This is an optimization exercise on Yosys and OpenROAD, whose aim is small area and a short achievable clock period, not a production implementation. Some runs may be left out. An edit can pass the tests and still lose a function that they never use. No functional check of the RTL was part of any run shown here.

`flow/config.mk`:
```
export PLATFORM = sky130hd
export DESIGN_NAME = goertzel_filter
export DESIGN_NICKNAME = goertzel_filter
export VERILOG_FILES = /design/flow/design.v
export SDC_FILE = /design/flow/constraint.sdc
export NUM_CORES = 4
export LEC_CHECK = 0
export CAP_MARGIN = 20
export CORE_MARGIN = 2
export CORE_UTILIZATION = 40
export SLEW_MARGIN = 20
export SYNTH_HIERARCHICAL = 1
export SYNTH_MINIMUM_KEEP_SIZE = 0
```
`flow/constraint.sdc`:
```
create_clock -name core_clock -period 45.0 [get_ports {clk}]
set_input_delay 9.0000 -clock core_clock [delete_from_list [all_inputs] [get_ports {clk}]]
set_output_delay 9.0000 -clock core_clock [all_outputs]
set_load 0.01 [all_outputs]
```
`flow/design.v`:
```
module goertzel_filter
  (input  [13:0] input_signal,
   input  clk,
   input  rst,
   output [39:0] magnitude);
  reg [17:0] q1, q2;
  reg [34:0] mag;
  assign magnitude = {5'b00000, mag};
  wire [19:0] q1x3 = {{2{q1[17]}}, q1} + {q1[17], q1, 1'b0};
  wire n1 = ~input_signal[11];
  wire n2 = ~input_signal[12];
  wire n3 = ~input_signal[13];
  wire n4 = ~input_signal[9];
  wire n5 = ~input_signal[10];
  wire s6 = ~(input_signal[5] ^ input_signal[2]);
  wire c7 = input_signal[5] | input_signal[2];
  wire s8, c9;
  gz_fa us8 (.a(input_signal[6]), .b(input_signal[3]), .c(input_signal[1]), .s(s8), .co(c9));
  wire s10 = ~(input_signal[7] ^ input_signal[4]);
  wire c11 = input_signal[7] | input_signal[4];
  wire s12 = ~(input_signal[8] ^ input_signal[5]);
  wire c13 = input_signal[8] | input_signal[5];
  wire s14, c15;
  gz_ha us14 (.a(input_signal[4]), .b(input_signal[1]), .s(s14), .co(c15));
  wire s16, c17;
  gz_fa us16 (.a(input_signal[0]), .b(n2), .c(n5), .s(s16), .co(c17));
  wire s18, c19;
  gz_fa us18 (.a(n3), .b(n1), .c(c7), .s(s18), .co(c19));
  wire s20, c21;
  gz_fa us20 (.a(input_signal[2]), .b(n2), .c(s10), .s(s20), .co(c21));
  wire s22, c23;
  gz_fa us22 (.a(input_signal[3]), .b(n3), .c(s12), .s(s22), .co(c23));
  wire s24, c25;
  gz_fa us24 (.a(input_signal[9]), .b(input_signal[6]), .c(input_signal[4]), .s(s24), .co(c25));
  wire s26 = ~(input_signal[10] ^ input_signal[7]);
  wire c27 = input_signal[10] | input_signal[7];
  wire s28 = ~(input_signal[11] ^ input_signal[8]);
  wire c29 = input_signal[11] | input_signal[8];
  wire s30, c31;
  gz_ha us30 (.a(n1), .b(n4), .s(s30), .co(c31));
  wire s32, c33;
  gz_fa us32 (.a(s6), .b(c15), .c(s16), .s(s32), .co(c33));
  wire s34, c35;
  gz_fa us34 (.a(s8), .b(c17), .c(s18), .s(s34), .co(c35));
  wire s36, c37;
  gz_fa us36 (.a(c9), .b(c19), .c(s20), .s(s36), .co(c37));
  wire s38, c39;
  gz_fa us38 (.a(c11), .b(c21), .c(s22), .s(s38), .co(c39));
  wire s40, c41;
  gz_fa us40 (.a(c13), .b(s24), .c(c23), .s(s40), .co(c41));
  wire s42, c43;
  gz_fa us42 (.a(input_signal[5]), .b(s26), .c(c25), .s(s42), .co(c43));
  wire s44, c45;
  gz_fa us44 (.a(input_signal[6]), .b(s28), .c(c27), .s(s44), .co(c45));
  wire [19:0] dlo = {s44, s42, s40, s38, s36, s34, s32, s14, 1'b0, 1'b0, 1'b0, 1'b0, 1'b0, 1'b0, 1'b0, 1'b0, 1'b0, 1'b0, 1'b0} + {c43, c41, c39, c37, c35, c33, c31, s30, 1'b0, 1'b0, 1'b0, 1'b0, 1'b0, 1'b0, 1'b0, 1'b0, 1'b0, 1'b0, 1'b0};
  wire n46 = ~q1[17];
  wire n47 = ~q1x3[7];
  wire n48 = ~q1x3[8];
  wire n49 = ~q1x3[9];
  wire n50 = ~q1x3[10];
  wire n51 = ~q1x3[11];
  wire n52 = ~q1x3[12];
  wire n53 = ~q1x3[13];
  wire n54 = ~q1x3[14];
  wire n55 = ~q1x3[15];
  wire n56 = ~q1x3[16];
  wire n57 = ~q1x3[17];
  wire n58 = ~q1x3[18];
  wire n59 = ~q1[3];
  wire n60 = ~q1[4];
  wire n61 = ~q1[5];
  wire n62 = ~q1[6];
  wire n63 = ~q1[7];
  wire n64 = ~q1[8];
  wire n65 = ~q1[9];
  wire n66 = ~q1[10];
  wire n67 = ~q1[11];
  wire n68 = ~q1[12];
  wire n69 = ~q1[13];
  wire n70 = ~q1[14];
  wire n71 = ~q1[15];
  wire n72 = ~q1[16];
  wire n73 = ~q1x3[19];
  wire n74 = ~q1x3[0];
  wire n75 = ~q1x3[1];
  wire n76 = ~q1x3[2];
  wire n77 = ~q1x3[3];
  wire n78 = ~q1x3[4];
  wire n79 = ~q1x3[5];
  wire n80 = ~q1x3[6];
  wire s81 = ~(q1[15] ^ q1[13]);
  wire c82 = q1[15] | q1[13];
  wire s83 = ~(q1[16] ^ q1[14]);
  wire c84 = q1[16] | q1[14];
  wire s85, c86;
  gz_ha us85 (.a(q1[15]), .b(q1[3]), .s(s85), .co(c86));
  wire s87 = ~(q1[12] ^ q1[10]);
  wire c88 = q1[12] | q1[10];
  wire s89, c90;
  gz_ha us89 (.a(q1[13]), .b(q1[11]), .s(s89), .co(c90));
  wire s91 = ~(q1[14] ^ q1[12]);
  wire c92 = q1[14] | q1[12];
  wire s93, c94;
  gz_ha us93 (.a(q1[0]), .b(n61), .s(s93), .co(c94));
  wire s95, c96;
  gz_fa us95 (.a(q1[1]), .b(n62), .c(n46), .s(s95), .co(c96));
  wire s97, c98;
  gz_fa us97 (.a(s81), .b(q1x3[0]), .c(n50), .s(s97), .co(c98));
  wire s99, c100;
  gz_fa us99 (.a(q1[2]), .b(n63), .c(s83), .s(s99), .co(c100));
  wire s101, c102;
  gz_fa us101 (.a(c82), .b(q1x3[1]), .c(n51), .s(s101), .co(c102));
  wire s103, c104;
  gz_fa us103 (.a(n46), .b(n64), .c(s85), .s(s103), .co(c104));
  wire s105, c106;
  gz_fa us105 (.a(c84), .b(q1x3[2]), .c(n52), .s(s105), .co(c106));
  wire s107, c108;
  gz_fa us107 (.a(q1[4]), .b(n65), .c(n72), .s(s107), .co(c108));
  wire s109, c110;
  gz_fa us109 (.a(c86), .b(q1x3[3]), .c(n53), .s(s109), .co(c110));
  wire s111, c112;
  gz_fa us111 (.a(q1[5]), .b(q1[16]), .c(n46), .s(s111), .co(c112));
  wire s113, c114;
  gz_fa us113 (.a(n66), .b(q1x3[4]), .c(n54), .s(s113), .co(c114));
  wire s115 = ~(q1[6] ^ n67);
  wire c116 = q1[6] | n67;
  wire s117, c118;
  gz_ha us117 (.a(q1x3[5]), .b(n55), .s(s117), .co(c118));
  wire s119 = ~(q1[7] ^ n68);
  wire c120 = q1[7] | n68;
  wire s121, c122;
  gz_ha us121 (.a(q1x3[6]), .b(n56), .s(s121), .co(c122));
  wire s123, c124;
  gz_fa us123 (.a(q1[8]), .b(n69), .c(q1x3[7]), .s(s123), .co(c124));
  wire s125, c126;
  gz_ha us125 (.a(n57), .b(n74), .s(s125), .co(c126));
  wire s127, c128;
  gz_fa us127 (.a(q1[9]), .b(n70), .c(q1x3[8]), .s(s127), .co(c128));
  wire s129, c130;
  gz_ha us129 (.a(n58), .b(n75), .s(s129), .co(c130));
  wire s131 = ~(q1[10] ^ n71);
  wire c132 = q1[10] | n71;
  wire s133, c134;
  gz_fa us133 (.a(q1x3[19]), .b(q1x3[9]), .c(n76), .s(s133), .co(c134));
  wire s135 = ~(q1[11] ^ n72);
  wire c136 = q1[11] | n72;
  wire s137, c138;
  gz_ha us137 (.a(q1x3[10]), .b(n77), .s(s137), .co(c138));
  wire s139, c140;
  gz_fa us139 (.a(q1[17]), .b(q1[12]), .c(q1x3[11]), .s(s139), .co(c140));
  wire s141, c142;
  gz_ha us141 (.a(q1[17]), .b(n59), .s(s141), .co(c142));
  wire s143, c144;
  gz_fa us143 (.a(n60), .b(s89), .c(c88), .s(s143), .co(c144));
  wire s145, c146;
  gz_fa us145 (.a(s91), .b(c90), .c(s93), .s(s145), .co(c146));
  wire s147, c148;
  gz_fa us147 (.a(c92), .b(c94), .c(s95), .s(s147), .co(c148));
  wire s149, c150;
  gz_fa us149 (.a(c96), .b(s99), .c(c98), .s(s149), .co(c150));
  wire s151, c152;
  gz_fa us151 (.a(c100), .b(s103), .c(c102), .s(s151), .co(c152));
  wire s153, c154;
  gz_fa us153 (.a(s107), .b(c104), .c(c106), .s(s153), .co(c154));
  wire s155, c156;
  gz_fa us155 (.a(c108), .b(s111), .c(c110), .s(s155), .co(c156));
  wire s157, c158;
  gz_fa us157 (.a(s115), .b(c112), .c(s117), .s(s157), .co(c158));
  wire s159, c160;
  gz_fa us159 (.a(s119), .b(c116), .c(s121), .s(s159), .co(c160));
  wire s161, c162;
  gz_fa us161 (.a(c120), .b(s125), .c(c122), .s(s161), .co(c162));
  wire s163, c164;
  gz_fa us163 (.a(s129), .b(c126), .c(c124), .s(s163), .co(c164));
  wire s165, c166;
  gz_fa us165 (.a(s131), .b(c130), .c(c128), .s(s165), .co(c166));
  wire s167, c168;
  gz_fa us167 (.a(s135), .b(c132), .c(s137), .s(s167), .co(c168));
  wire s169, c170;
  gz_fa us169 (.a(c136), .b(n78), .c(c138), .s(s169), .co(c170));
  wire s171, c172;
  gz_ha us171 (.a(s87), .b(s141), .s(s171), .co(c172));
  wire s173, c174;
  gz_fa us173 (.a(c142), .b(s143), .c(n48), .s(s173), .co(c174));
  wire s175, c176;
  gz_fa us175 (.a(c144), .b(s145), .c(n49), .s(s175), .co(c176));
  wire s177, c178;
  gz_fa us177 (.a(c146), .b(s147), .c(s97), .s(s177), .co(c178));
  wire s179, c180;
  gz_fa us179 (.a(c148), .b(s101), .c(s149), .s(s179), .co(c180));
  wire s181, c182;
  gz_fa us181 (.a(s105), .b(c150), .c(s151), .s(s181), .co(c182));
  wire s183, c184;
  gz_fa us183 (.a(s109), .b(c152), .c(s153), .s(s183), .co(c184));
  wire s185, c186;
  gz_fa us185 (.a(s113), .b(c154), .c(s155), .s(s185), .co(c186));
  wire s187, c188;
  gz_fa us187 (.a(c114), .b(s157), .c(c156), .s(s187), .co(c188));
  wire s189, c190;
  gz_fa us189 (.a(c118), .b(c158), .c(s159), .s(s189), .co(c190));
  wire s191, c192;
  gz_fa us191 (.a(s123), .b(c160), .c(s161), .s(s191), .co(c192));
  wire s193, c194;
  gz_fa us193 (.a(s127), .b(c162), .c(s163), .s(s193), .co(c194));
  wire s195, c196;
  gz_fa us195 (.a(s133), .b(c164), .c(s165), .s(s195), .co(c196));
  wire s197, c198;
  gz_fa us197 (.a(c134), .b(s167), .c(c166), .s(s197), .co(c198));
  wire s199, c200;
  gz_fa us199 (.a(s139), .b(c168), .c(s169), .s(s199), .co(c200));
  wire [27:0] p1lo = {s199, s197, s195, s193, s191, s189, s187, s185, s183, s181, s179, s177, s175, s173, n47, 1'b0, 1'b0, 1'b0, 1'b0, 1'b0, 1'b0, 1'b0, 1'b0, 1'b0, 1'b0, 1'b0, 1'b0} + {c198, c196, c194, c192, c190, c188, c186, c184, c182, c180, c178, c176, c174, c172, s171, 1'b0, 1'b0, 1'b0, 1'b0, 1'b0, 1'b0, 1'b0, 1'b0, 1'b0, 1'b0, 1'b0, 1'b0};
  wire n201 = ~q2[0];
  wire n202 = ~q2[1];
  wire n203 = ~q2[2];
  wire n204 = ~q2[3];
  wire n205 = ~q2[4];
  wire n206 = ~q2[5];
  wire n207 = ~q2[6];
  wire n208 = ~q2[7];
  wire n209 = ~q2[8];
  wire n210 = ~q2[9];
  wire n211 = ~q2[10];
  wire n212 = ~q2[11];
  wire n213 = ~q2[12];
  wire n214 = ~q2[13];
  wire n215 = ~q2[14];
  wire n216 = ~q2[15];
  wire n217 = ~q2[16];
  wire s218, c219;
  gz_fa us218 (.a(q1[17]), .b(q1[13]), .c(n201), .s(s218), .co(c219));
  wire s220, c221;
  gz_ha us220 (.a(q1x3[12]), .b(n79), .s(s220), .co(c221));
  wire s222, c223;
  gz_ha us222 (.a(q1[0]), .b(n202), .s(s222), .co(c223));
  wire s224 = ~(q1[15] ^ q1[1]);
  wire c225 = q1[15] | q1[1];
  wire s226, c227;
  gz_fa us226 (.a(s218), .b(s220), .c(c140), .s(s226), .co(c227));
  wire s228, c229;
  gz_fa us228 (.a(q1[14]), .b(s222), .c(c219), .s(s228), .co(c229));
  wire s230, c231;
  gz_ha us230 (.a(q1x3[13]), .b(n80), .s(s230), .co(c231));
  wire s232 = ~(n203 ^ s224);
  wire c233 = n203 | s224;
  wire s234, c235;
  gz_fa us234 (.a(c223), .b(q1x3[14]), .c(n47), .s(s234), .co(c235));
  wire s236, c237;
  gz_fa us236 (.a(q1[2]), .b(n204), .c(n72), .s(s236), .co(c237));
  wire s238, c239;
  gz_fa us238 (.a(c225), .b(q1x3[15]), .c(n48), .s(s238), .co(c239));
  wire s240, c241;
  gz_fa us240 (.a(q1[3]), .b(q1[16]), .c(n46), .s(s240), .co(c241));
  wire s242, c243;
  gz_fa us242 (.a(n205), .b(q1x3[16]), .c(n49), .s(s242), .co(c243));
  wire s244 = ~(q1[4] ^ n206);
  wire c245 = q1[4] | n206;
  wire s246, c247;
  gz_ha us246 (.a(q1x3[17]), .b(n50), .s(s246), .co(c247));
  wire s248 = ~(q1[5] ^ n207);
  wire c249 = q1[5] | n207;
  wire s250, c251;
  gz_ha us250 (.a(q1x3[18]), .b(n51), .s(s250), .co(c251));
  wire s252, c253;
  gz_fa us252 (.a(q1[6]), .b(n208), .c(n73), .s(s252), .co(c253));
  wire s254, c255;
  gz_ha us254 (.a(c170), .b(s226), .s(s254), .co(c255));
  wire s256, c257;
  gz_fa us256 (.a(s228), .b(c221), .c(s230), .s(s256), .co(c257));
  wire s258, c259;
  gz_fa us258 (.a(s232), .b(c229), .c(c231), .s(s258), .co(c259));
  wire s260, c261;
  gz_fa us260 (.a(s236), .b(c233), .c(c235), .s(s260), .co(c261));
  wire s262, c263;
  gz_fa us262 (.a(c237), .b(s240), .c(c239), .s(s262), .co(c263));
  wire s264, c265;
  gz_fa us264 (.a(s244), .b(c241), .c(s246), .s(s264), .co(c265));
  wire s266, c267;
  gz_fa us266 (.a(s248), .b(c245), .c(s250), .s(s266), .co(c267));
  wire s268, c269;
  gz_fa us268 (.a(c249), .b(n52), .c(c251), .s(s268), .co(c269));
  wire s270, c271;
  gz_fa us270 (.a(n209), .b(n63), .c(n53), .s(s270), .co(c271));
  wire s272, c273;
  gz_fa us272 (.a(q1[7]), .b(n210), .c(n64), .s(s272), .co(c273));
  wire s274, c275;
  gz_fa us274 (.a(q1[8]), .b(n211), .c(n65), .s(s274), .co(c275));
  wire s276, c277;
  gz_fa us276 (.a(q1[9]), .b(n212), .c(n66), .s(s276), .co(c277));
  wire s278, c279;
  gz_fa us278 (.a(q1[10]), .b(n213), .c(n67), .s(s278), .co(c279));
  wire s280, c281;
  gz_fa us280 (.a(q1[11]), .b(n214), .c(n68), .s(s280), .co(c281));
  wire s282, c283;
  gz_fa us282 (.a(q1[13]), .b(q1[12]), .c(n215), .s(s282), .co(c283));
  wire s284, c285;
  gz_ha us284 (.a(s254), .b(c200), .s(s284), .co(c285));
  wire s286, c287;
  gz_fa us286 (.a(s256), .b(c227), .c(c255), .s(s286), .co(c287));
  wire s288, c289;
  gz_fa us288 (.a(s234), .b(c257), .c(s258), .s(s288), .co(c289));
  wire s290, c291;
  gz_fa us290 (.a(s238), .b(c259), .c(s260), .s(s290), .co(c291));
  wire s292, c293;
  gz_fa us292 (.a(s242), .b(c261), .c(s262), .s(s292), .co(c293));
  wire s294, c295;
  gz_fa us294 (.a(c243), .b(s264), .c(c263), .s(s294), .co(c295));
  wire s296, c297;
  gz_fa us296 (.a(c247), .b(c265), .c(s266), .s(s296), .co(c297));
  wire s298, c299;
  gz_fa us298 (.a(s252), .b(c267), .c(s268), .s(s298), .co(c299));
  wire s300, c301;
  gz_fa us300 (.a(c253), .b(s270), .c(c269), .s(s300), .co(c301));
  wire s302, c303;
  gz_fa us302 (.a(s272), .b(n54), .c(c271), .s(s302), .co(c303));
  wire s304, c305;
  gz_fa us304 (.a(c273), .b(s274), .c(n55), .s(s304), .co(c305));
  wire s306, c307;
  gz_fa us306 (.a(c275), .b(s276), .c(n56), .s(s306), .co(c307));
  wire s308, c309;
  gz_fa us308 (.a(c277), .b(s278), .c(n57), .s(s308), .co(c309));
  wire s310, c311;
  gz_fa us310 (.a(c279), .b(s280), .c(n58), .s(s310), .co(c311));
  wire s312, c313;
  gz_fa us312 (.a(c281), .b(s282), .c(q1x3[19]), .s(s312), .co(c313));
  wire s314, c315;
  gz_fa us314 (.a(n216), .b(n70), .c(c283), .s(s314), .co(c315));
  wire s316, c317;
  gz_fa us316 (.a(q1[14]), .b(n217), .c(n71), .s(s316), .co(c317));
  wire s318, c319;
  gz_fa us318 (.a(q2[17]), .b(q1[16]), .c(q1[15]), .s(s318), .co(c319));
  wire n320 = ~q1[0];
  wire n321 = ~q1[1];
  wire n322 = ~q1[2];
  wire s323 = ~(q1[10] ^ q1[17]);
  wire c324 = q1[10] | q1[17];
  wire s325, c326;
  gz_ha us325 (.a(q1[11]), .b(n70), .s(s325), .co(c326));
  wire s327, c328;
  gz_ha us327 (.a(q1[12]), .b(n71), .s(s327), .co(c328));
  wire s329, c330;
  gz_fa us329 (.a(q1[13]), .b(q1[0]), .c(n72), .s(s329), .co(c330));
  wire s331 = ~(q1[17] ^ q1[14]);
  wire c332 = q1[17] | q1[14];
  wire s333, c334;
  gz_ha us333 (.a(q1[1]), .b(q1x3[6]), .s(s333), .co(c334));
  wire s335 = ~(q1[15] ^ q1[2]);
  wire c336 = q1[15] | q1[2];
  wire s337, c338;
  gz_ha us337 (.a(q1x3[7]), .b(n51), .s(s337), .co(c338));
  wire s339 = ~(q1[16] ^ q1[3]);
  wire c340 = q1[16] | q1[3];
  wire s341, c342;
  gz_fa us341 (.a(q1x3[8]), .b(q1x3[0]), .c(n52), .s(s341), .co(c342));
  wire s343, c344;
  gz_fa us343 (.a(q1[4]), .b(n46), .c(q1x3[9]), .s(s343), .co(c344));
  wire s345, c346;
  gz_ha us345 (.a(q1x3[1]), .b(n53), .s(s345), .co(c346));
  wire s347 = ~(q1[5] ^ q1x3[10]);
  wire c348 = q1[5] | q1x3[10];
  wire s349, c350;
  gz_ha us349 (.a(q1x3[2]), .b(n54), .s(s349), .co(c350));
  wire s351 = ~(q1[6] ^ q1x3[11]);
  wire c352 = q1[6] | q1x3[11];
  wire s353, c354;
  gz_ha us353 (.a(q1x3[3]), .b(n55), .s(s353), .co(c354));
  wire s355 = ~(q1[7] ^ q1x3[12]);
  wire c356 = q1[7] | q1x3[12];
  wire s357, c358;
  gz_ha us357 (.a(q1x3[4]), .b(n56), .s(s357), .co(c358));
  wire s359 = ~(q1[8] ^ q1x3[13]);
  wire c360 = q1[8] | q1x3[13];
  wire s361, c362;
  gz_ha us361 (.a(q1x3[5]), .b(n57), .s(s361), .co(c362));
  wire s363, c364;
  gz_ha us363 (.a(n69), .b(s323), .s(s363), .co(c364));
  wire s365, c366;
  gz_fa us365 (.a(c324), .b(s325), .c(q1x3[3]), .s(s365), .co(c366));
  wire s367, c368;
  gz_fa us367 (.a(s327), .b(c326), .c(q1x3[4]), .s(s367), .co(c368));
  wire s369, c370;
  gz_fa us369 (.a(c328), .b(s329), .c(q1x3[5]), .s(s369), .co(c370));
  wire s371, c372;
  gz_fa us371 (.a(s331), .b(c330), .c(n50), .s(s371), .co(c372));
  wire s373, c374;
  gz_fa us373 (.a(s335), .b(c332), .c(c334), .s(s373), .co(c374));
  wire s375, c376;
  gz_fa us375 (.a(s339), .b(c336), .c(c338), .s(s375), .co(c376));
  wire s377, c378;
  gz_fa us377 (.a(c340), .b(s345), .c(c342), .s(s377), .co(c378));
  wire s379, c380;
  gz_fa us379 (.a(s347), .b(s349), .c(c346), .s(s379), .co(c380));
  wire s381, c382;
  gz_fa us381 (.a(s351), .b(c348), .c(s353), .s(s381), .co(c382));
  wire s383, c384;
  gz_fa us383 (.a(s355), .b(c352), .c(s357), .s(s383), .co(c384));
  wire s385, c386;
  gz_fa us385 (.a(s359), .b(c356), .c(s361), .s(s385), .co(c386));
  wire s387, c388;
  gz_ha us387 (.a(s363), .b(q1x3[2]), .s(s387), .co(c388));
  wire s389, c390;
  gz_fa us389 (.a(c364), .b(n47), .c(s365), .s(s389), .co(c390));
  wire s391, c392;
  gz_fa us391 (.a(n48), .b(c366), .c(s367), .s(s391), .co(c392));
  wire s393, c394;
  gz_fa us393 (.a(n49), .b(c368), .c(s369), .s(s393), .co(c394));
  wire s395, c396;
  gz_fa us395 (.a(s333), .b(c370), .c(s371), .s(s395), .co(c396));
  wire s397, c398;
  gz_fa us397 (.a(s337), .b(c372), .c(s373), .s(s397), .co(c398));
  wire s399, c400;
  gz_fa us399 (.a(s341), .b(c374), .c(s375), .s(s399), .co(c400));
  wire s401, c402;
  gz_fa us401 (.a(s343), .b(c376), .c(s377), .s(s401), .co(c402));
  wire s403, c404;
  gz_fa us403 (.a(c344), .b(s379), .c(c378), .s(s403), .co(c404));
  wire s405, c406;
  gz_fa us405 (.a(c350), .b(c380), .c(s381), .s(s405), .co(c406));
  wire s407, c408;
  gz_fa us407 (.a(c354), .b(c382), .c(s383), .s(s407), .co(c408));
  wire s409, c410;
  gz_fa us409 (.a(c358), .b(c384), .c(s385), .s(s409), .co(c410));
  wire [27:0] p2lo = {s409, s407, s405, s403, s401, s399, s397, s395, s393, s391, s389, n80, 1'b1, 1'b1, 1'b1, 1'b1, 1'b1, 1'b1, 1'b1, 1'b1, 1'b1, 1'b1, 1'b1, 1'b1, 1'b1, 1'b1, 1'b1} + {c408, c406, c404, c402, c400, c398, c396, c394, c392, c390, c388, s387, 1'b0, 1'b0, 1'b0, 1'b0, 1'b0, 1'b0, 1'b0, 1'b0, 1'b0, 1'b0, 1'b0, 1'b0, 1'b0, 1'b0, 1'b0};
  wire s411, c412;
  gz_ha us411 (.a(n71), .b(n46), .s(s411), .co(c412));
  wire s413, c414;
  gz_ha us413 (.a(n72), .b(q1x3[6]), .s(s413), .co(c414));
  wire s415 = ~(q1[17] ^ q1x3[7]);
  wire c416 = q1[17] | q1x3[7];
  wire s417, c418;
  gz_ha us417 (.a(n320), .b(q1x3[8]), .s(s417), .co(c418));
  wire s419, c420;
  gz_ha us419 (.a(n321), .b(q1x3[9]), .s(s419), .co(c420));
  wire s421, c422;
  gz_ha us421 (.a(n322), .b(q1x3[10]), .s(s421), .co(c422));
  wire s423, c424;
  gz_ha us423 (.a(n59), .b(q1x3[11]), .s(s423), .co(c424));
  wire s425, c426;
  gz_fa us425 (.a(q1[0]), .b(n60), .c(q1x3[12]), .s(s425), .co(c426));
  wire s427, c428;
  gz_fa us427 (.a(q1[1]), .b(n61), .c(q1x3[13]), .s(s427), .co(c428));
  wire s429, c430;
  gz_fa us429 (.a(q1[2]), .b(q1[0]), .c(n62), .s(s429), .co(c430));
  wire s431, c432;
  gz_ha us431 (.a(q1x3[14]), .b(q1x3[11]), .s(s431), .co(c432));
  wire s433, c434;
  gz_fa us433 (.a(q1[3]), .b(q1[1]), .c(n63), .s(s433), .co(c434));
  wire s435, c436;
  gz_fa us435 (.a(q1x3[15]), .b(q1x3[12]), .c(n58), .s(s435), .co(c436));
  wire s437, c438;
  gz_ha us437 (.a(n70), .b(q1x3[4]), .s(s437), .co(c438));
  wire s439, c440;
  gz_fa us439 (.a(s411), .b(q1x3[5]), .c(q1x3[2]), .s(s439), .co(c440));
  wire s441, c442;
  gz_fa us441 (.a(c412), .b(q1x3[3]), .c(n49), .s(s441), .co(c442));
  wire s443, c444;
  gz_fa us443 (.a(q1x3[4]), .b(n50), .c(s415), .s(s443), .co(c444));
  wire s445, c446;
  gz_fa us445 (.a(q1x3[5]), .b(n51), .c(s417), .s(s445), .co(c446));
  wire s447, c448;
  gz_fa us447 (.a(q1x3[6]), .b(n52), .c(s419), .s(s447), .co(c448));
  wire s449, c450;
  gz_fa us449 (.a(q1x3[7]), .b(n53), .c(s421), .s(s449), .co(c450));
  wire s451, c452;
  gz_fa us451 (.a(q1x3[8]), .b(n54), .c(s423), .s(s451), .co(c452));
  wire s453, c454;
  gz_fa us453 (.a(q1x3[9]), .b(n55), .c(c424), .s(s453), .co(c454));
  wire s455, c456;
  gz_fa us455 (.a(q1x3[10]), .b(n56), .c(c426), .s(s455), .co(c456));
  wire s457, c458;
  gz_fa us457 (.a(s429), .b(n57), .c(s431), .s(s457), .co(c458));
  wire s459, c460;
  gz_fa us459 (.a(c430), .b(s433), .c(c432), .s(s459), .co(c460));
  wire s461, c462;
  gz_ha us461 (.a(q1x3[1]), .b(n47), .s(s461), .co(c462));
  wire s463, c464;
  gz_fa us463 (.a(n48), .b(c438), .c(s439), .s(s463), .co(c464));
  wire s465, c466;
  gz_fa us465 (.a(s413), .b(c440), .c(s441), .s(s465), .co(c466));
  wire s467, c468;
  gz_fa us467 (.a(c414), .b(c442), .c(s443), .s(s467), .co(c468));
  wire s469, c470;
  gz_fa us469 (.a(c416), .b(c444), .c(s445), .s(s469), .co(c470));
  wire s471, c472;
  gz_fa us471 (.a(c418), .b(c446), .c(s447), .s(s471), .co(c472));
  wire s473, c474;
  gz_fa us473 (.a(c420), .b(c448), .c(s449), .s(s473), .co(c474));
  wire s475, c476;
  gz_fa us475 (.a(c422), .b(c450), .c(s451), .s(s475), .co(c476));
  wire s477, c478;
  gz_fa us477 (.a(s425), .b(c452), .c(s453), .s(s477), .co(c478));
  wire s479, c480;
  gz_fa us479 (.a(s427), .b(c454), .c(s455), .s(s479), .co(c480));
  wire s481, c482;
  gz_fa us481 (.a(c428), .b(s457), .c(c456), .s(s481), .co(c482));
  wire s483, c484;
  gz_fa us483 (.a(s435), .b(c458), .c(s459), .s(s483), .co(c484));
  wire [27:0] p3lo = {s483, s481, s479, s477, s475, s473, s471, s469, s467, s465, s463, s437, 1'b0, 1'b0, 1'b0, 1'b0, 1'b0, 1'b0, 1'b0, 1'b0, 1'b0, 1'b0, 1'b0, 1'b0, 1'b0, 1'b0, 1'b0} + {c482, c480, c478, c476, c474, c472, c470, c468, c466, c464, c462, s461, 1'b0, 1'b0, 1'b0, 1'b0, 1'b0, 1'b0, 1'b0, 1'b0, 1'b0, 1'b0, 1'b0, 1'b0, 1'b0, 1'b0, 1'b0};
  wire s485 = ~(q1[4] ^ q1[2]);
  wire c486 = q1[4] | q1[2];
  wire s487, c488;
  gz_fa us487 (.a(q1[17]), .b(n64), .c(c434), .s(s487), .co(c488));
  wire s489, c490;
  gz_fa us489 (.a(s485), .b(s487), .c(q1x3[19]), .s(s489), .co(c490));
  wire s491, c492;
  gz_ha us491 (.a(q1x3[16]), .b(q1x3[13]), .s(s491), .co(c492));
  wire s493 = ~(q1[5] ^ q1[3]);
  wire c494 = q1[5] | q1[3];
  wire s495, c496;
  gz_fa us495 (.a(n65), .b(c486), .c(c488), .s(s495), .co(c496));
  wire s497 = ~(q1[6] ^ q1[4]);
  wire c498 = q1[6] | q1[4];
  wire s499, c500;
  gz_fa us499 (.a(s491), .b(c436), .c(s489), .s(s499), .co(c500));
  wire s501, c502;
  gz_fa us501 (.a(s493), .b(s495), .c(q1x3[17]), .s(s501), .co(c502));
  wire s503, c504;
  gz_ha us503 (.a(q1x3[14]), .b(c492), .s(s503), .co(c504));
  wire s505, c506;
  gz_fa us505 (.a(n66), .b(s497), .c(c494), .s(s505), .co(c506));
  wire s507, c508;
  gz_fa us507 (.a(c496), .b(q1x3[18]), .c(q1x3[15]), .s(s507), .co(c508));
  wire s509, c510;
  gz_fa us509 (.a(q1[7]), .b(q1[5]), .c(n67), .s(s509), .co(c510));
  wire s511, c512;
  gz_fa us511 (.a(c498), .b(q1x3[16]), .c(n73), .s(s511), .co(c512));
  wire s513 = ~(q1[8] ^ q1[6]);
  wire c514 = q1[8] | q1[6];
  wire s515, c516;
  gz_ha us515 (.a(n68), .b(q1x3[17]), .s(s515), .co(c516));
  wire s517 = ~(q1[9] ^ q1[7]);
  wire c518 = q1[9] | q1[7];
  wire s519, c520;
  gz_ha us519 (.a(n69), .b(q1x3[18]), .s(s519), .co(c520));
  wire s521, c522;
  gz_fa us521 (.a(q1[10]), .b(q1[8]), .c(n70), .s(s521), .co(c522));
  wire s523, c524;
  gz_ha us523 (.a(c460), .b(s499), .s(s523), .co(c524));
  wire s525, c526;
  gz_fa us525 (.a(c490), .b(s501), .c(s503), .s(s525), .co(c526));
  wire s527, c528;
  gz_fa us527 (.a(s505), .b(c502), .c(s507), .s(s527), .co(c528));
  wire s529, c530;
  gz_fa us529 (.a(s509), .b(c506), .c(c508), .s(s529), .co(c530));
  wire s531, c532;
  gz_fa us531 (.a(s513), .b(c510), .c(s515), .s(s531), .co(c532));
  wire s533, c534;
  gz_fa us533 (.a(s517), .b(c514), .c(s519), .s(s533), .co(c534));
  wire s535, c536;
  gz_fa us535 (.a(c518), .b(s521), .c(n73), .s(s535), .co(c536));
  wire s537, c538;
  gz_fa us537 (.a(q1[9]), .b(n71), .c(n67), .s(s537), .co(c538));
  wire s539, c540;
  gz_fa us539 (.a(q1[10]), .b(q1[11]), .c(n72), .s(s539), .co(c540));
  wire s541, c542;
  gz_fa us541 (.a(q1[17]), .b(q1[13]), .c(q1[11]), .s(s541), .co(c542));
  wire s543, c544;
  gz_ha us543 (.a(c484), .b(s523), .s(s543), .co(c544));
  wire s545, c546;
  gz_fa us545 (.a(c500), .b(s525), .c(c524), .s(s545), .co(c546));
  wire s547, c548;
  gz_fa us547 (.a(c504), .b(c526), .c(s527), .s(s547), .co(c548));
  wire s549, c550;
  gz_fa us549 (.a(s511), .b(s529), .c(c528), .s(s549), .co(c550));
  wire s551, c552;
  gz_fa us551 (.a(c512), .b(s531), .c(c530), .s(s551), .co(c552));
  wire s553, c554;
  gz_fa us553 (.a(c516), .b(c532), .c(s533), .s(s553), .co(c554));
  wire s555, c556;
  gz_fa us555 (.a(c520), .b(s535), .c(c534), .s(s555), .co(c556));
  wire s557, c558;
  gz_fa us557 (.a(c522), .b(s537), .c(c536), .s(s557), .co(c558));
  wire s559, c560;
  gz_fa us559 (.a(n68), .b(c538), .c(s539), .s(s559), .co(c560));
  wire s561, c562;
  gz_fa us561 (.a(q1[12]), .b(s541), .c(c540), .s(s561), .co(c562));
  wire s563, c564;
  gz_fa us563 (.a(q1[12]), .b(n70), .c(c542), .s(s563), .co(c564));
  wire s565, c566;
  gz_fa us565 (.a(q1[13]), .b(q1[14]), .c(n71), .s(s565), .co(c566));
  wire s567, c568;
  gz_fa us567 (.a(q1[14]), .b(q1[15]), .c(n72), .s(s567), .co(c568));
  wire s569, c570;
  gz_fa us569 (.a(q1[15]), .b(q1[16]), .c(n46), .s(s569), .co(c570));
  wire [16:0] im = {1'b1, n46, n72, s569, s567, s565, s563, s561, s559, s557, s555, s553, s551, s549, s547, s545, p3lo[27]} + {1'b0, q1[16], c570, c568, c566, c564, c562, c560, c558, c556, c554, c552, c550, c548, c546, c544, s543};
  wire s571 = ~(s284 ^ p1lo[27]);
  wire c572 = s284 | p1lo[27];
  wire s573, c574;
  gz_ha us573 (.a(input_signal[12]), .b(input_signal[9]), .s(s573), .co(c574));
  wire s575 = ~(c285 ^ s286);
  wire c576 = c285 | s286;
  wire s577, c578;
  gz_fa us577 (.a(s571), .b(input_signal[7]), .c(c29), .s(s577), .co(c578));
  wire s579, c580;
  gz_fa us579 (.a(s575), .b(c572), .c(input_signal[13]), .s(s579), .co(c580));
  wire s581, c582;
  gz_ha us581 (.a(input_signal[10]), .b(input_signal[8]), .s(s581), .co(c582));
  wire s583 = ~(s288 ^ c287);
  wire c584 = s288 | c287;
  wire s585, c586;
  gz_fa us585 (.a(c576), .b(input_signal[11]), .c(input_signal[9]), .s(s585), .co(c586));
  wire s587 = ~(c289 ^ s290);
  wire c588 = c289 | s290;
  wire s589, c590;
  gz_ha us589 (.a(input_signal[12]), .b(input_signal[10]), .s(s589), .co(c590));
  wire s591 = ~(c291 ^ s292);
  wire c592 = c291 | s292;
  wire s593, c594;
  gz_ha us593 (.a(input_signal[13]), .b(input_signal[11]), .s(s593), .co(c594));
  wire s595 = ~(s294 ^ c293);
  wire c596 = s294 | c293;
  wire n597 = ~s296;
  wire s598, c599;
  gz_ha us598 (.a(s573), .b(c45), .s(s598), .co(c599));
  wire s600, c601;
  gz_fa us600 (.a(c574), .b(s581), .c(s579), .s(s600), .co(c601));
  wire s602, c603;
  gz_fa us602 (.a(s583), .b(c582), .c(c580), .s(s602), .co(c603));
  wire s604, c605;
  gz_fa us604 (.a(s587), .b(c584), .c(s589), .s(s604), .co(c605));
  wire s606, c607;
  gz_fa us606 (.a(s591), .b(c588), .c(s593), .s(s606), .co(c607));
  wire s608, c609;
  gz_fa us608 (.a(s595), .b(c592), .c(input_signal[12]), .s(s608), .co(c609));
  wire s610, c611;
  gz_fa us610 (.a(c295), .b(n597), .c(c596), .s(s610), .co(c611));
  wire s612 = ~(c297 ^ s298);
  wire c613 = c297 | s298;
  wire n614 = ~s300;
  wire n615 = ~s302;
  wire n616 = ~s304;
  wire n617 = ~c305;
  wire n618 = ~c307;
  wire n619 = ~c309;
  wire n620 = ~c311;
  wire n621 = ~s314;
  wire n622 = ~s316;
  wire n623 = ~s318;
  wire s624, c625;
  gz_ha us624 (.a(s577), .b(s598), .s(s624), .co(c625));
  wire s626, c627;
  gz_fa us626 (.a(c578), .b(s600), .c(c599), .s(s626), .co(c627));
  wire s628, c629;
  gz_fa us628 (.a(s585), .b(s602), .c(c601), .s(s628), .co(c629));
  wire s630, c631;
  gz_fa us630 (.a(c586), .b(s604), .c(c603), .s(s630), .co(c631));
  wire s632, c633;
  gz_fa us632 (.a(c590), .b(c605), .c(s606), .s(s632), .co(c633));
  wire s634, c635;
  gz_fa us634 (.a(c594), .b(s608), .c(c607), .s(s634), .co(c635));
  wire s636, c637;
  gz_fa us636 (.a(s610), .b(input_signal[13]), .c(c609), .s(s636), .co(c637));
  wire s638, c639;
  gz_fa us638 (.a(s296), .b(s612), .c(c611), .s(s638), .co(c639));
  wire s640, c641;
  gz_fa us640 (.a(c299), .b(n614), .c(c613), .s(s640), .co(c641));
  wire s642, c643;
  gz_fa us642 (.a(n615), .b(c301), .c(s300), .s(s642), .co(c643));
  wire s644, c645;
  gz_fa us644 (.a(n616), .b(c303), .c(s302), .s(s644), .co(c645));
  wire s646, c647;
  gz_fa us646 (.a(n617), .b(s306), .c(s304), .s(s646), .co(c647));
  wire s648, c649;
  gz_fa us648 (.a(c305), .b(n618), .c(s308), .s(s648), .co(c649));
  wire s650, c651;
  gz_fa us650 (.a(c307), .b(n619), .c(s310), .s(s650), .co(c651));
  wire s652, c653;
  gz_fa us652 (.a(c309), .b(s312), .c(n620), .s(s652), .co(c653));
  wire s654, c655;
  gz_fa us654 (.a(n621), .b(c313), .c(c311), .s(s654), .co(c655));
  wire s656, c657;
  gz_fa us656 (.a(n622), .b(c315), .c(s314), .s(s656), .co(c657));
  wire s658, c659;
  gz_fa us658 (.a(c317), .b(s316), .c(n623), .s(s658), .co(c659));
  wire [17:0] q0 = {s658, s656, s654, s652, s650, s648, s646, s644, s642, s640, s638, s636, s634, s632, s630, s628, s626, dlo[19]} + {c657, c655, c653, c651, c649, c647, c645, c643, c641, c639, c637, c635, c633, c631, c629, c627, c625, s624};
  wire s660, c661;
  gz_fa us660 (.a(n320), .b(n46), .c(n65), .s(s660), .co(c661));
  wire s662, c663;
  gz_fa us662 (.a(q1x3[14]), .b(q1x3[6]), .c(n58), .s(s662), .co(c663));
  wire s664, c665;
  gz_fa us664 (.a(c360), .b(c362), .c(c386), .s(s664), .co(c665));
  wire s666, c667;
  gz_ha us666 (.a(q1[9]), .b(n321), .s(s666), .co(c667));
  wire s668, c669;
  gz_fa us668 (.a(s660), .b(s662), .c(c410), .s(s668), .co(c669));
  wire s670, c671;
  gz_fa us670 (.a(s664), .b(s284), .c(p1lo[27]), .s(s670), .co(c671));
  wire s672, c673;
  gz_fa us672 (.a(q1[10]), .b(s666), .c(c661), .s(s672), .co(c673));
  wire s674, c675;
  gz_fa us674 (.a(q1x3[19]), .b(q1x3[15]), .c(q1x3[7]), .s(s674), .co(c675));
  wire s676, c677;
  gz_fa us676 (.a(c663), .b(c665), .c(c285), .s(s676), .co(c677));
  wire s678, c679;
  gz_fa us678 (.a(q1[11]), .b(n322), .c(c667), .s(s678), .co(c679));
  wire s680, c681;
  gz_fa us680 (.a(q1x3[16]), .b(q1x3[8]), .c(s288), .s(s680), .co(c681));
  wire s682, c683;
  gz_fa us682 (.a(n59), .b(q1x3[17]), .c(q1x3[9]), .s(s682), .co(c683));
  wire s684, c685;
  gz_ha us684 (.a(n60), .b(q1x3[18]), .s(s684), .co(c685));
  wire s686, c687;
  gz_fa us686 (.a(s668), .b(p2lo[27]), .c(s670), .s(s686), .co(c687));
  wire s688, c689;
  gz_ha us688 (.a(input_signal[12]), .b(input_signal[9]), .s(s688), .co(c689));
  wire s690, c691;
  gz_fa us690 (.a(s672), .b(s674), .c(c669), .s(s690), .co(c691));
  wire s692, c693;
  gz_fa us692 (.a(s286), .b(s676), .c(c671), .s(s692), .co(c693));
  wire s694, c695;
  gz_ha us694 (.a(input_signal[13]), .b(input_signal[10]), .s(s694), .co(c695));
  wire s696 = ~(s678 ^ c673);
  wire c697 = s678 | c673;
  wire s698, c699;
  gz_fa us698 (.a(c675), .b(c287), .c(s680), .s(s698), .co(c699));
  wire s700, c701;
  gz_fa us700 (.a(c677), .b(input_signal[11]), .c(input_signal[9]), .s(s700), .co(c701));
  wire s702 = ~(q1[12] ^ c679);
  wire c703 = q1[12] | c679;
  wire s704, c705;
  gz_fa us704 (.a(s682), .b(c289), .c(s290), .s(s704), .co(c705));
  wire s706, c707;
  gz_fa us706 (.a(c681), .b(input_signal[12]), .c(input_signal[10]), .s(s706), .co(c707));
  wire s708 = ~(q1[13] ^ q1x3[10]);
  wire c709 = q1[13] | q1x3[10];
  wire s710, c711;
  gz_fa us710 (.a(s684), .b(c683), .c(c291), .s(s710), .co(c711));
  wire s712, c713;
  gz_fa us712 (.a(s292), .b(input_signal[13]), .c(input_signal[11]), .s(s712), .co(c713));
  wire s714 = ~(n61 ^ n70);
  wire c715 = n61 | n70;
  wire s716, c717;
  gz_fa us716 (.a(q1x3[11]), .b(n73), .c(c685), .s(s716), .co(c717));
  wire s718, c719;
  gz_fa us718 (.a(s294), .b(c293), .c(input_signal[12]), .s(s718), .co(c719));
  wire s720, c721;
  gz_fa us720 (.a(q1[14]), .b(n62), .c(q1x3[12]), .s(s720), .co(c721));
  wire s722, c723;
  gz_fa us722 (.a(s296), .b(c295), .c(input_signal[13]), .s(s722), .co(c723));
  wire s724, c725;
  gz_fa us724 (.a(n63), .b(q1x3[13]), .c(c297), .s(s724), .co(c725));
  wire s726 = ~(n46 ^ n64);
  wire c727 = n46 | n64;
  wire s728, c729;
  gz_fa us728 (.a(s686), .b(input_signal[7]), .c(c29), .s(s728), .co(c729));
  wire s730, c731;
  gz_fa us730 (.a(s690), .b(s692), .c(c687), .s(s730), .co(c731));
  wire s732, c733;
  gz_ha us732 (.a(input_signal[8]), .b(s694), .s(s732), .co(c733));
  wire s734, c735;
  gz_fa us734 (.a(s696), .b(c691), .c(s698), .s(s734), .co(c735));
  wire s736, c737;
  gz_fa us736 (.a(c693), .b(c695), .c(s700), .s(s736), .co(c737));
  wire s738, c739;
  gz_fa us738 (.a(s702), .b(c697), .c(s704), .s(s738), .co(c739));
  wire s740, c741;
  gz_fa us740 (.a(c699), .b(c701), .c(s706), .s(s740), .co(c741));
  wire s742, c743;
  gz_fa us742 (.a(c703), .b(s708), .c(s710), .s(s742), .co(c743));
  wire s744, c745;
  gz_fa us744 (.a(c705), .b(c707), .c(s712), .s(s744), .co(c745));
  wire s746, c747;
  gz_fa us746 (.a(s714), .b(c709), .c(s716), .s(s746), .co(c747));
  wire s748, c749;
  gz_fa us748 (.a(c711), .b(c713), .c(s718), .s(s748), .co(c749));
  wire s750, c751;
  gz_fa us750 (.a(q1[15]), .b(c715), .c(s720), .s(s750), .co(c751));
  wire s752, c753;
  gz_fa us752 (.a(c717), .b(c719), .c(s722), .s(s752), .co(c753));
  wire s754 = ~(q1[16] ^ c721);
  wire c755 = q1[16] | c721;
  wire s756, c757;
  gz_fa us756 (.a(s298), .b(s724), .c(c723), .s(s756), .co(c757));
  wire s758 = ~(s726 ^ q1x3[14]);
  wire c759 = s726 | q1x3[14];
  wire s760, c761;
  gz_fa us760 (.a(s300), .b(c299), .c(c725), .s(s760), .co(c761));
  wire s762, c763;
  gz_fa us762 (.a(n65), .b(c727), .c(q1x3[15]), .s(s762), .co(c763));
  wire s764, c765;
  gz_ha us764 (.a(s302), .b(c301), .s(s764), .co(c765));
  wire s766 = ~(n66 ^ q1x3[16]);
  wire c767 = n66 | q1x3[16];
  wire s768, c769;
  gz_ha us768 (.a(s304), .b(c303), .s(s768), .co(c769));
  wire s770 = ~(n67 ^ q1x3[17]);
  wire c771 = n67 | q1x3[17];
  wire s772, c773;
  gz_ha us772 (.a(c305), .b(s306), .s(s772), .co(c773));
  wire s774 = ~(n68 ^ q1x3[18]);
  wire c775 = n68 | q1x3[18];
  wire s776, c777;
  gz_ha us776 (.a(c307), .b(s308), .s(s776), .co(c777));
  wire s778, c779;
  gz_fa us778 (.a(n73), .b(c309), .c(s310), .s(s778), .co(c779));
  wire s780, c781;
  gz_ha us780 (.a(c311), .b(s312), .s(s780), .co(c781));
  wire s782, c783;
  gz_ha us782 (.a(s314), .b(c313), .s(s782), .co(c783));
  wire s784, c785;
  gz_ha us784 (.a(s316), .b(c315), .s(s784), .co(c785));
  wire s786 = ~(q1[17] ^ s318);
  wire c787 = q1[17] | s318;
  wire s788, c789;
  gz_ha us788 (.a(s688), .b(c45), .s(s788), .co(c789));
  wire s790, c791;
  gz_fa us790 (.a(s730), .b(c689), .c(s732), .s(s790), .co(c791));
  wire s792, c793;
  gz_fa us792 (.a(s734), .b(c731), .c(c733), .s(s792), .co(c793));
  wire s794, c795;
  gz_fa us794 (.a(s738), .b(c735), .c(c737), .s(s794), .co(c795));
  wire s796, c797;
  gz_fa us796 (.a(s742), .b(c739), .c(c741), .s(s796), .co(c797));
  wire s798, c799;
  gz_fa us798 (.a(s746), .b(c743), .c(c745), .s(s798), .co(c799));
  wire s800, c801;
  gz_fa us800 (.a(s750), .b(c747), .c(c749), .s(s800), .co(c801));
  wire s802, c803;
  gz_fa us802 (.a(s754), .b(c751), .c(s756), .s(s802), .co(c803));
  wire s804, c805;
  gz_fa us804 (.a(s758), .b(c755), .c(s760), .s(s804), .co(c805));
  wire s806, c807;
  gz_fa us806 (.a(c759), .b(s762), .c(s764), .s(s806), .co(c807));
  wire s808, c809;
  gz_fa us808 (.a(s766), .b(c763), .c(s768), .s(s808), .co(c809));
  wire s810, c811;
  gz_fa us810 (.a(s770), .b(c767), .c(s772), .s(s810), .co(c811));
  wire s812, c813;
  gz_fa us812 (.a(s774), .b(c771), .c(s776), .s(s812), .co(c813));
  wire s814, c815;
  gz_fa us814 (.a(n69), .b(c775), .c(c777), .s(s814), .co(c815));
  wire s816 = ~(n70 ^ s780);
  wire c817 = n70 | s780;
  wire s818 = ~(n71 ^ s782);
  wire c819 = n71 | s782;
  wire s820 = ~(n72 ^ s784);
  wire c821 = n72 | s784;
  wire s822 = ~(c317 ^ s786);
  wire c823 = c317 | s786;
  wire s824, c825;
  gz_ha us824 (.a(s728), .b(s788), .s(s824), .co(c825));
  wire s826, c827;
  gz_fa us826 (.a(c729), .b(c789), .c(s790), .s(s826), .co(c827));
  wire s828, c829;
  gz_fa us828 (.a(s736), .b(c791), .c(s792), .s(s828), .co(c829));
  wire s830, c831;
  gz_fa us830 (.a(s740), .b(c793), .c(s794), .s(s830), .co(c831));
  wire s832, c833;
  gz_fa us832 (.a(s744), .b(c795), .c(s796), .s(s832), .co(c833));
  wire s834, c835;
  gz_fa us834 (.a(s748), .b(c797), .c(s798), .s(s834), .co(c835));
  wire s836, c837;
  gz_fa us836 (.a(s752), .b(c799), .c(s800), .s(s836), .co(c837));
  wire s838, c839;
  gz_fa us838 (.a(c753), .b(c801), .c(s802), .s(s838), .co(c839));
  wire s840, c841;
  gz_fa us840 (.a(s804), .b(c757), .c(c803), .s(s840), .co(c841));
  wire s842, c843;
  gz_fa us842 (.a(s806), .b(c761), .c(c805), .s(s842), .co(c843));
  wire s844, c845;
  gz_fa us844 (.a(c765), .b(s808), .c(c807), .s(s844), .co(c845));
  wire s846, c847;
  gz_fa us846 (.a(c769), .b(s810), .c(c809), .s(s846), .co(c847));
  wire s848, c849;
  gz_fa us848 (.a(c773), .b(c811), .c(s812), .s(s848), .co(c849));
  wire s850, c851;
  gz_fa us850 (.a(s778), .b(c813), .c(s814), .s(s850), .co(c851));
  wire s852, c853;
  gz_fa us852 (.a(c779), .b(s816), .c(c815), .s(s852), .co(c853));
  wire s854, c855;
  gz_fa us854 (.a(c781), .b(s818), .c(c817), .s(s854), .co(c855));
  wire s856, c857;
  gz_fa us856 (.a(s820), .b(c783), .c(c819), .s(s856), .co(c857));
  wire s858, c859;
  gz_fa us858 (.a(s822), .b(c785), .c(c821), .s(s858), .co(c859));
  wire [17:0] re = {s858, s856, s854, s852, s850, s848, s846, s844, s842, s840, s838, s836, s834, s832, s830, s828, s826, dlo[19]} + {c857, c855, c853, c851, c849, c847, c845, c843, c841, c839, c837, c835, c833, c831, c829, c827, c825, s824};
  wire pp860 = im[0] & im[1];
  wire pp861 = im[0] & im[2];
  wire pp862 = im[0] & im[3];
  wire pp863 = im[0] & im[4];
  wire pp864 = im[0] & im[5];
  wire pp865 = im[0] & im[6];
  wire pp866 = im[0] & im[7];
  wire pp867 = im[0] & im[8];
  wire pp868 = im[0] & im[9];
  wire pp869 = im[0] & im[10];
  wire pp870 = im[0] & im[11];
  wire pp871 = im[0] & im[12];
  wire pp872 = im[0] & im[13];
  wire pp873 = im[0] & im[14];
  wire pp874 = im[0] & im[15];
  wire pp875 = im[1] & im[2];
  wire pp876 = im[1] & im[3];
  wire pp877 = im[1] & im[4];
  wire pp878 = im[1] & im[5];
  wire pp879 = im[1] & im[6];
  wire pp880 = im[1] & im[7];
  wire pp881 = im[1] & im[8];
  wire pp882 = im[1] & im[9];
  wire pp883 = im[1] & im[10];
  wire pp884 = im[1] & im[11];
  wire pp885 = im[1] & im[12];
  wire pp886 = im[1] & im[13];
  wire pp887 = im[1] & im[14];
  wire pp888 = im[1] & im[15];
  wire pp889 = im[2] & im[3];
  wire pp890 = im[2] & im[4];
  wire pp891 = im[2] & im[5];
  wire pp892 = im[2] & im[6];
  wire pp893 = im[2] & im[7];
  wire pp894 = im[2] & im[8];
  wire pp895 = im[2] & im[9];
  wire pp896 = im[2] & im[10];
  wire pp897 = im[2] & im[11];
  wire pp898 = im[2] & im[12];
  wire pp899 = im[2] & im[13];
  wire pp900 = im[2] & im[14];
  wire pp901 = im[2] & im[15];
  wire pp902 = im[3] & im[4];
  wire pp903 = im[3] & im[5];
  wire pp904 = im[3] & im[6];
  wire pp905 = im[3] & im[7];
  wire pp906 = im[3] & im[8];
  wire pp907 = im[3] & im[9];
  wire pp908 = im[3] & im[10];
  wire pp909 = im[3] & im[11];
  wire pp910 = im[3] & im[12];
  wire pp911 = im[3] & im[13];
  wire pp912 = im[3] & im[14];
  wire pp913 = im[3] & im[15];
  wire pp914 = im[4] & im[5];
  wire pp915 = im[4] & im[6];
  wire pp916 = im[4] & im[7];
  wire pp917 = im[4] & im[8];
  wire pp918 = im[4] & im[9];
  wire pp919 = im[4] & im[10];
  wire pp920 = im[4] & im[11];
  wire pp921 = im[4] & im[12];
  wire pp922 = im[4] & im[13];
  wire pp923 = im[4] & im[14];
  wire pp924 = im[4] & im[15];
  wire pp925 = im[5] & im[6];
  wire pp926 = im[5] & im[7];
  wire pp927 = im[5] & im[8];
  wire pp928 = im[5] & im[9];
  wire pp929 = im[5] & im[10];
  wire pp930 = im[5] & im[11];
  wire pp931 = im[5] & im[12];
  wire pp932 = im[5] & im[13];
  wire pp933 = im[5] & im[14];
  wire pp934 = im[5] & im[15];
  wire pp935 = im[6] & im[7];
  wire pp936 = im[6] & im[8];
  wire pp937 = im[6] & im[9];
  wire pp938 = im[6] & im[10];
  wire pp939 = im[6] & im[11];
  wire pp940 = im[6] & im[12];
  wire pp941 = im[6] & im[13];
  wire pp942 = im[6] & im[14];
  wire pp943 = im[6] & im[15];
  wire pp944 = im[7] & im[8];
  wire pp945 = im[7] & im[9];
  wire pp946 = im[7] & im[10];
  wire pp947 = im[7] & im[11];
  wire pp948 = im[7] & im[12];
  wire pp949 = im[7] & im[13];
  wire pp950 = im[7] & im[14];
  wire pp951 = im[7] & im[15];
  wire pp952 = im[8] & im[9];
  wire pp953 = im[8] & im[10];
  wire pp954 = im[8] & im[11];
  wire pp955 = im[8] & im[12];
  wire pp956 = im[8] & im[13];
  wire pp957 = im[8] & im[14];
  wire pp958 = im[8] & im[15];
  wire pp959 = im[9] & im[10];
  wire pp960 = im[9] & im[11];
  wire pp961 = im[9] & im[12];
  wire pp962 = im[9] & im[13];
  wire pp963 = im[9] & im[14];
  wire pp964 = im[9] & im[15];
  wire pp965 = im[10] & im[11];
  wire pp966 = im[10] & im[12];
  wire pp967 = im[10] & im[13];
  wire pp968 = im[10] & im[14];
  wire pp969 = im[10] & im[15];
  wire pp970 = im[11] & im[12];
  wire pp971 = im[11] & im[13];
  wire pp972 = im[11] & im[14];
  wire pp973 = im[11] & im[15];
  wire pp974 = im[12] & im[13];
  wire pp975 = im[12] & im[14];
  wire pp976 = im[12] & im[15];
  wire pp977 = im[13] & im[14];
  wire pp978 = im[13] & im[15];
  wire pp979 = im[14] & im[15];
  wire pp980 = ~(im[16] & im[0]);
  wire pp981 = ~(im[16] & im[1]);
  wire pp982 = ~(im[16] & im[2]);
  wire pp983 = ~(im[16] & im[3]);
  wire pp984 = ~(im[16] & im[4]);
  wire pp985 = ~(im[16] & im[5]);
  wire pp986 = ~(im[16] & im[6]);
  wire pp987 = ~(im[16] & im[7]);
  wire pp988 = ~(im[16] & im[8]);
  wire pp989 = ~(im[16] & im[9]);
  wire pp990 = ~(im[16] & im[10]);
  wire pp991 = ~(im[16] & im[11]);
  wire pp992 = ~(im[16] & im[12]);
  wire pp993 = ~(im[16] & im[13]);
  wire pp994 = ~(im[16] & im[14]);
  wire pp995 = ~(im[16] & im[15]);
  wire pp996 = re[0] & re[1];
  wire pp997 = re[0] & re[2];
  wire pp998 = re[0] & re[3];
  wire pp999 = re[0] & re[4];
  wire pp1000 = re[0] & re[5];
  wire pp1001 = re[0] & re[6];
  wire pp1002 = re[0] & re[7];
  wire pp1003 = re[0] & re[8];
  wire pp1004 = re[0] & re[9];
  wire pp1005 = re[0] & re[10];
  wire pp1006 = re[0] & re[11];
  wire pp1007 = re[0] & re[12];
  wire pp1008 = re[0] & re[13];
  wire pp1009 = re[0] & re[14];
  wire pp1010 = re[0] & re[15];
  wire pp1011 = re[0] & re[16];
  wire pp1012 = re[1] & re[2];
  wire pp1013 = re[1] & re[3];
  wire pp1014 = re[1] & re[4];
  wire pp1015 = re[1] & re[5];
  wire pp1016 = re[1] & re[6];
  wire pp1017 = re[1] & re[7];
  wire pp1018 = re[1] & re[8];
  wire pp1019 = re[1] & re[9];
  wire pp1020 = re[1] & re[10];
  wire pp1021 = re[1] & re[11];
  wire pp1022 = re[1] & re[12];
  wire pp1023 = re[1] & re[13];
  wire pp1024 = re[1] & re[14];
  wire pp1025 = re[1] & re[15];
  wire pp1026 = re[1] & re[16];
  wire pp1027 = re[2] & re[3];
  wire pp1028 = re[2] & re[4];
  wire pp1029 = re[2] & re[5];
  wire pp1030 = re[2] & re[6];
  wire pp1031 = re[2] & re[7];
  wire pp1032 = re[2] & re[8];
  wire pp1033 = re[2] & re[9];
  wire pp1034 = re[2] & re[10];
  wire pp1035 = re[2] & re[11];
  wire pp1036 = re[2] & re[12];
  wire pp1037 = re[2] & re[13];
  wire pp1038 = re[2] & re[14];
  wire pp1039 = re[2] & re[15];
  wire pp1040 = re[2] & re[16];
  wire pp1041 = re[3] & re[4];
  wire pp1042 = re[3] & re[5];
  wire pp1043 = re[3] & re[6];
  wire pp1044 = re[3] & re[7];
  wire pp1045 = re[3] & re[8];
  wire pp1046 = re[3] & re[9];
  wire pp1047 = re[3] & re[10];
  wire pp1048 = re[3] & re[11];
  wire pp1049 = re[3] & re[12];
  wire pp1050 = re[3] & re[13];
  wire pp1051 = re[3] & re[14];
  wire pp1052 = re[3] & re[15];
  wire pp1053 = re[3] & re[16];
  wire pp1054 = re[4] & re[5];
  wire pp1055 = re[4] & re[6];
  wire pp1056 = re[4] & re[7];
  wire pp1057 = re[4] & re[8];
  wire pp1058 = re[4] & re[9];
  wire pp1059 = re[4] & re[10];
  wire pp1060 = re[4] & re[11];
  wire pp1061 = re[4] & re[12];
  wire pp1062 = re[4] & re[13];
  wire pp1063 = re[4] & re[14];
  wire pp1064 = re[4] & re[15];
  wire pp1065 = re[4] & re[16];
  wire pp1066 = re[5] & re[6];
  wire pp1067 = re[5] & re[7];
  wire pp1068 = re[5] & re[8];
  wire pp1069 = re[5] & re[9];
  wire pp1070 = re[5] & re[10];
  wire pp1071 = re[5] & re[11];
  wire pp1072 = re[5] & re[12];
  wire pp1073 = re[5] & re[13];
  wire pp1074 = re[5] & re[14];
  wire pp1075 = re[5] & re[15];
  wire pp1076 = re[5] & re[16];
  wire pp1077 = re[6] & re[7];
  wire pp1078 = re[6] & re[8];
  wire pp1079 = re[6] & re[9];
  wire pp1080 = re[6] & re[10];
  wire pp1081 = re[6] & re[11];
  wire pp1082 = re[6] & re[12];
  wire pp1083 = re[6] & re[13];
  wire pp1084 = re[6] & re[14];
  wire pp1085 = re[6] & re[15];
  wire pp1086 = re[6] & re[16];
  wire pp1087 = re[7] & re[8];
  wire pp1088 = re[7] & re[9];
  wire pp1089 = re[7] & re[10];
  wire pp1090 = re[7] & re[11];
  wire pp1091 = re[7] & re[12];
  wire pp1092 = re[7] & re[13];
  wire pp1093 = re[7] & re[14];
  wire pp1094 = re[7] & re[15];
  wire pp1095 = re[7] & re[16];
  wire pp1096 = re[8] & re[9];
  wire pp1097 = re[8] & re[10];
  wire pp1098 = re[8] & re[11];
  wire pp1099 = re[8] & re[12];
  wire pp1100 = re[8] & re[13];
  wire pp1101 = re[8] & re[14];
  wire pp1102 = re[8] & re[15];
  wire pp1103 = re[8] & re[16];
  wire pp1104 = re[9] & re[10];
  wire pp1105 = re[9] & re[11];
  wire pp1106 = re[9] & re[12];
  wire pp1107 = re[9] & re[13];
  wire pp1108 = re[9] & re[14];
  wire pp1109 = re[9] & re[15];
  wire pp1110 = re[9] & re[16];
  wire pp1111 = re[10] & re[11];
  wire pp1112 = re[10] & re[12];
  wire pp1113 = re[10] & re[13];
  wire pp1114 = re[10] & re[14];
  wire pp1115 = re[10] & re[15];
  wire pp1116 = re[10] & re[16];
  wire pp1117 = re[11] & re[12];
  wire pp1118 = re[11] & re[13];
  wire pp1119 = re[11] & re[14];
  wire pp1120 = re[11] & re[15];
  wire pp1121 = re[11] & re[16];
  wire pp1122 = re[12] & re[13];
  wire pp1123 = re[12] & re[14];
  wire pp1124 = re[12] & re[15];
  wire pp1125 = re[12] & re[16];
  wire pp1126 = re[13] & re[14];
  wire pp1127 = re[13] & re[15];
  wire pp1128 = re[13] & re[16];
  wire pp1129 = re[14] & re[15];
  wire pp1130 = re[14] & re[16];
  wire pp1131 = re[15] & re[16];
  wire pp1132 = ~(re[17] & re[0]);
  wire pp1133 = ~(re[17] & re[1]);
  wire pp1134 = ~(re[17] & re[2]);
  wire pp1135 = ~(re[17] & re[3]);
  wire pp1136 = ~(re[17] & re[4]);
  wire pp1137 = ~(re[17] & re[5]);
  wire pp1138 = ~(re[17] & re[6]);
  wire pp1139 = ~(re[17] & re[7]);
  wire pp1140 = ~(re[17] & re[8]);
  wire pp1141 = ~(re[17] & re[9]);
  wire pp1142 = ~(re[17] & re[10]);
  wire pp1143 = ~(re[17] & re[11]);
  wire pp1144 = ~(re[17] & re[12]);
  wire pp1145 = ~(re[17] & re[13]);
  wire pp1146 = ~(re[17] & re[14]);
  wire pp1147 = ~(re[17] & re[15]);
  wire pp1148 = ~(re[17] & re[16]);
  wire n1149 = ~im[9];
  wire s1150, c1151;
  gz_ha us1150 (.a(im[6]), .b(pp870), .s(s1150), .co(c1151));
  wire s1152, c1153;
  gz_fa us1152 (.a(im[7]), .b(pp872), .c(pp885), .s(s1152), .co(c1153));
  wire s1154, c1155;
  gz_ha us1154 (.a(pp897), .b(pp908), .s(s1154), .co(c1155));
  wire s1156, c1157;
  gz_fa us1156 (.a(pp873), .b(pp886), .c(pp898), .s(s1156), .co(c1157));
  wire s1158, c1159;
  gz_ha us1158 (.a(pp909), .b(pp919), .s(s1158), .co(c1159));
  wire s1160, c1161;
  gz_fa us1160 (.a(im[8]), .b(pp874), .c(pp887), .s(s1160), .co(c1161));
  wire s1162, c1163;
  gz_fa us1162 (.a(pp899), .b(pp910), .c(pp920), .s(s1162), .co(c1163));
  wire s1164, c1165;
  gz_fa us1164 (.a(pp929), .b(pp937), .c(pp944), .s(s1164), .co(c1165));
  wire s1166, c1167;
  gz_ha us1166 (.a(re[8]), .b(pp1010), .s(s1166), .co(c1167));
  wire s1168 = ~(pp888 ^ pp900);
  wire c1169 = pp888 | pp900;
  wire s1170, c1171;
  gz_fa us1170 (.a(pp911), .b(pp921), .c(pp930), .s(s1170), .co(c1171));
  wire s1172, c1173;
  gz_fa us1172 (.a(pp938), .b(pp945), .c(pp980), .s(s1172), .co(c1173));
  wire s1174, c1175;
  gz_fa us1174 (.a(pp1011), .b(pp1025), .c(pp1038), .s(s1174), .co(c1175));
  wire s1176, c1177;
  gz_fa us1176 (.a(n1149), .b(pp901), .c(pp912), .s(s1176), .co(c1177));
  wire s1178, c1179;
  gz_fa us1178 (.a(pp922), .b(pp931), .c(pp939), .s(s1178), .co(c1179));
  wire s1180, c1181;
  gz_fa us1180 (.a(pp946), .b(pp952), .c(pp981), .s(s1180), .co(c1181));
  wire s1182, c1183;
  gz_fa us1182 (.a(re[9]), .b(pp1026), .c(pp1039), .s(s1182), .co(c1183));
  wire s1184, c1185;
  gz_fa us1184 (.a(pp1051), .b(pp1062), .c(pp1072), .s(s1184), .co(c1185));
  wire s1186, c1187;
  gz_fa us1186 (.a(im[9]), .b(pp913), .c(pp923), .s(s1186), .co(c1187));
  wire s1188, c1189;
  gz_fa us1188 (.a(pp932), .b(pp940), .c(pp947), .s(s1188), .co(c1189));
  wire s1190, c1191;
  gz_fa us1190 (.a(pp953), .b(pp982), .c(pp1040), .s(s1190), .co(c1191));
  wire s1192, c1193;
  gz_fa us1192 (.a(pp1052), .b(pp1063), .c(pp1073), .s(s1192), .co(c1193));
  wire s1194, c1195;
  gz_fa us1194 (.a(im[10]), .b(pp924), .c(pp933), .s(s1194), .co(c1195));
  wire s1196, c1197;
  gz_fa us1196 (.a(pp941), .b(pp948), .c(pp954), .s(s1196), .co(c1197));
  wire s1198, c1199;
  gz_fa us1198 (.a(pp959), .b(pp983), .c(re[10]), .s(s1198), .co(c1199));
  wire s1200, c1201;
  gz_fa us1200 (.a(pp1053), .b(pp1064), .c(pp1074), .s(s1200), .co(c1201));
  wire s1202, c1203;
  gz_fa us1202 (.a(pp934), .b(pp942), .c(pp949), .s(s1202), .co(c1203));
  wire s1204, c1205;
  gz_fa us1204 (.a(pp955), .b(pp960), .c(pp984), .s(s1204), .co(c1205));
  wire s1206, c1207;
  gz_fa us1206 (.a(im[11]), .b(pp943), .c(pp950), .s(s1206), .co(c1207));
  wire s1208, c1209;
  gz_fa us1208 (.a(pp956), .b(pp961), .c(pp965), .s(s1208), .co(c1209));
  wire s1210, c1211;
  gz_ha us1210 (.a(im[4]), .b(pp866), .s(s1210), .co(c1211));
  wire s1212, c1213;
  gz_fa us1212 (.a(im[5]), .b(pp868), .c(pp881), .s(s1212), .co(c1213));
  wire s1214, c1215;
  gz_ha us1214 (.a(pp893), .b(pp904), .s(s1214), .co(c1215));
  wire s1216, c1217;
  gz_fa us1216 (.a(pp869), .b(pp882), .c(pp894), .s(s1216), .co(c1217));
  wire s1218, c1219;
  gz_ha us1218 (.a(pp905), .b(pp915), .s(s1218), .co(c1219));
  wire s1220, c1221;
  gz_fa us1220 (.a(pp883), .b(pp895), .c(pp906), .s(s1220), .co(c1221));
  wire s1222, c1223;
  gz_fa us1222 (.a(pp916), .b(pp925), .c(s1150), .s(s1222), .co(c1223));
  wire s1224, c1225;
  gz_fa us1224 (.a(re[6]), .b(pp1006), .c(pp1020), .s(s1224), .co(c1225));
  wire s1226, c1227;
  gz_fa us1226 (.a(pp871), .b(pp884), .c(pp896), .s(s1226), .co(c1227));
  wire s1228, c1229;
  gz_fa us1228 (.a(pp907), .b(pp917), .c(pp926), .s(s1228), .co(c1229));
  wire s1230, c1231;
  gz_fa us1230 (.a(c1151), .b(pp1007), .c(pp1021), .s(s1230), .co(c1231));
  wire s1232, c1233;
  gz_ha us1232 (.a(pp1034), .b(pp1046), .s(s1232), .co(c1233));
  wire s1234, c1235;
  gz_fa us1234 (.a(pp918), .b(pp927), .c(pp935), .s(s1234), .co(c1235));
  wire s1236, c1237;
  gz_fa us1236 (.a(s1154), .b(s1152), .c(re[7]), .s(s1236), .co(c1237));
  wire s1238, c1239;
  gz_fa us1238 (.a(pp1008), .b(pp1022), .c(pp1035), .s(s1238), .co(c1239));
  wire s1240, c1241;
  gz_fa us1240 (.a(pp1047), .b(pp1058), .c(pp1068), .s(s1240), .co(c1241));
  wire s1242, c1243;
  gz_fa us1242 (.a(pp928), .b(pp936), .c(s1158), .s(s1242), .co(c1243));
  wire s1244, c1245;
  gz_fa us1244 (.a(c1155), .b(c1153), .c(s1156), .s(s1244), .co(c1245));
  wire s1246, c1247;
  gz_fa us1246 (.a(pp1009), .b(pp1023), .c(pp1036), .s(s1246), .co(c1247));
  wire s1248, c1249;
  gz_fa us1248 (.a(pp1048), .b(pp1059), .c(pp1069), .s(s1248), .co(c1249));
  wire s1250, c1251;
  gz_fa us1250 (.a(c1159), .b(c1157), .c(s1160), .s(s1250), .co(c1251));
  wire s1252, c1253;
  gz_fa us1252 (.a(s1162), .b(s1164), .c(pp1024), .s(s1252), .co(c1253));
  wire s1254, c1255;
  gz_fa us1254 (.a(pp1037), .b(pp1049), .c(pp1060), .s(s1254), .co(c1255));
  wire s1256, c1257;
  gz_fa us1256 (.a(pp1070), .b(pp1079), .c(pp1087), .s(s1256), .co(c1257));
  wire s1258, c1259;
  gz_fa us1258 (.a(s1168), .b(c1161), .c(c1163), .s(s1258), .co(c1259));
  wire s1260, c1261;
  gz_fa us1260 (.a(c1165), .b(s1170), .c(s1172), .s(s1260), .co(c1261));
  wire s1262, c1263;
  gz_fa us1262 (.a(pp1050), .b(pp1061), .c(pp1071), .s(s1262), .co(c1263));
  wire s1264, c1265;
  gz_fa us1264 (.a(pp1080), .b(pp1088), .c(c1167), .s(s1264), .co(c1265));
  wire s1266, c1267;
  gz_fa us1266 (.a(c1169), .b(c1171), .c(c1173), .s(s1266), .co(c1267));
  wire s1268, c1269;
  gz_fa us1268 (.a(s1176), .b(s1178), .c(s1180), .s(s1268), .co(c1269));
  wire s1270, c1271;
  gz_fa us1270 (.a(pp1081), .b(pp1089), .c(pp1096), .s(s1270), .co(c1271));
  wire s1272, c1273;
  gz_fa us1272 (.a(pp1132), .b(c1175), .c(s1182), .s(s1272), .co(c1273));
  wire s1274, c1275;
  gz_fa us1274 (.a(c1177), .b(c1179), .c(c1181), .s(s1274), .co(c1275));
  wire s1276, c1277;
  gz_fa us1276 (.a(s1186), .b(s1188), .c(pp1082), .s(s1276), .co(c1277));
  wire s1278, c1279;
  gz_fa us1278 (.a(pp1090), .b(pp1097), .c(pp1133), .s(s1278), .co(c1279));
  wire s1280, c1281;
  gz_fa us1280 (.a(c1183), .b(c1185), .c(s1190), .s(s1280), .co(c1281));
  wire s1282, c1283;
  gz_fa us1282 (.a(c1187), .b(c1189), .c(s1194), .s(s1282), .co(c1283));
  wire s1284, c1285;
  gz_fa us1284 (.a(s1196), .b(pp1083), .c(pp1091), .s(s1284), .co(c1285));
  wire s1286, c1287;
  gz_fa us1286 (.a(pp1098), .b(pp1104), .c(pp1134), .s(s1286), .co(c1287));
  wire s1288, c1289;
  gz_fa us1288 (.a(s1198), .b(c1191), .c(c1193), .s(s1288), .co(c1289));
  wire s1290, c1291;
  gz_fa us1290 (.a(c1195), .b(c1197), .c(s1202), .s(s1290), .co(c1291));
  wire s1292, c1293;
  gz_fa us1292 (.a(s1204), .b(pp1065), .c(pp1075), .s(s1292), .co(c1293));
  wire s1294, c1295;
  gz_fa us1294 (.a(pp1084), .b(pp1092), .c(pp1099), .s(s1294), .co(c1295));
  wire s1296, c1297;
  gz_fa us1296 (.a(pp1105), .b(pp1135), .c(c1199), .s(s1296), .co(c1297));
  wire s1298, c1299;
  gz_fa us1298 (.a(pp985), .b(c1203), .c(c1205), .s(s1298), .co(c1299));
  wire s1300, c1301;
  gz_fa us1300 (.a(s1206), .b(s1208), .c(re[11]), .s(s1300), .co(c1301));
  wire s1302, c1303;
  gz_fa us1302 (.a(pp1076), .b(pp1085), .c(pp1093), .s(s1302), .co(c1303));
  wire s1304, c1305;
  gz_fa us1304 (.a(pp1100), .b(pp1106), .c(pp1111), .s(s1304), .co(c1305));
  wire s1306, c1307;
  gz_fa us1306 (.a(pp951), .b(pp957), .c(pp962), .s(s1306), .co(c1307));
  wire s1308, c1309;
  gz_fa us1308 (.a(pp966), .b(pp986), .c(c1207), .s(s1308), .co(c1309));
  wire s1310, c1311;
  gz_fa us1310 (.a(c1209), .b(pp1086), .c(pp1094), .s(s1310), .co(c1311));
  wire s1312, c1313;
  gz_fa us1312 (.a(pp1101), .b(pp1107), .c(pp1112), .s(s1312), .co(c1313));
  wire s1314, c1315;
  gz_fa us1314 (.a(im[12]), .b(pp958), .c(pp963), .s(s1314), .co(c1315));
  wire s1316, c1317;
  gz_fa us1316 (.a(pp967), .b(pp970), .c(pp987), .s(s1316), .co(c1317));
  wire s1318, c1319;
  gz_fa us1318 (.a(re[12]), .b(pp1095), .c(pp1102), .s(s1318), .co(c1319));
  wire s1320, c1321;
  gz_fa us1320 (.a(pp1108), .b(pp1113), .c(pp1117), .s(s1320), .co(c1321));
  wire s1322, c1323;
  gz_fa us1322 (.a(pp964), .b(pp968), .c(pp971), .s(s1322), .co(c1323));
  wire s1324, c1325;
  gz_fa us1324 (.a(pp988), .b(pp1103), .c(pp1109), .s(s1324), .co(c1325));
  wire s1326, c1327;
  gz_fa us1326 (.a(im[13]), .b(pp969), .c(pp972), .s(s1326), .co(c1327));
  wire s1328, c1329;
  gz_fa us1328 (.a(pp974), .b(pp989), .c(re[13]), .s(s1328), .co(c1329));
  wire s1330, c1331;
  gz_fa us1330 (.a(im[3]), .b(pp864), .c(pp877), .s(s1330), .co(c1331));
  wire s1332, c1333;
  gz_ha us1332 (.a(pp865), .b(pp878), .s(s1332), .co(c1333));
  wire s1334, c1335;
  gz_fa us1334 (.a(pp879), .b(pp891), .c(pp902), .s(s1334), .co(c1335));
  wire s1336, c1337;
  gz_fa us1336 (.a(s1210), .b(re[4]), .c(pp1002), .s(s1336), .co(c1337));
  wire s1338, c1339;
  gz_fa us1338 (.a(pp867), .b(pp880), .c(pp892), .s(s1338), .co(c1339));
  wire s1340, c1341;
  gz_fa us1340 (.a(pp903), .b(c1211), .c(pp1003), .s(s1340), .co(c1341));
  wire s1342, c1343;
  gz_ha us1342 (.a(pp1017), .b(pp1030), .s(s1342), .co(c1343));
  wire s1344, c1345;
  gz_fa us1344 (.a(pp914), .b(s1214), .c(s1212), .s(s1344), .co(c1345));
  wire s1346, c1347;
  gz_fa us1346 (.a(re[5]), .b(pp1004), .c(pp1018), .s(s1346), .co(c1347));
  wire s1348, c1349;
  gz_fa us1348 (.a(pp1031), .b(pp1043), .c(pp1054), .s(s1348), .co(c1349));
  wire s1350, c1351;
  gz_fa us1350 (.a(s1218), .b(c1215), .c(c1213), .s(s1350), .co(c1351));
  wire s1352, c1353;
  gz_fa us1352 (.a(s1216), .b(pp1005), .c(pp1019), .s(s1352), .co(c1353));
  wire s1354, c1355;
  gz_fa us1354 (.a(pp1032), .b(pp1044), .c(pp1055), .s(s1354), .co(c1355));
  wire s1356, c1357;
  gz_fa us1356 (.a(c1219), .b(c1217), .c(s1220), .s(s1356), .co(c1357));
  wire s1358, c1359;
  gz_fa us1358 (.a(s1222), .b(pp1033), .c(pp1045), .s(s1358), .co(c1359));
  wire s1360, c1361;
  gz_fa us1360 (.a(pp1056), .b(pp1066), .c(s1224), .s(s1360), .co(c1361));
  wire s1362, c1363;
  gz_fa us1362 (.a(c1221), .b(s1226), .c(s1228), .s(s1362), .co(c1363));
  wire s1364, c1365;
  gz_fa us1364 (.a(c1223), .b(pp1057), .c(pp1067), .s(s1364), .co(c1365));
  wire s1366, c1367;
  gz_fa us1366 (.a(s1232), .b(c1225), .c(s1230), .s(s1366), .co(c1367));
  wire s1368, c1369;
  gz_fa us1368 (.a(c1227), .b(c1229), .c(s1234), .s(s1368), .co(c1369));
  wire s1370, c1371;
  gz_fa us1370 (.a(pp1077), .b(c1233), .c(s1236), .s(s1370), .co(c1371));
  wire s1372, c1373;
  gz_fa us1372 (.a(c1231), .b(s1238), .c(s1240), .s(s1372), .co(c1373));
  wire s1374, c1375;
  gz_fa us1374 (.a(c1235), .b(s1242), .c(s1244), .s(s1374), .co(c1375));
  wire s1376, c1377;
  gz_fa us1376 (.a(pp1078), .b(c1237), .c(c1239), .s(s1376), .co(c1377));
  wire s1378, c1379;
  gz_fa us1378 (.a(c1241), .b(s1246), .c(s1248), .s(s1378), .co(c1379));
  wire s1380, c1381;
  gz_fa us1380 (.a(c1243), .b(c1245), .c(s1250), .s(s1380), .co(c1381));
  wire s1382, c1383;
  gz_fa us1382 (.a(s1166), .b(c1247), .c(c1249), .s(s1382), .co(c1383));
  wire s1384, c1385;
  gz_fa us1384 (.a(s1252), .b(s1254), .c(s1256), .s(s1384), .co(c1385));
  wire s1386, c1387;
  gz_fa us1386 (.a(s1258), .b(c1251), .c(s1260), .s(s1386), .co(c1387));
  wire s1388, c1389;
  gz_fa us1388 (.a(c1253), .b(c1255), .c(c1257), .s(s1388), .co(c1389));
  wire s1390, c1391;
  gz_fa us1390 (.a(s1174), .b(s1262), .c(s1264), .s(s1390), .co(c1391));
  wire s1392, c1393;
  gz_fa us1392 (.a(c1259), .b(s1266), .c(c1261), .s(s1392), .co(c1393));
  wire s1394, c1395;
  gz_fa us1394 (.a(s1268), .b(c1263), .c(s1184), .s(s1394), .co(c1395));
  wire s1396, c1397;
  gz_fa us1396 (.a(s1270), .b(c1265), .c(s1272), .s(s1396), .co(c1397));
  wire s1398, c1399;
  gz_fa us1398 (.a(c1267), .b(s1274), .c(c1269), .s(s1398), .co(c1399));
  wire s1400, c1401;
  gz_fa us1400 (.a(c1271), .b(s1192), .c(s1276), .s(s1400), .co(c1401));
  wire s1402, c1403;
  gz_fa us1402 (.a(s1278), .b(c1273), .c(s1280), .s(s1402), .co(c1403));
  wire s1404, c1405;
  gz_fa us1404 (.a(c1275), .b(s1282), .c(c1277), .s(s1404), .co(c1405));
  wire s1406, c1407;
  gz_fa us1406 (.a(c1279), .b(s1200), .c(s1284), .s(s1406), .co(c1407));
  wire s1408, c1409;
  gz_fa us1408 (.a(s1286), .b(s1288), .c(c1281), .s(s1408), .co(c1409));
  wire s1410, c1411;
  gz_fa us1410 (.a(c1283), .b(s1290), .c(c1201), .s(s1410), .co(c1411));
  wire s1412, c1413;
  gz_fa us1412 (.a(c1285), .b(c1287), .c(s1292), .s(s1412), .co(c1413));
  wire s1414, c1415;
  gz_fa us1414 (.a(s1294), .b(s1296), .c(c1289), .s(s1414), .co(c1415));
  wire s1416, c1417;
  gz_fa us1416 (.a(s1298), .b(c1291), .c(pp1136), .s(s1416), .co(c1417));
  wire s1418, c1419;
  gz_fa us1418 (.a(s1300), .b(c1293), .c(c1295), .s(s1418), .co(c1419));
  wire s1420, c1421;
  gz_fa us1420 (.a(s1302), .b(s1304), .c(c1297), .s(s1420), .co(c1421));
  wire s1422, c1423;
  gz_fa us1422 (.a(s1306), .b(c1299), .c(s1308), .s(s1422), .co(c1423));
  wire s1424, c1425;
  gz_fa us1424 (.a(pp1137), .b(c1301), .c(c1303), .s(s1424), .co(c1425));
  wire s1426, c1427;
  gz_fa us1426 (.a(c1305), .b(s1310), .c(s1312), .s(s1426), .co(c1427));
  wire s1428, c1429;
  gz_fa us1428 (.a(c1307), .b(s1314), .c(s1316), .s(s1428), .co(c1429));
  wire s1430, c1431;
  gz_fa us1430 (.a(c1309), .b(pp1138), .c(c1311), .s(s1430), .co(c1431));
  wire s1432, c1433;
  gz_fa us1432 (.a(c1313), .b(s1318), .c(s1320), .s(s1432), .co(c1433));
  wire s1434, c1435;
  gz_fa us1434 (.a(c1315), .b(c1317), .c(s1322), .s(s1434), .co(c1435));
  wire s1436, c1437;
  gz_fa us1436 (.a(pp1114), .b(pp1118), .c(pp1139), .s(s1436), .co(c1437));
  wire s1438, c1439;
  gz_fa us1438 (.a(c1319), .b(c1321), .c(s1324), .s(s1438), .co(c1439));
  wire s1440, c1441;
  gz_fa us1440 (.a(c1323), .b(s1326), .c(pp1110), .s(s1440), .co(c1441));
  wire s1442, c1443;
  gz_fa us1442 (.a(pp1115), .b(pp1119), .c(pp1122), .s(s1442), .co(c1443));
  wire s1444, c1445;
  gz_fa us1444 (.a(pp1140), .b(s1328), .c(c1325), .s(s1444), .co(c1445));
  wire s1446, c1447;
  gz_fa us1446 (.a(pp973), .b(pp975), .c(pp990), .s(s1446), .co(c1447));
  wire s1448, c1449;
  gz_fa us1448 (.a(c1327), .b(pp1116), .c(pp1120), .s(s1448), .co(c1449));
  wire s1450, c1451;
  gz_fa us1450 (.a(pp1123), .b(pp1141), .c(c1329), .s(s1450), .co(c1451));
  wire s1452, c1453;
  gz_fa us1452 (.a(im[14]), .b(pp976), .c(pp977), .s(s1452), .co(c1453));
  wire s1454, c1455;
  gz_fa us1454 (.a(pp991), .b(re[14]), .c(pp1121), .s(s1454), .co(c1455));
  wire s1456, c1457;
  gz_fa us1456 (.a(pp1124), .b(pp1126), .c(pp1142), .s(s1456), .co(c1457));
  wire s1458, c1459;
  gz_fa us1458 (.a(pp978), .b(pp992), .c(pp1125), .s(s1458), .co(c1459));
  wire s1460, c1461;
  gz_fa us1460 (.a(im[15]), .b(pp979), .c(pp993), .s(s1460), .co(c1461));
  wire s1462, c1463;
  gz_fa us1462 (.a(im[2]), .b(pp862), .c(pp875), .s(s1462), .co(c1463));
  wire s1464, c1465;
  gz_ha us1464 (.a(pp863), .b(pp876), .s(s1464), .co(c1465));
  wire s1466, c1467;
  gz_fa us1466 (.a(pp889), .b(s1330), .c(re[3]), .s(s1466), .co(c1467));
  wire s1468, c1469;
  gz_ha us1468 (.a(pp1000), .b(pp1014), .s(s1468), .co(c1469));
  wire s1470, c1471;
  gz_fa us1470 (.a(pp890), .b(s1332), .c(c1331), .s(s1470), .co(c1471));
  wire s1472, c1473;
  gz_fa us1472 (.a(pp1001), .b(pp1015), .c(pp1028), .s(s1472), .co(c1473));
  wire s1474, c1475;
  gz_fa us1474 (.a(c1333), .b(s1334), .c(pp1016), .s(s1474), .co(c1475));
  wire s1476, c1477;
  gz_fa us1476 (.a(pp1029), .b(pp1041), .c(s1336), .s(s1476), .co(c1477));
  wire s1478, c1479;
  gz_fa us1478 (.a(c1335), .b(s1338), .c(pp1042), .s(s1478), .co(c1479));
  wire s1480, c1481;
  gz_fa us1480 (.a(s1342), .b(c1337), .c(s1340), .s(s1480), .co(c1481));
  wire s1482, c1483;
  gz_fa us1482 (.a(c1339), .b(s1344), .c(c1343), .s(s1482), .co(c1483));
  wire s1484, c1485;
  gz_fa us1484 (.a(c1341), .b(s1346), .c(s1348), .s(s1484), .co(c1485));
  wire s1486, c1487;
  gz_fa us1486 (.a(s1350), .b(c1345), .c(c1347), .s(s1486), .co(c1487));
  wire s1488, c1489;
  gz_fa us1488 (.a(c1349), .b(s1352), .c(s1354), .s(s1488), .co(c1489));
  wire s1490, c1491;
  gz_fa us1490 (.a(c1351), .b(s1356), .c(c1353), .s(s1490), .co(c1491));
  wire s1492, c1493;
  gz_fa us1492 (.a(c1355), .b(s1358), .c(s1360), .s(s1492), .co(c1493));
  wire s1494, c1495;
  gz_fa us1494 (.a(c1357), .b(s1362), .c(c1359), .s(s1494), .co(c1495));
  wire s1496, c1497;
  gz_fa us1496 (.a(s1364), .b(c1361), .c(s1366), .s(s1496), .co(c1497));
  wire s1498, c1499;
  gz_fa us1498 (.a(c1363), .b(s1368), .c(c1365), .s(s1498), .co(c1499));
  wire s1500, c1501;
  gz_fa us1500 (.a(s1370), .b(c1367), .c(s1372), .s(s1500), .co(c1501));
  wire s1502, c1503;
  gz_fa us1502 (.a(c1369), .b(s1374), .c(c1371), .s(s1502), .co(c1503));
  wire s1504, c1505;
  gz_fa us1504 (.a(s1376), .b(c1373), .c(s1378), .s(s1504), .co(c1505));
  wire s1506, c1507;
  gz_fa us1506 (.a(c1375), .b(s1380), .c(c1377), .s(s1506), .co(c1507));
  wire s1508, c1509;
  gz_fa us1508 (.a(s1382), .b(c1379), .c(s1384), .s(s1508), .co(c1509));
  wire s1510, c1511;
  gz_fa us1510 (.a(c1381), .b(s1386), .c(c1383), .s(s1510), .co(c1511));
  wire s1512, c1513;
  gz_fa us1512 (.a(s1388), .b(c1385), .c(s1390), .s(s1512), .co(c1513));
  wire s1514, c1515;
  gz_fa us1514 (.a(s1392), .b(c1387), .c(c1389), .s(s1514), .co(c1515));
  wire s1516, c1517;
  gz_fa us1516 (.a(s1394), .b(c1391), .c(s1396), .s(s1516), .co(c1517));
  wire s1518, c1519;
  gz_fa us1518 (.a(c1393), .b(s1398), .c(c1395), .s(s1518), .co(c1519));
  wire s1520, c1521;
  gz_fa us1520 (.a(s1400), .b(c1397), .c(s1402), .s(s1520), .co(c1521));
  wire s1522, c1523;
  gz_fa us1522 (.a(c1399), .b(s1404), .c(c1401), .s(s1522), .co(c1523));
  wire s1524, c1525;
  gz_fa us1524 (.a(s1406), .b(s1408), .c(c1403), .s(s1524), .co(c1525));
  wire s1526, c1527;
  gz_fa us1526 (.a(c1405), .b(s1410), .c(c1407), .s(s1526), .co(c1527));
  wire s1528, c1529;
  gz_fa us1528 (.a(s1412), .b(s1414), .c(c1409), .s(s1528), .co(c1529));
  wire s1530, c1531;
  gz_fa us1530 (.a(s1416), .b(c1411), .c(s1418), .s(s1530), .co(c1531));
  wire s1532, c1533;
  gz_fa us1532 (.a(c1413), .b(s1420), .c(c1415), .s(s1532), .co(c1533));
  wire s1534, c1535;
  gz_fa us1534 (.a(s1422), .b(c1417), .c(c1419), .s(s1534), .co(c1535));
  wire s1536, c1537;
  gz_fa us1536 (.a(s1424), .b(s1426), .c(c1421), .s(s1536), .co(c1537));
  wire s1538, c1539;
  gz_fa us1538 (.a(s1428), .b(c1423), .c(c1425), .s(s1538), .co(c1539));
  wire s1540, c1541;
  gz_fa us1540 (.a(s1430), .b(c1427), .c(s1432), .s(s1540), .co(c1541));
  wire s1542, c1543;
  gz_fa us1542 (.a(c1429), .b(s1434), .c(s1436), .s(s1542), .co(c1543));
  wire s1544, c1545;
  gz_fa us1544 (.a(c1431), .b(c1433), .c(s1438), .s(s1544), .co(c1545));
  wire s1546, c1547;
  gz_fa us1546 (.a(c1435), .b(c1437), .c(s1440), .s(s1546), .co(c1547));
  wire s1548, c1549;
  gz_fa us1548 (.a(s1442), .b(s1444), .c(c1439), .s(s1548), .co(c1549));
  wire s1550, c1551;
  gz_fa us1550 (.a(s1446), .b(c1441), .c(c1443), .s(s1550), .co(c1551));
  wire s1552, c1553;
  gz_fa us1552 (.a(s1448), .b(s1450), .c(c1445), .s(s1552), .co(c1553));
  wire s1554, c1555;
  gz_fa us1554 (.a(c1447), .b(s1452), .c(c1449), .s(s1554), .co(c1555));
  wire s1556, c1557;
  gz_fa us1556 (.a(s1454), .b(s1456), .c(c1451), .s(s1556), .co(c1557));
  wire s1558, c1559;
  gz_fa us1558 (.a(c1453), .b(pp1127), .c(pp1143), .s(s1558), .co(c1559));
  wire s1560, c1561;
  gz_fa us1560 (.a(c1455), .b(c1457), .c(s1458), .s(s1560), .co(c1561));
  wire s1562, c1563;
  gz_fa us1562 (.a(s1460), .b(re[15]), .c(pp1128), .s(s1562), .co(c1563));
  wire s1564, c1565;
  gz_fa us1564 (.a(pp1129), .b(pp1144), .c(c1459), .s(s1564), .co(c1565));
  wire s1566, c1567;
  gz_fa us1566 (.a(pp994), .b(c1461), .c(pp1130), .s(s1566), .co(c1567));
  wire s1568, c1569;
  gz_fa us1568 (.a(im[16]), .b(pp995), .c(re[16]), .s(s1568), .co(c1569));
  wire s1570, c1571;
  gz_ha us1570 (.a(im[1]), .b(pp860), .s(s1570), .co(c1571));
  wire s1572, c1573;
  gz_ha us1572 (.a(s1462), .b(re[2]), .s(s1572), .co(c1573));
  wire s1574, c1575;
  gz_fa us1574 (.a(s1464), .b(c1463), .c(pp999), .s(s1574), .co(c1575));
  wire s1576, c1577;
  gz_fa us1576 (.a(c1465), .b(pp1027), .c(s1468), .s(s1576), .co(c1577));
  wire s1578, c1579;
  gz_fa us1578 (.a(s1470), .b(c1467), .c(c1469), .s(s1578), .co(c1579));
  wire s1580, c1581;
  gz_fa us1580 (.a(c1471), .b(c1473), .c(s1474), .s(s1580), .co(c1581));
  wire s1582, c1583;
  gz_fa us1582 (.a(c1475), .b(s1478), .c(c1477), .s(s1582), .co(c1583));
  wire s1584, c1585;
  gz_fa us1584 (.a(c1479), .b(s1482), .c(c1481), .s(s1584), .co(c1585));
  wire s1586, c1587;
  gz_fa us1586 (.a(c1483), .b(s1486), .c(c1485), .s(s1586), .co(c1587));
  wire s1588, c1589;
  gz_fa us1588 (.a(c1487), .b(s1490), .c(c1489), .s(s1588), .co(c1589));
  wire s1590, c1591;
  gz_fa us1590 (.a(c1491), .b(s1494), .c(c1493), .s(s1590), .co(c1591));
  wire s1592, c1593;
  gz_fa us1592 (.a(c1495), .b(s1498), .c(c1497), .s(s1592), .co(c1593));
  wire s1594, c1595;
  gz_fa us1594 (.a(c1499), .b(s1502), .c(c1501), .s(s1594), .co(c1595));
  wire s1596, c1597;
  gz_fa us1596 (.a(c1503), .b(s1506), .c(c1505), .s(s1596), .co(c1597));
  wire s1598, c1599;
  gz_fa us1598 (.a(c1507), .b(s1510), .c(c1509), .s(s1598), .co(c1599));
  wire s1600, c1601;
  gz_fa us1600 (.a(c1511), .b(s1514), .c(c1513), .s(s1600), .co(c1601));
  wire s1602, c1603;
  gz_fa us1602 (.a(c1515), .b(s1518), .c(c1517), .s(s1602), .co(c1603));
  wire s1604, c1605;
  gz_fa us1604 (.a(c1519), .b(s1522), .c(s1524), .s(s1604), .co(c1605));
  wire s1606, c1607;
  gz_fa us1606 (.a(c1523), .b(s1526), .c(s1528), .s(s1606), .co(c1607));
  wire s1608, c1609;
  gz_fa us1608 (.a(c1527), .b(s1530), .c(s1532), .s(s1608), .co(c1609));
  wire s1610, c1611;
  gz_fa us1610 (.a(s1534), .b(c1531), .c(s1536), .s(s1610), .co(c1611));
  wire s1612, c1613;
  gz_fa us1612 (.a(c1535), .b(s1538), .c(s1540), .s(s1612), .co(c1613));
  wire s1614, c1615;
  gz_fa us1614 (.a(s1542), .b(c1539), .c(c1541), .s(s1614), .co(c1615));
  wire s1616, c1617;
  gz_fa us1616 (.a(c1543), .b(s1546), .c(s1548), .s(s1616), .co(c1617));
  wire s1618, c1619;
  gz_fa us1618 (.a(s1550), .b(c1547), .c(s1552), .s(s1618), .co(c1619));
  wire s1620, c1621;
  gz_fa us1620 (.a(c1551), .b(s1554), .c(s1556), .s(s1620), .co(c1621));
  wire s1622, c1623;
  gz_fa us1622 (.a(s1558), .b(c1555), .c(s1560), .s(s1622), .co(c1623));
  wire s1624, c1625;
  gz_fa us1624 (.a(c1559), .b(s1562), .c(s1564), .s(s1624), .co(c1625));
  wire s1626, c1627;
  gz_fa us1626 (.a(pp1145), .b(c1563), .c(s1566), .s(s1626), .co(c1627));
  wire s1628, c1629;
  gz_fa us1628 (.a(pp1131), .b(pp1146), .c(s1568), .s(s1628), .co(c1629));
  wire n1630 = ~pp1147;
  wire n1631 = ~re[17];
  wire s1632, c1633;
  gz_ha us1632 (.a(s1570), .b(re[1]), .s(s1632), .co(c1633));
  wire s1634, c1635;
  gz_fa us1634 (.a(pp861), .b(c1571), .c(pp997), .s(s1634), .co(c1635));
  wire s1636, c1637;
  gz_fa us1636 (.a(pp998), .b(pp1012), .c(s1572), .s(s1636), .co(c1637));
  wire s1638, c1639;
  gz_fa us1638 (.a(pp1013), .b(c1573), .c(s1574), .s(s1638), .co(c1639));
  wire s1640, c1641;
  gz_fa us1640 (.a(s1466), .b(c1575), .c(s1576), .s(s1640), .co(c1641));
  wire s1642, c1643;
  gz_fa us1642 (.a(s1472), .b(c1577), .c(s1578), .s(s1642), .co(c1643));
  wire s1644, c1645;
  gz_fa us1644 (.a(c1579), .b(s1476), .c(s1580), .s(s1644), .co(c1645));
  wire s1646, c1647;
  gz_fa us1646 (.a(c1581), .b(s1480), .c(s1582), .s(s1646), .co(c1647));
  wire s1648, c1649;
  gz_fa us1648 (.a(s1484), .b(c1583), .c(s1584), .s(s1648), .co(c1649));
  wire s1650, c1651;
  gz_fa us1650 (.a(s1488), .b(c1585), .c(s1586), .s(s1650), .co(c1651));
  wire s1652, c1653;
  gz_fa us1652 (.a(c1587), .b(s1588), .c(s1492), .s(s1652), .co(c1653));
  wire s1654, c1655;
  gz_fa us1654 (.a(c1589), .b(s1496), .c(s1590), .s(s1654), .co(c1655));
  wire s1656, c1657;
  gz_fa us1656 (.a(s1500), .b(c1591), .c(s1592), .s(s1656), .co(c1657));
  wire s1658, c1659;
  gz_fa us1658 (.a(s1504), .b(c1593), .c(s1594), .s(s1658), .co(c1659));
  wire s1660, c1661;
  gz_fa us1660 (.a(s1508), .b(c1595), .c(s1596), .s(s1660), .co(c1661));
  wire s1662, c1663;
  gz_fa us1662 (.a(s1512), .b(c1597), .c(s1598), .s(s1662), .co(c1663));
  wire s1664, c1665;
  gz_fa us1664 (.a(c1599), .b(s1516), .c(s1600), .s(s1664), .co(c1665));
  wire s1666, c1667;
  gz_fa us1666 (.a(s1520), .b(c1601), .c(s1602), .s(s1666), .co(c1667));
  wire s1668, c1669;
  gz_fa us1668 (.a(c1521), .b(c1603), .c(s1604), .s(s1668), .co(c1669));
  wire s1670, c1671;
  gz_fa us1670 (.a(c1525), .b(c1605), .c(s1606), .s(s1670), .co(c1671));
  wire s1672, c1673;
  gz_fa us1672 (.a(c1529), .b(s1608), .c(c1607), .s(s1672), .co(c1673));
  wire s1674, c1675;
  gz_fa us1674 (.a(c1533), .b(s1610), .c(c1609), .s(s1674), .co(c1675));
  wire s1676, c1677;
  gz_fa us1676 (.a(c1537), .b(s1612), .c(c1611), .s(s1676), .co(c1677));
  wire s1678, c1679;
  gz_fa us1678 (.a(s1544), .b(s1614), .c(c1613), .s(s1678), .co(c1679));
  wire s1680, c1681;
  gz_fa us1680 (.a(c1545), .b(c1615), .c(s1616), .s(s1680), .co(c1681));
  wire s1682, c1683;
  gz_fa us1682 (.a(c1549), .b(s1618), .c(c1617), .s(s1682), .co(c1683));
  wire s1684, c1685;
  gz_fa us1684 (.a(c1553), .b(s1620), .c(c1619), .s(s1684), .co(c1685));
  wire s1686, c1687;
  gz_fa us1686 (.a(c1557), .b(s1622), .c(c1621), .s(s1686), .co(c1687));
  wire s1688, c1689;
  gz_fa us1688 (.a(c1561), .b(s1624), .c(c1623), .s(s1688), .co(c1689));
  wire s1690, c1691;
  gz_fa us1690 (.a(c1565), .b(s1626), .c(c1625), .s(s1690), .co(c1691));
  wire s1692, c1693;
  gz_fa us1692 (.a(c1567), .b(s1628), .c(c1627), .s(s1692), .co(c1693));
  wire s1694, c1695;
  gz_fa us1694 (.a(n1630), .b(c1569), .c(c1629), .s(s1694), .co(c1695));
  wire s1696, c1697;
  gz_fa us1696 (.a(n1631), .b(pp1148), .c(pp1147), .s(s1696), .co(c1697));
  wire [34:0] mag_n = {s1696, s1694, s1692, s1690, s1688, s1686, s1684, s1682, s1680, s1678, s1676, s1674, s1672, s1670, s1668, s1666, s1664, s1662, s1660, s1658, s1656, s1654, s1652, s1650, s1648, s1646, s1644, s1642, s1640, s1638, s1636, s1634, pp996, 1'b0, im[0]} + {c1695, c1693, c1691, c1689, c1687, c1685, c1683, c1681, c1679, c1677, c1675, c1673, c1671, c1669, c1667, c1665, c1663, c1661, c1659, c1657, c1655, c1653, c1651, c1649, c1647, c1645, c1643, c1641, c1639, c1637, c1635, c1633, s1632, 1'b0, re[0]};
  always @(posedge clk or posedge rst)
    if (rst) begin
      q1 <= 18'd0;
      q2 <= 18'd0;
    end else begin
      q1 <= q0;
      q2 <= q1;
    end
  always @(posedge clk)
    if (!rst) mag <= mag_n;
endmodule
module gz_fa(input a, input b, input c, output s, output co);
  assign s = a ^ b ^ c;
  assign co = (a & b) | (a & c) | (b & c);
endmodule
module gz_maj(input a, input b, input c, output co);
  assign co = (a & b) | (a & c) | (b & c);
endmodule
module gz_ha(input a, input b, output s, output co);
  assign s = a ^ b;
  assign co = a & b;
endmodule
```
`flow/run.sh`:
```
#!/bin/bash
# synth_recipe.tcl (not shown) runs the flow's synth.tcl, then flattens the netlist and writes it again
# the make line also repeats each setting of config.mk as NAME=value (left out here)
make -C /OpenROAD-flow-scripts/flow DESIGN_CONFIG=/design/flow/config.mk WORK_HOME=/design/flow/orfs CLKGATE_MAP_FILE= SYNTH_SCRIPT=/design/flow/synth_recipe.tcl finish
```
==> out/metrics.csv, run 1 <==
metric;value;unit
hold depth;0;
post-route cell area;0.0239;sq mm
worst r2r src;q1[0]$_DFF_PP0_;
Max Cap Viol;0;
Clock Latency Late Sink;370;ps
initial core utilization;40.4;%
worst-path fanout max;18;
final setup vio count;0;
WP data arrival;19290;ps
HP Class;reg -> reg;
f_max;0.0521;GHz
fin worst setup slack;25820;ps
WL per Instance;21.6;microns
GRT Util Overall;22.3;%
Synth top area share;48.6;%
hold path start;q1[6]$_DFF_PP0_;
Post-Synthesis Cells;2032;
H-tree levels;3;
Critical Path Start;input_signal[12];
Port Buf Inserts;50;
register area share after synthesis;8.81;%
Slew HR;26.1;%
Top cell by count, worst path;fa_1;
clk slew on worst S/H paths;70;ps
Post-synth EDFFs;35;
Die Width;239;microns
Slew Limit Fails;0;
Worst-Margin Slew;1100;ps
core footprint;0.0549;sq mm
vias in the first global route;17300;
Synth warnings;7;
first-pass GRT wire length;96.9;mm
ys flop type;dfrtp_1;
vias per inst;5.52;
Final Hold Fails;0;
CTS resizes;0;
largest stage delay on the critical path;690;ps
Area contributors post-synth;fa_1, ha_1, nor2_1;
post-DP HPWL;50.1;mm
WP data required;45110;ps
cts hold-fix bufs;0;
remaining global-route overflow;0;
final setup TNS;0;ps
pre-CTS WS;25550;ps
Crit Path Class;in -> reg;
CTS root buf;clkbuf_16;
via count of the routed design;15400;
Post-Synthesis Cell Area;0.0221;sq mm
dpl cells;2780;
Clock Sink Count;71;
Final Non-Filler Cells;2796;
Unique masters post-synth;67;
initial antenna violation count;0;
CTS tree;built;
DRT Pass-1 Iters;5;
Worst Skew;19.9;ps
DR iter-0 viols;1074;
Post-DRT Antenna Nets;0;
CTS Buf Count;9;
Setup Fix Bufs, Post-CTS;0;
Mean Syn Cell Area;10.9;sq um
Post-layout nets;2916;
Area Overhead vs Synth;7.92;%
Crit-path slowest cell;clkdlybuf4s50_1;
RePlAce Congestion;0.921;
DR DRC count;0;
row count;86;
cell taking the most area after synthesis;fa_1;
placed inst area;0.0236;sq mm
RSZ-0062 raised after global routing;no;
CP startpoint kind;primary input;
Die Area;0.0573;sq mm
fraction of registers with async set/reset;50.7;%
number of synthesized register bits;71;
Max Root-Sink Buffers;2;
Crit. End Element;register;
antenna cell count;0;
largest net degree at the start of global routing;72;
Tcrit/Tclk final;42.6;%
status;no timing/DRC/antenna violations;
final wirelength;60.4;mm
number of placed I/O pins;56;
Die Y;239;microns
Reg2Reg Depth;44;
share of layout cells above drive strength 1;4.16;%
Tmin final;19180;ps
-- run 1: Yosys stat by module, one instance, submodules excluded --
module / flip-flops and latches / cells inside / times used
gz_fa: 0 / 1 / 533
gz_ha: 0 / 1 / 80
goertzel_filter: 71 / 1419 / 1
-- run 1: layout make-up --
type                       count  area [sq um]
clock buffer                  10           233
clock inverter                 6          42.5
fill                        5203         31000
inverter                     247           928
multi-input combinational   1669         19100
sequential                    71          1950
tap                          704           881
timing repair buffer          89           793
-- run 1: cell families after synthesis --
group / synth area share, %
AO/OA/AOI/OAI: 9.25
XOR/XNOR: 4.03
adder cells (fa/ha/maj): 64.2
buffers and inverters: 5.28
flip-flops: 8.81
other: 0.0169
AND/OR/NAND/NOR: 8.44
-- run 1: cells in the mapped netlist (3+ instances only) --
cell      count
a211oi_2      3
inv_1       246
o22ai_1       3
o211ai_1      6
a31o_2        8
a21boi_0      3
clkbuf_1     29
xnor2_1      57
o21ai_0      58
nand2b_1     16
buf_6         3
and2_1        4
nor3_1       11
a211oi_1     11
a31oi_1      13
a21o_1       43
and3_1       10
edfxtp_1     35
nor2_1      292
nand3_1       8
dfrtp_1      36
ha_1        275
a221oi_1      3
nand2_1      72
nor2b_1      11
xnor2_2       3
fa_1        538
buf_2        11
o21bai_1     15
a21oi_1      97
a41oi_1       4
o21a_1       17
o31ai_1       4
xor2_1       33
buf_4         6
nand4_1       8
a2111o_1      3
-- run 1: worst paths after layout --
| check | endpoint | slack, ps |
|---|---|---|
| max | mag[29]$_DFFE_PN_ | 25820 |
| min | q2[6]$_DFF_PP0_ | 600 |
| max reg2reg | mag[29]$_DFFE_PN_ | 29030 |
| min reg2reg | q2[6]$_DFF_PP0_ | 600 |
| max in group asynchronous | q2[12]$_DFF_PP0_ | 35040 |
| min in group asynchronous | q1[0]$_DFF_PP0_ | 9230 |
-- run 1: flip-flops by register name, summed over array words and instances (netlist names) --
signal  cells
q1         18
q2         18
mag        35
-- run 1: layout by cell type, fill, tap and decap left out, types with 36 or more instances in the layout --
master / n
o21ai_0: 58
ha_1: 275
nor2_1: 292
a21oi_1: 97
a21o_1: 43
dfrtp_1: 36
xnor2_1: 56
fa_1: 538
buf_4: 39
clkdlybuf4s50_1: 50
nand2_1: 72
inv_1: 245
-- run 1: layer usage --
| metal | share of wire, % | GRT usage, % |
|---|---|---|
| met5 | 0 | 0 |
| met3 | 6.0 | 3.65 |
| met1 | 42 | 29.3 |
| met4 | 2.8 | 6.34 |
| met2 | 49 | 38.1 |
-- run 1: worst max-delay path: cells and delay by family --
| kind | cells | cell delay [ps] |
|---|---|---|
| and+or+nand+nor | 4 | 440 |
| xor gates and xnor gates | 2 | 660 |
| buffers and inverters | 2 | 850 |
| AOI/OAI and AO/OA | 15 | 3190 |
| adders and majority gates | 12 | 5140 |
-- run 1: metrics by stage --
stage          hold slack [ps]  utilization [%]
6_report                   597             43.5
5_1_grt                    606             43.5
4_1_cts                    594             43.5
3_5_place_dp               576             43.0
3_3_place_gp               578             43.0
2_1_floorplan              457                -
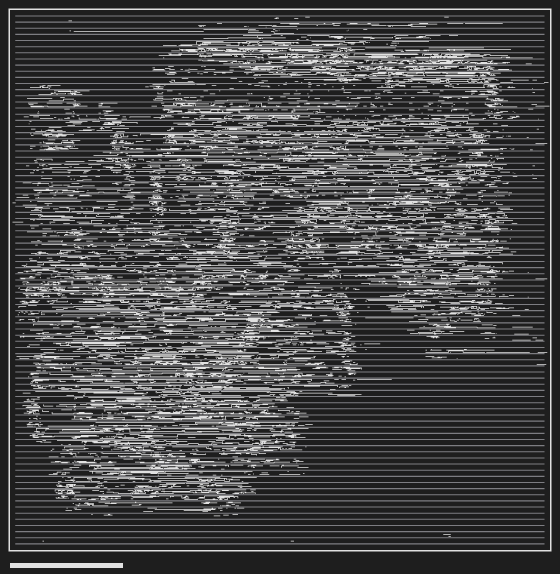
run_1/layer_met1.png
Scale bar: 50 microns. Supply wires on this layer in grey.
share of all routed wire: 42%
nets with wire on the layer: 2673
main direction: horizontal
longest straight run: 69.9 microns

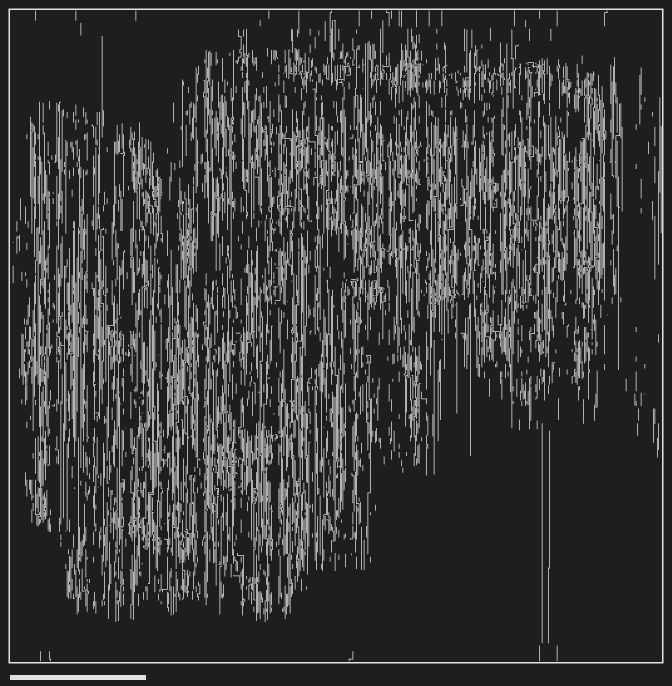
run_1/layer_met2.png
Scale bar: 50 microns.
longest straight run: 86.4 microns
share of all routed wire: 49%
nets with wire on the layer: 2551
wire length on this layer: 29.7 mm
main direction: vertical

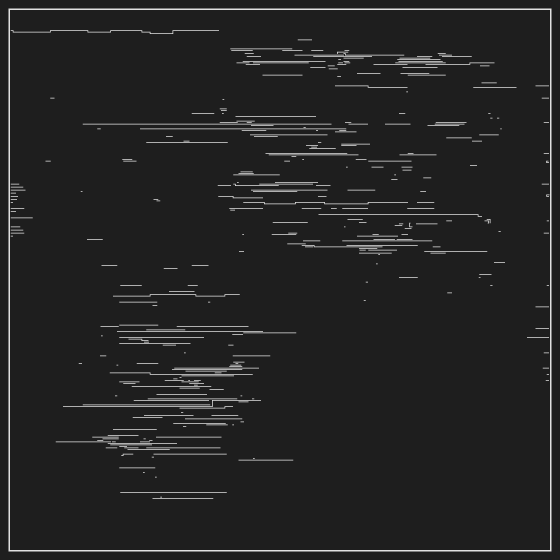
run_1/layer_met3.png
main direction: horizontal
share of all routed wire: 6.0%

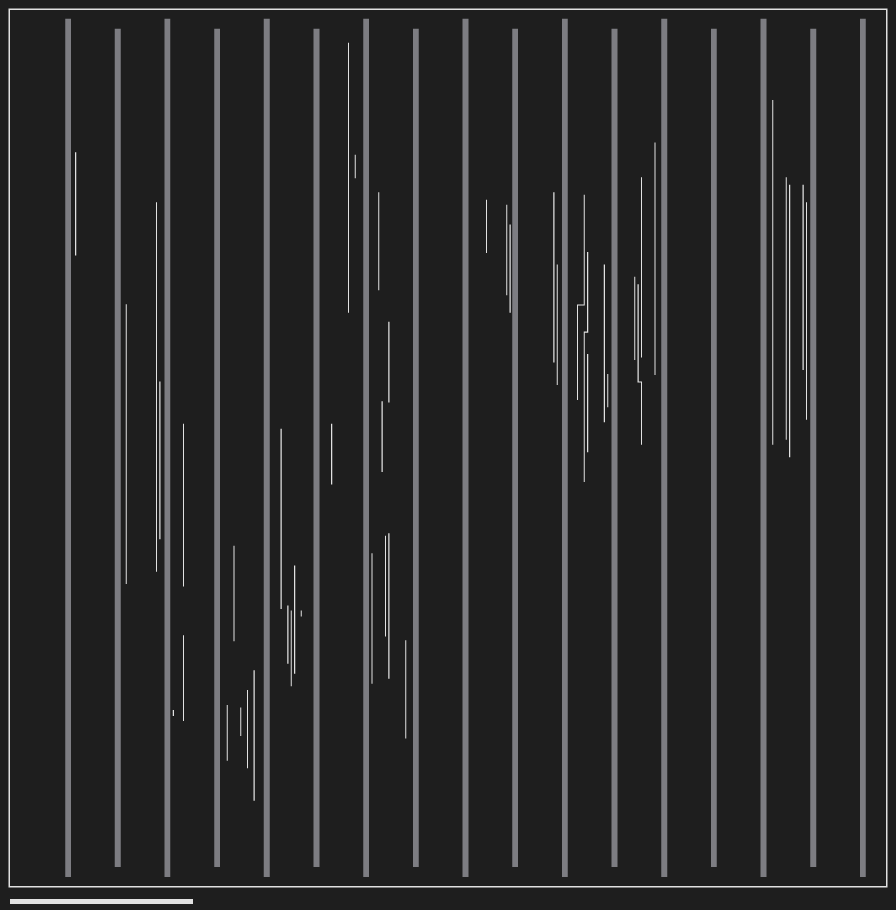
run_1/layer_met4.png
Scale bar: 50 microns. Supply wires on this layer in grey.
wire length on this layer: 1700 microns
longest straight run: 101 microns
share of all routed wire: 2.8%
nets with wire on the layer: 41

## Run 2: large edit since run 1, in outline
flow/design.v: 1736 -> 1853 lines; modules unchanged: 3
  goertzel_filter: edited, 1725 -> 1842 lines
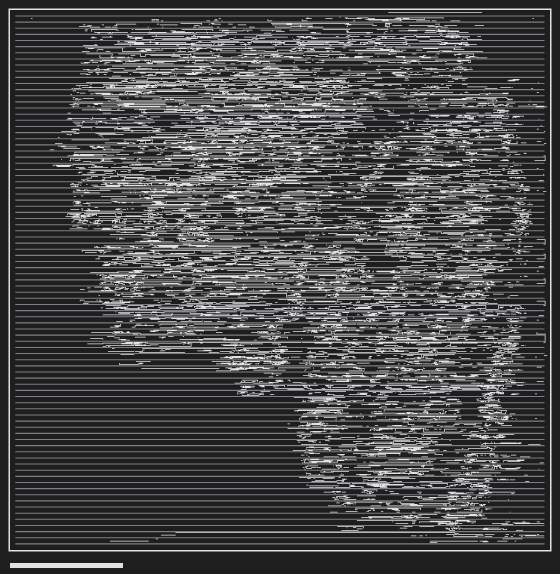
run_2/layer_met1.png
Scale bar: 50 microns. Supply wires on this layer in grey.
main direction: horizontal
longest straight run: 124 microns
wire length on this layer: 26.1 mm
nets with wire on the layer: 2682

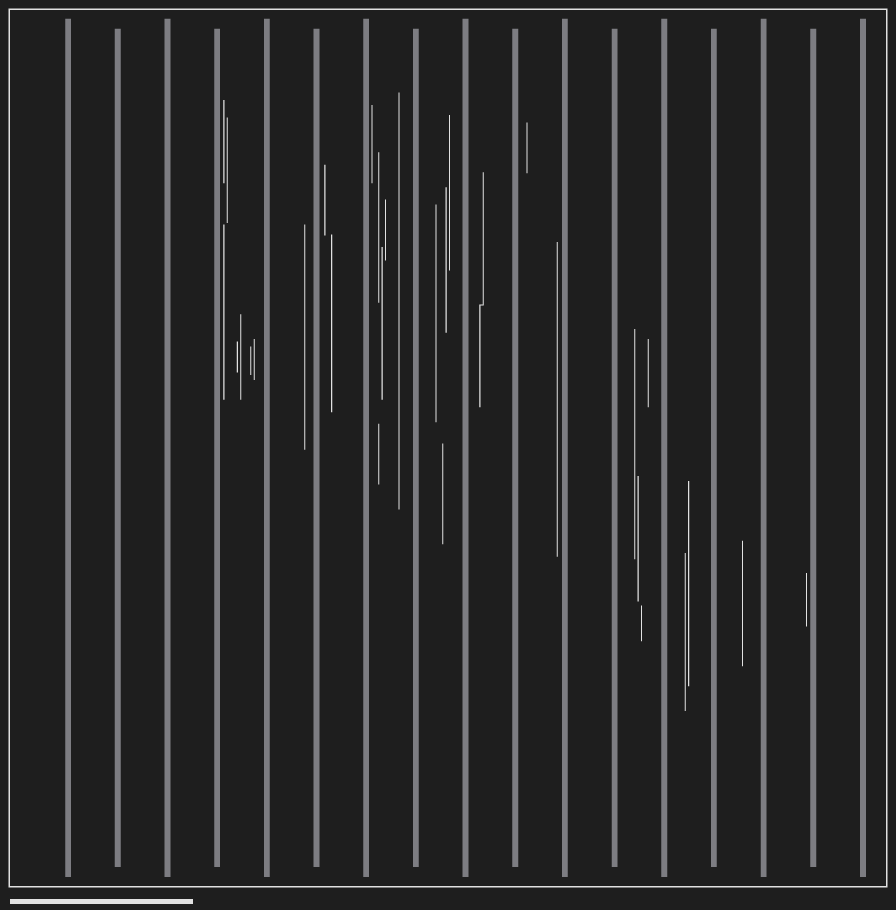
run_2/layer_met4.png
Scale bar: 50 microns. Supply wires on this layer in grey.
wire length on this layer: 1130 microns
main direction: vertical
longest straight run: 114 microns

==> run 2 against run 1 <==
Compared with the run above: still clean; non-clock buffer count grew 3; critical path depth down 1; final area rose by 0.20%; largest cell class unchanged.
==> out/metrics.csv, run 2 <==
metric;value;unit;change
CP startpoint kind;primary input;;unchanged
Crit Path Class;in -> reg;;unchanged
number of synthesized register bits;71;;unchanged
Post-Synthesis Cell Area;0.0221;sq mm;about the same
Setup Fix Bufs, Post-CTS;0;;unchanged
max reg flops;35;;unchanged
Die Width;239;microns;about the same
Post-layout nets;2909;;was 2916
Slew Limit Fails;0;;unchanged
f_max;0.0528;GHz;was 0.0521 GHz
remaining global-route overflow;0;;unchanged
clk slew on worst S/H paths;70;ps;about the same
GRT Util Overall;21.5;%;was 22.3%
WL per Instance;21.0;microns;was 21.6 microns
CTS resizes;0;;unchanged
CTS tree;built;;unchanged
final setup TNS;0;ps;unchanged
first-pass GRT wire length;94.4;mm;was 96.9 mm
DR DRC count;0;;unchanged
register area;0.00195;sq mm;unchanged
hold depth;0;;unchanged
worst r2r src;q1[2]$_DFF_PP0_;;was q1[0]$_DFF_PP0_
WP data required;45160;ps;was 45110 ps
CTS root buf;clkbuf_16;;unchanged
Post-synth top cells;fa_1, nor2_1, inv_1;;was fa_1, nor2_1, ha_1
register area share after synthesis;8.81;%;about the same
HP Class;reg -> reg;;unchanged
Worst Skew;21.8;ps;was 19.9 ps
Die Area;0.0573;sq mm;about the same
fraction of registers with async set/reset;50.7;%;unchanged
Crit. path cell count;34;;was 35
commonest non-fill, non-tap cells in the layout;fa_1, nor2_1, inv_1;;was fa_1, nor2_1, ha_1
largest net degree at the start of global routing;38;;was 72
status;no timing/DRC/antenna violations;;unchanged
core footprint;0.0549;sq mm;unchanged
hold slack final;592;ps;was 597 ps
antenna cell count;0;;unchanged
vias per inst;5.40;;was 5.52
Top cell by count, worst path;fa_1;;unchanged
Clock Latency Late Sink;400;ps;was 370 ps
number of placed I/O pins;56;;unchanged
Max Root-Sink Buffers;2;;unchanged
cell taking the most area after synthesis;fa_1;;unchanged
CP Buf/Inv Count;2;;unchanged
cts hold-fix bufs;0;;unchanged
Mean Syn Cell Area;10.8;sq um;was 10.9 sq um
Max Cap Viol;0;;unchanged
H-tree levels;3;;unchanged
commonest non-fill, non-tap cell in the layout;fa_1;;unchanged
via count of the routed design;15200;;was 15400
Die Y;239;microns;about the same
worst-path fanout max;18;;unchanged
Unique masters post-synth;66;;was 67
DRT Pass-1 Iters;5;;unchanged
final wirelength;59.0;mm;was 60.4 mm
Crit-path slowest cell;clkdlybuf4s50_1;;unchanged
share of layout cells above drive strength 1;5.46;%;was 4.16%
vias in the first global route;16800;;was 17300
final setup vio count;0;;unchanged
Final Hold Fails;0;;unchanged
Post-synth EDFFs;35;;unchanged
Area contributors post-synth;fa_1, ha_1, nor2_1;;unchanged
Post-Synthesis Cells;2046;;was 2032
initial core utilization;40.4;%;about the same
RR Endpoint;mag[34]$_DFFE_PN_;;was mag[29]$_DFFE_PN_
Tmin final;18940;ps;was 19180 ps
Layout fillers;5168;;was 5203
RePlAce Congestion;0.935;;was 0.921
Area Overhead vs Synth;8.15;%;was 7.92%
Tcrit/Tclk final;42.1;%;was 42.6%
largest stage delay on the critical path;710;ps;was 690 ps
Crit. End Element;register;;unchanged
post-DP HPWL;48.8;mm;was 50.1 mm
initial antenna violation count;0;;unchanged
CTS Buf Count;9;;unchanged
Top reg by flops;mag;;unchanged
Reg2Reg Depth;48;;was 44
RSZ-0062 raised after global routing;no;;unchanged
-- run 2: through the flow --
| step | worst slack [ps] | area [sq um] | instances |
|---|---|---|---|
| 6_report | 26060 | 23900 | 2810 |
| 3_3_place_gp | 25840 | 23600 | 2793 |
| 4_1_cts | 26020 | 23900 | 2809 |
| 2_1_floorplan | 27390 | 22200 | 2051 |
| 3_5_place_dp | 25560 | 23600 | 2793 |
| 5_1_grt | 25410 | 23900 | 2810 |
-- run 2: cell families after synthesis --
kind of cell	Yosys count	share of synthesized area [%]
adder cells (fa/ha/maj)	829	64.8
AND/OR/NAND/NOR	471	9.06
buffers and inverters	310	5.49
AO/OA/AOI/OAI	274	8.16
XOR/XNOR	86	3.44
flip-flops	71	8.81
multiplexers	4	0.181
other	1	0.0169
-- run 2: per-module statistics from Yosys, one instance, submodules excluded --
module / cell area, sq um / cells / times used / flip-flops and latches
goertzel_filter: 9890 / 1382 / 1 / 71
gz_fa: 20.0 / 1 / 532 / 0
gz_ha: 12.5 / 1 / 95 / 0
gz_maj: 11.3 / 1 / 37 / 0
-- run 2: worst max path at each step --
stage,startpoint,to,slack [ps]
after floorplan,input_signal[12],mag[32]$_DFFE_PN_,27390
after global placement,input_signal[12],mag[32]$_DFFE_PN_,25840
after detailed placement,input_signal[12],mag[34]$_DFFE_PN_,25560
after CTS,input_signal[12],mag[34]$_DFFE_PN_,26020
after global routing,input_signal[12],mag[34]$_DFFE_PN_,25410
final,input_signal[12],mag[34]$_DFFE_PN_,26060
-- run 2: layout make-up --
| cell class | instances | share of cell area [%] |
|---|---|---|
| clock buffer | 9 | 0.940 |
| multi-input combinational | 1670 | 79.5 |
| sequential | 71 | 8.15 |
| tap | 704 | 3.68 |
| timing repair buffer | 92 | 3.42 |
| clock inverter | 7 | 0.261 |
| inverter | 257 | 4.03 |
-- run 2: routing by layer --
metal	routed length, microns	GRT usage, %
met1	26100	28.9
met2	29000	36.9
met3	2710	3.31
met4	1130	4.70
met5	0	0

==> separate check: timing with driven ports <==
No port has a modelled driver above. Below, the same layouts with a new extraction and two added sets of constraints. Step 1 sets driving cells, clkbuf_16 on the clock port and buf_2 on the other inputs (assumed; they add their load-dependent delay and slew). Step 2 adds t to the input delays and takes it off the output delays; t is the mean of the earliest and latest rising clock arrival at the registers after step 1. Input paths then give back, and output paths get back, about the clock's delay inside the block. Three values: no drivers, after step 1, after step 2; two values: the first two.
run | t, ns | setup slack, ns | worst data-port slew with drivers (ns) | pins driven straight from the clock port
run 1 | 0.413 | 25.821 / 25.849 / 25.436 | 0.04 | 1
run 2 | 0.447 | 26.061 / 26.096 / 25.649 | 0.05 | 1
After both steps setup and hold are still met in every run listed. For run 2, which loses most, drivers alone change the setup slack by +0.035 ns; drivers and shift together by -0.412 ns.
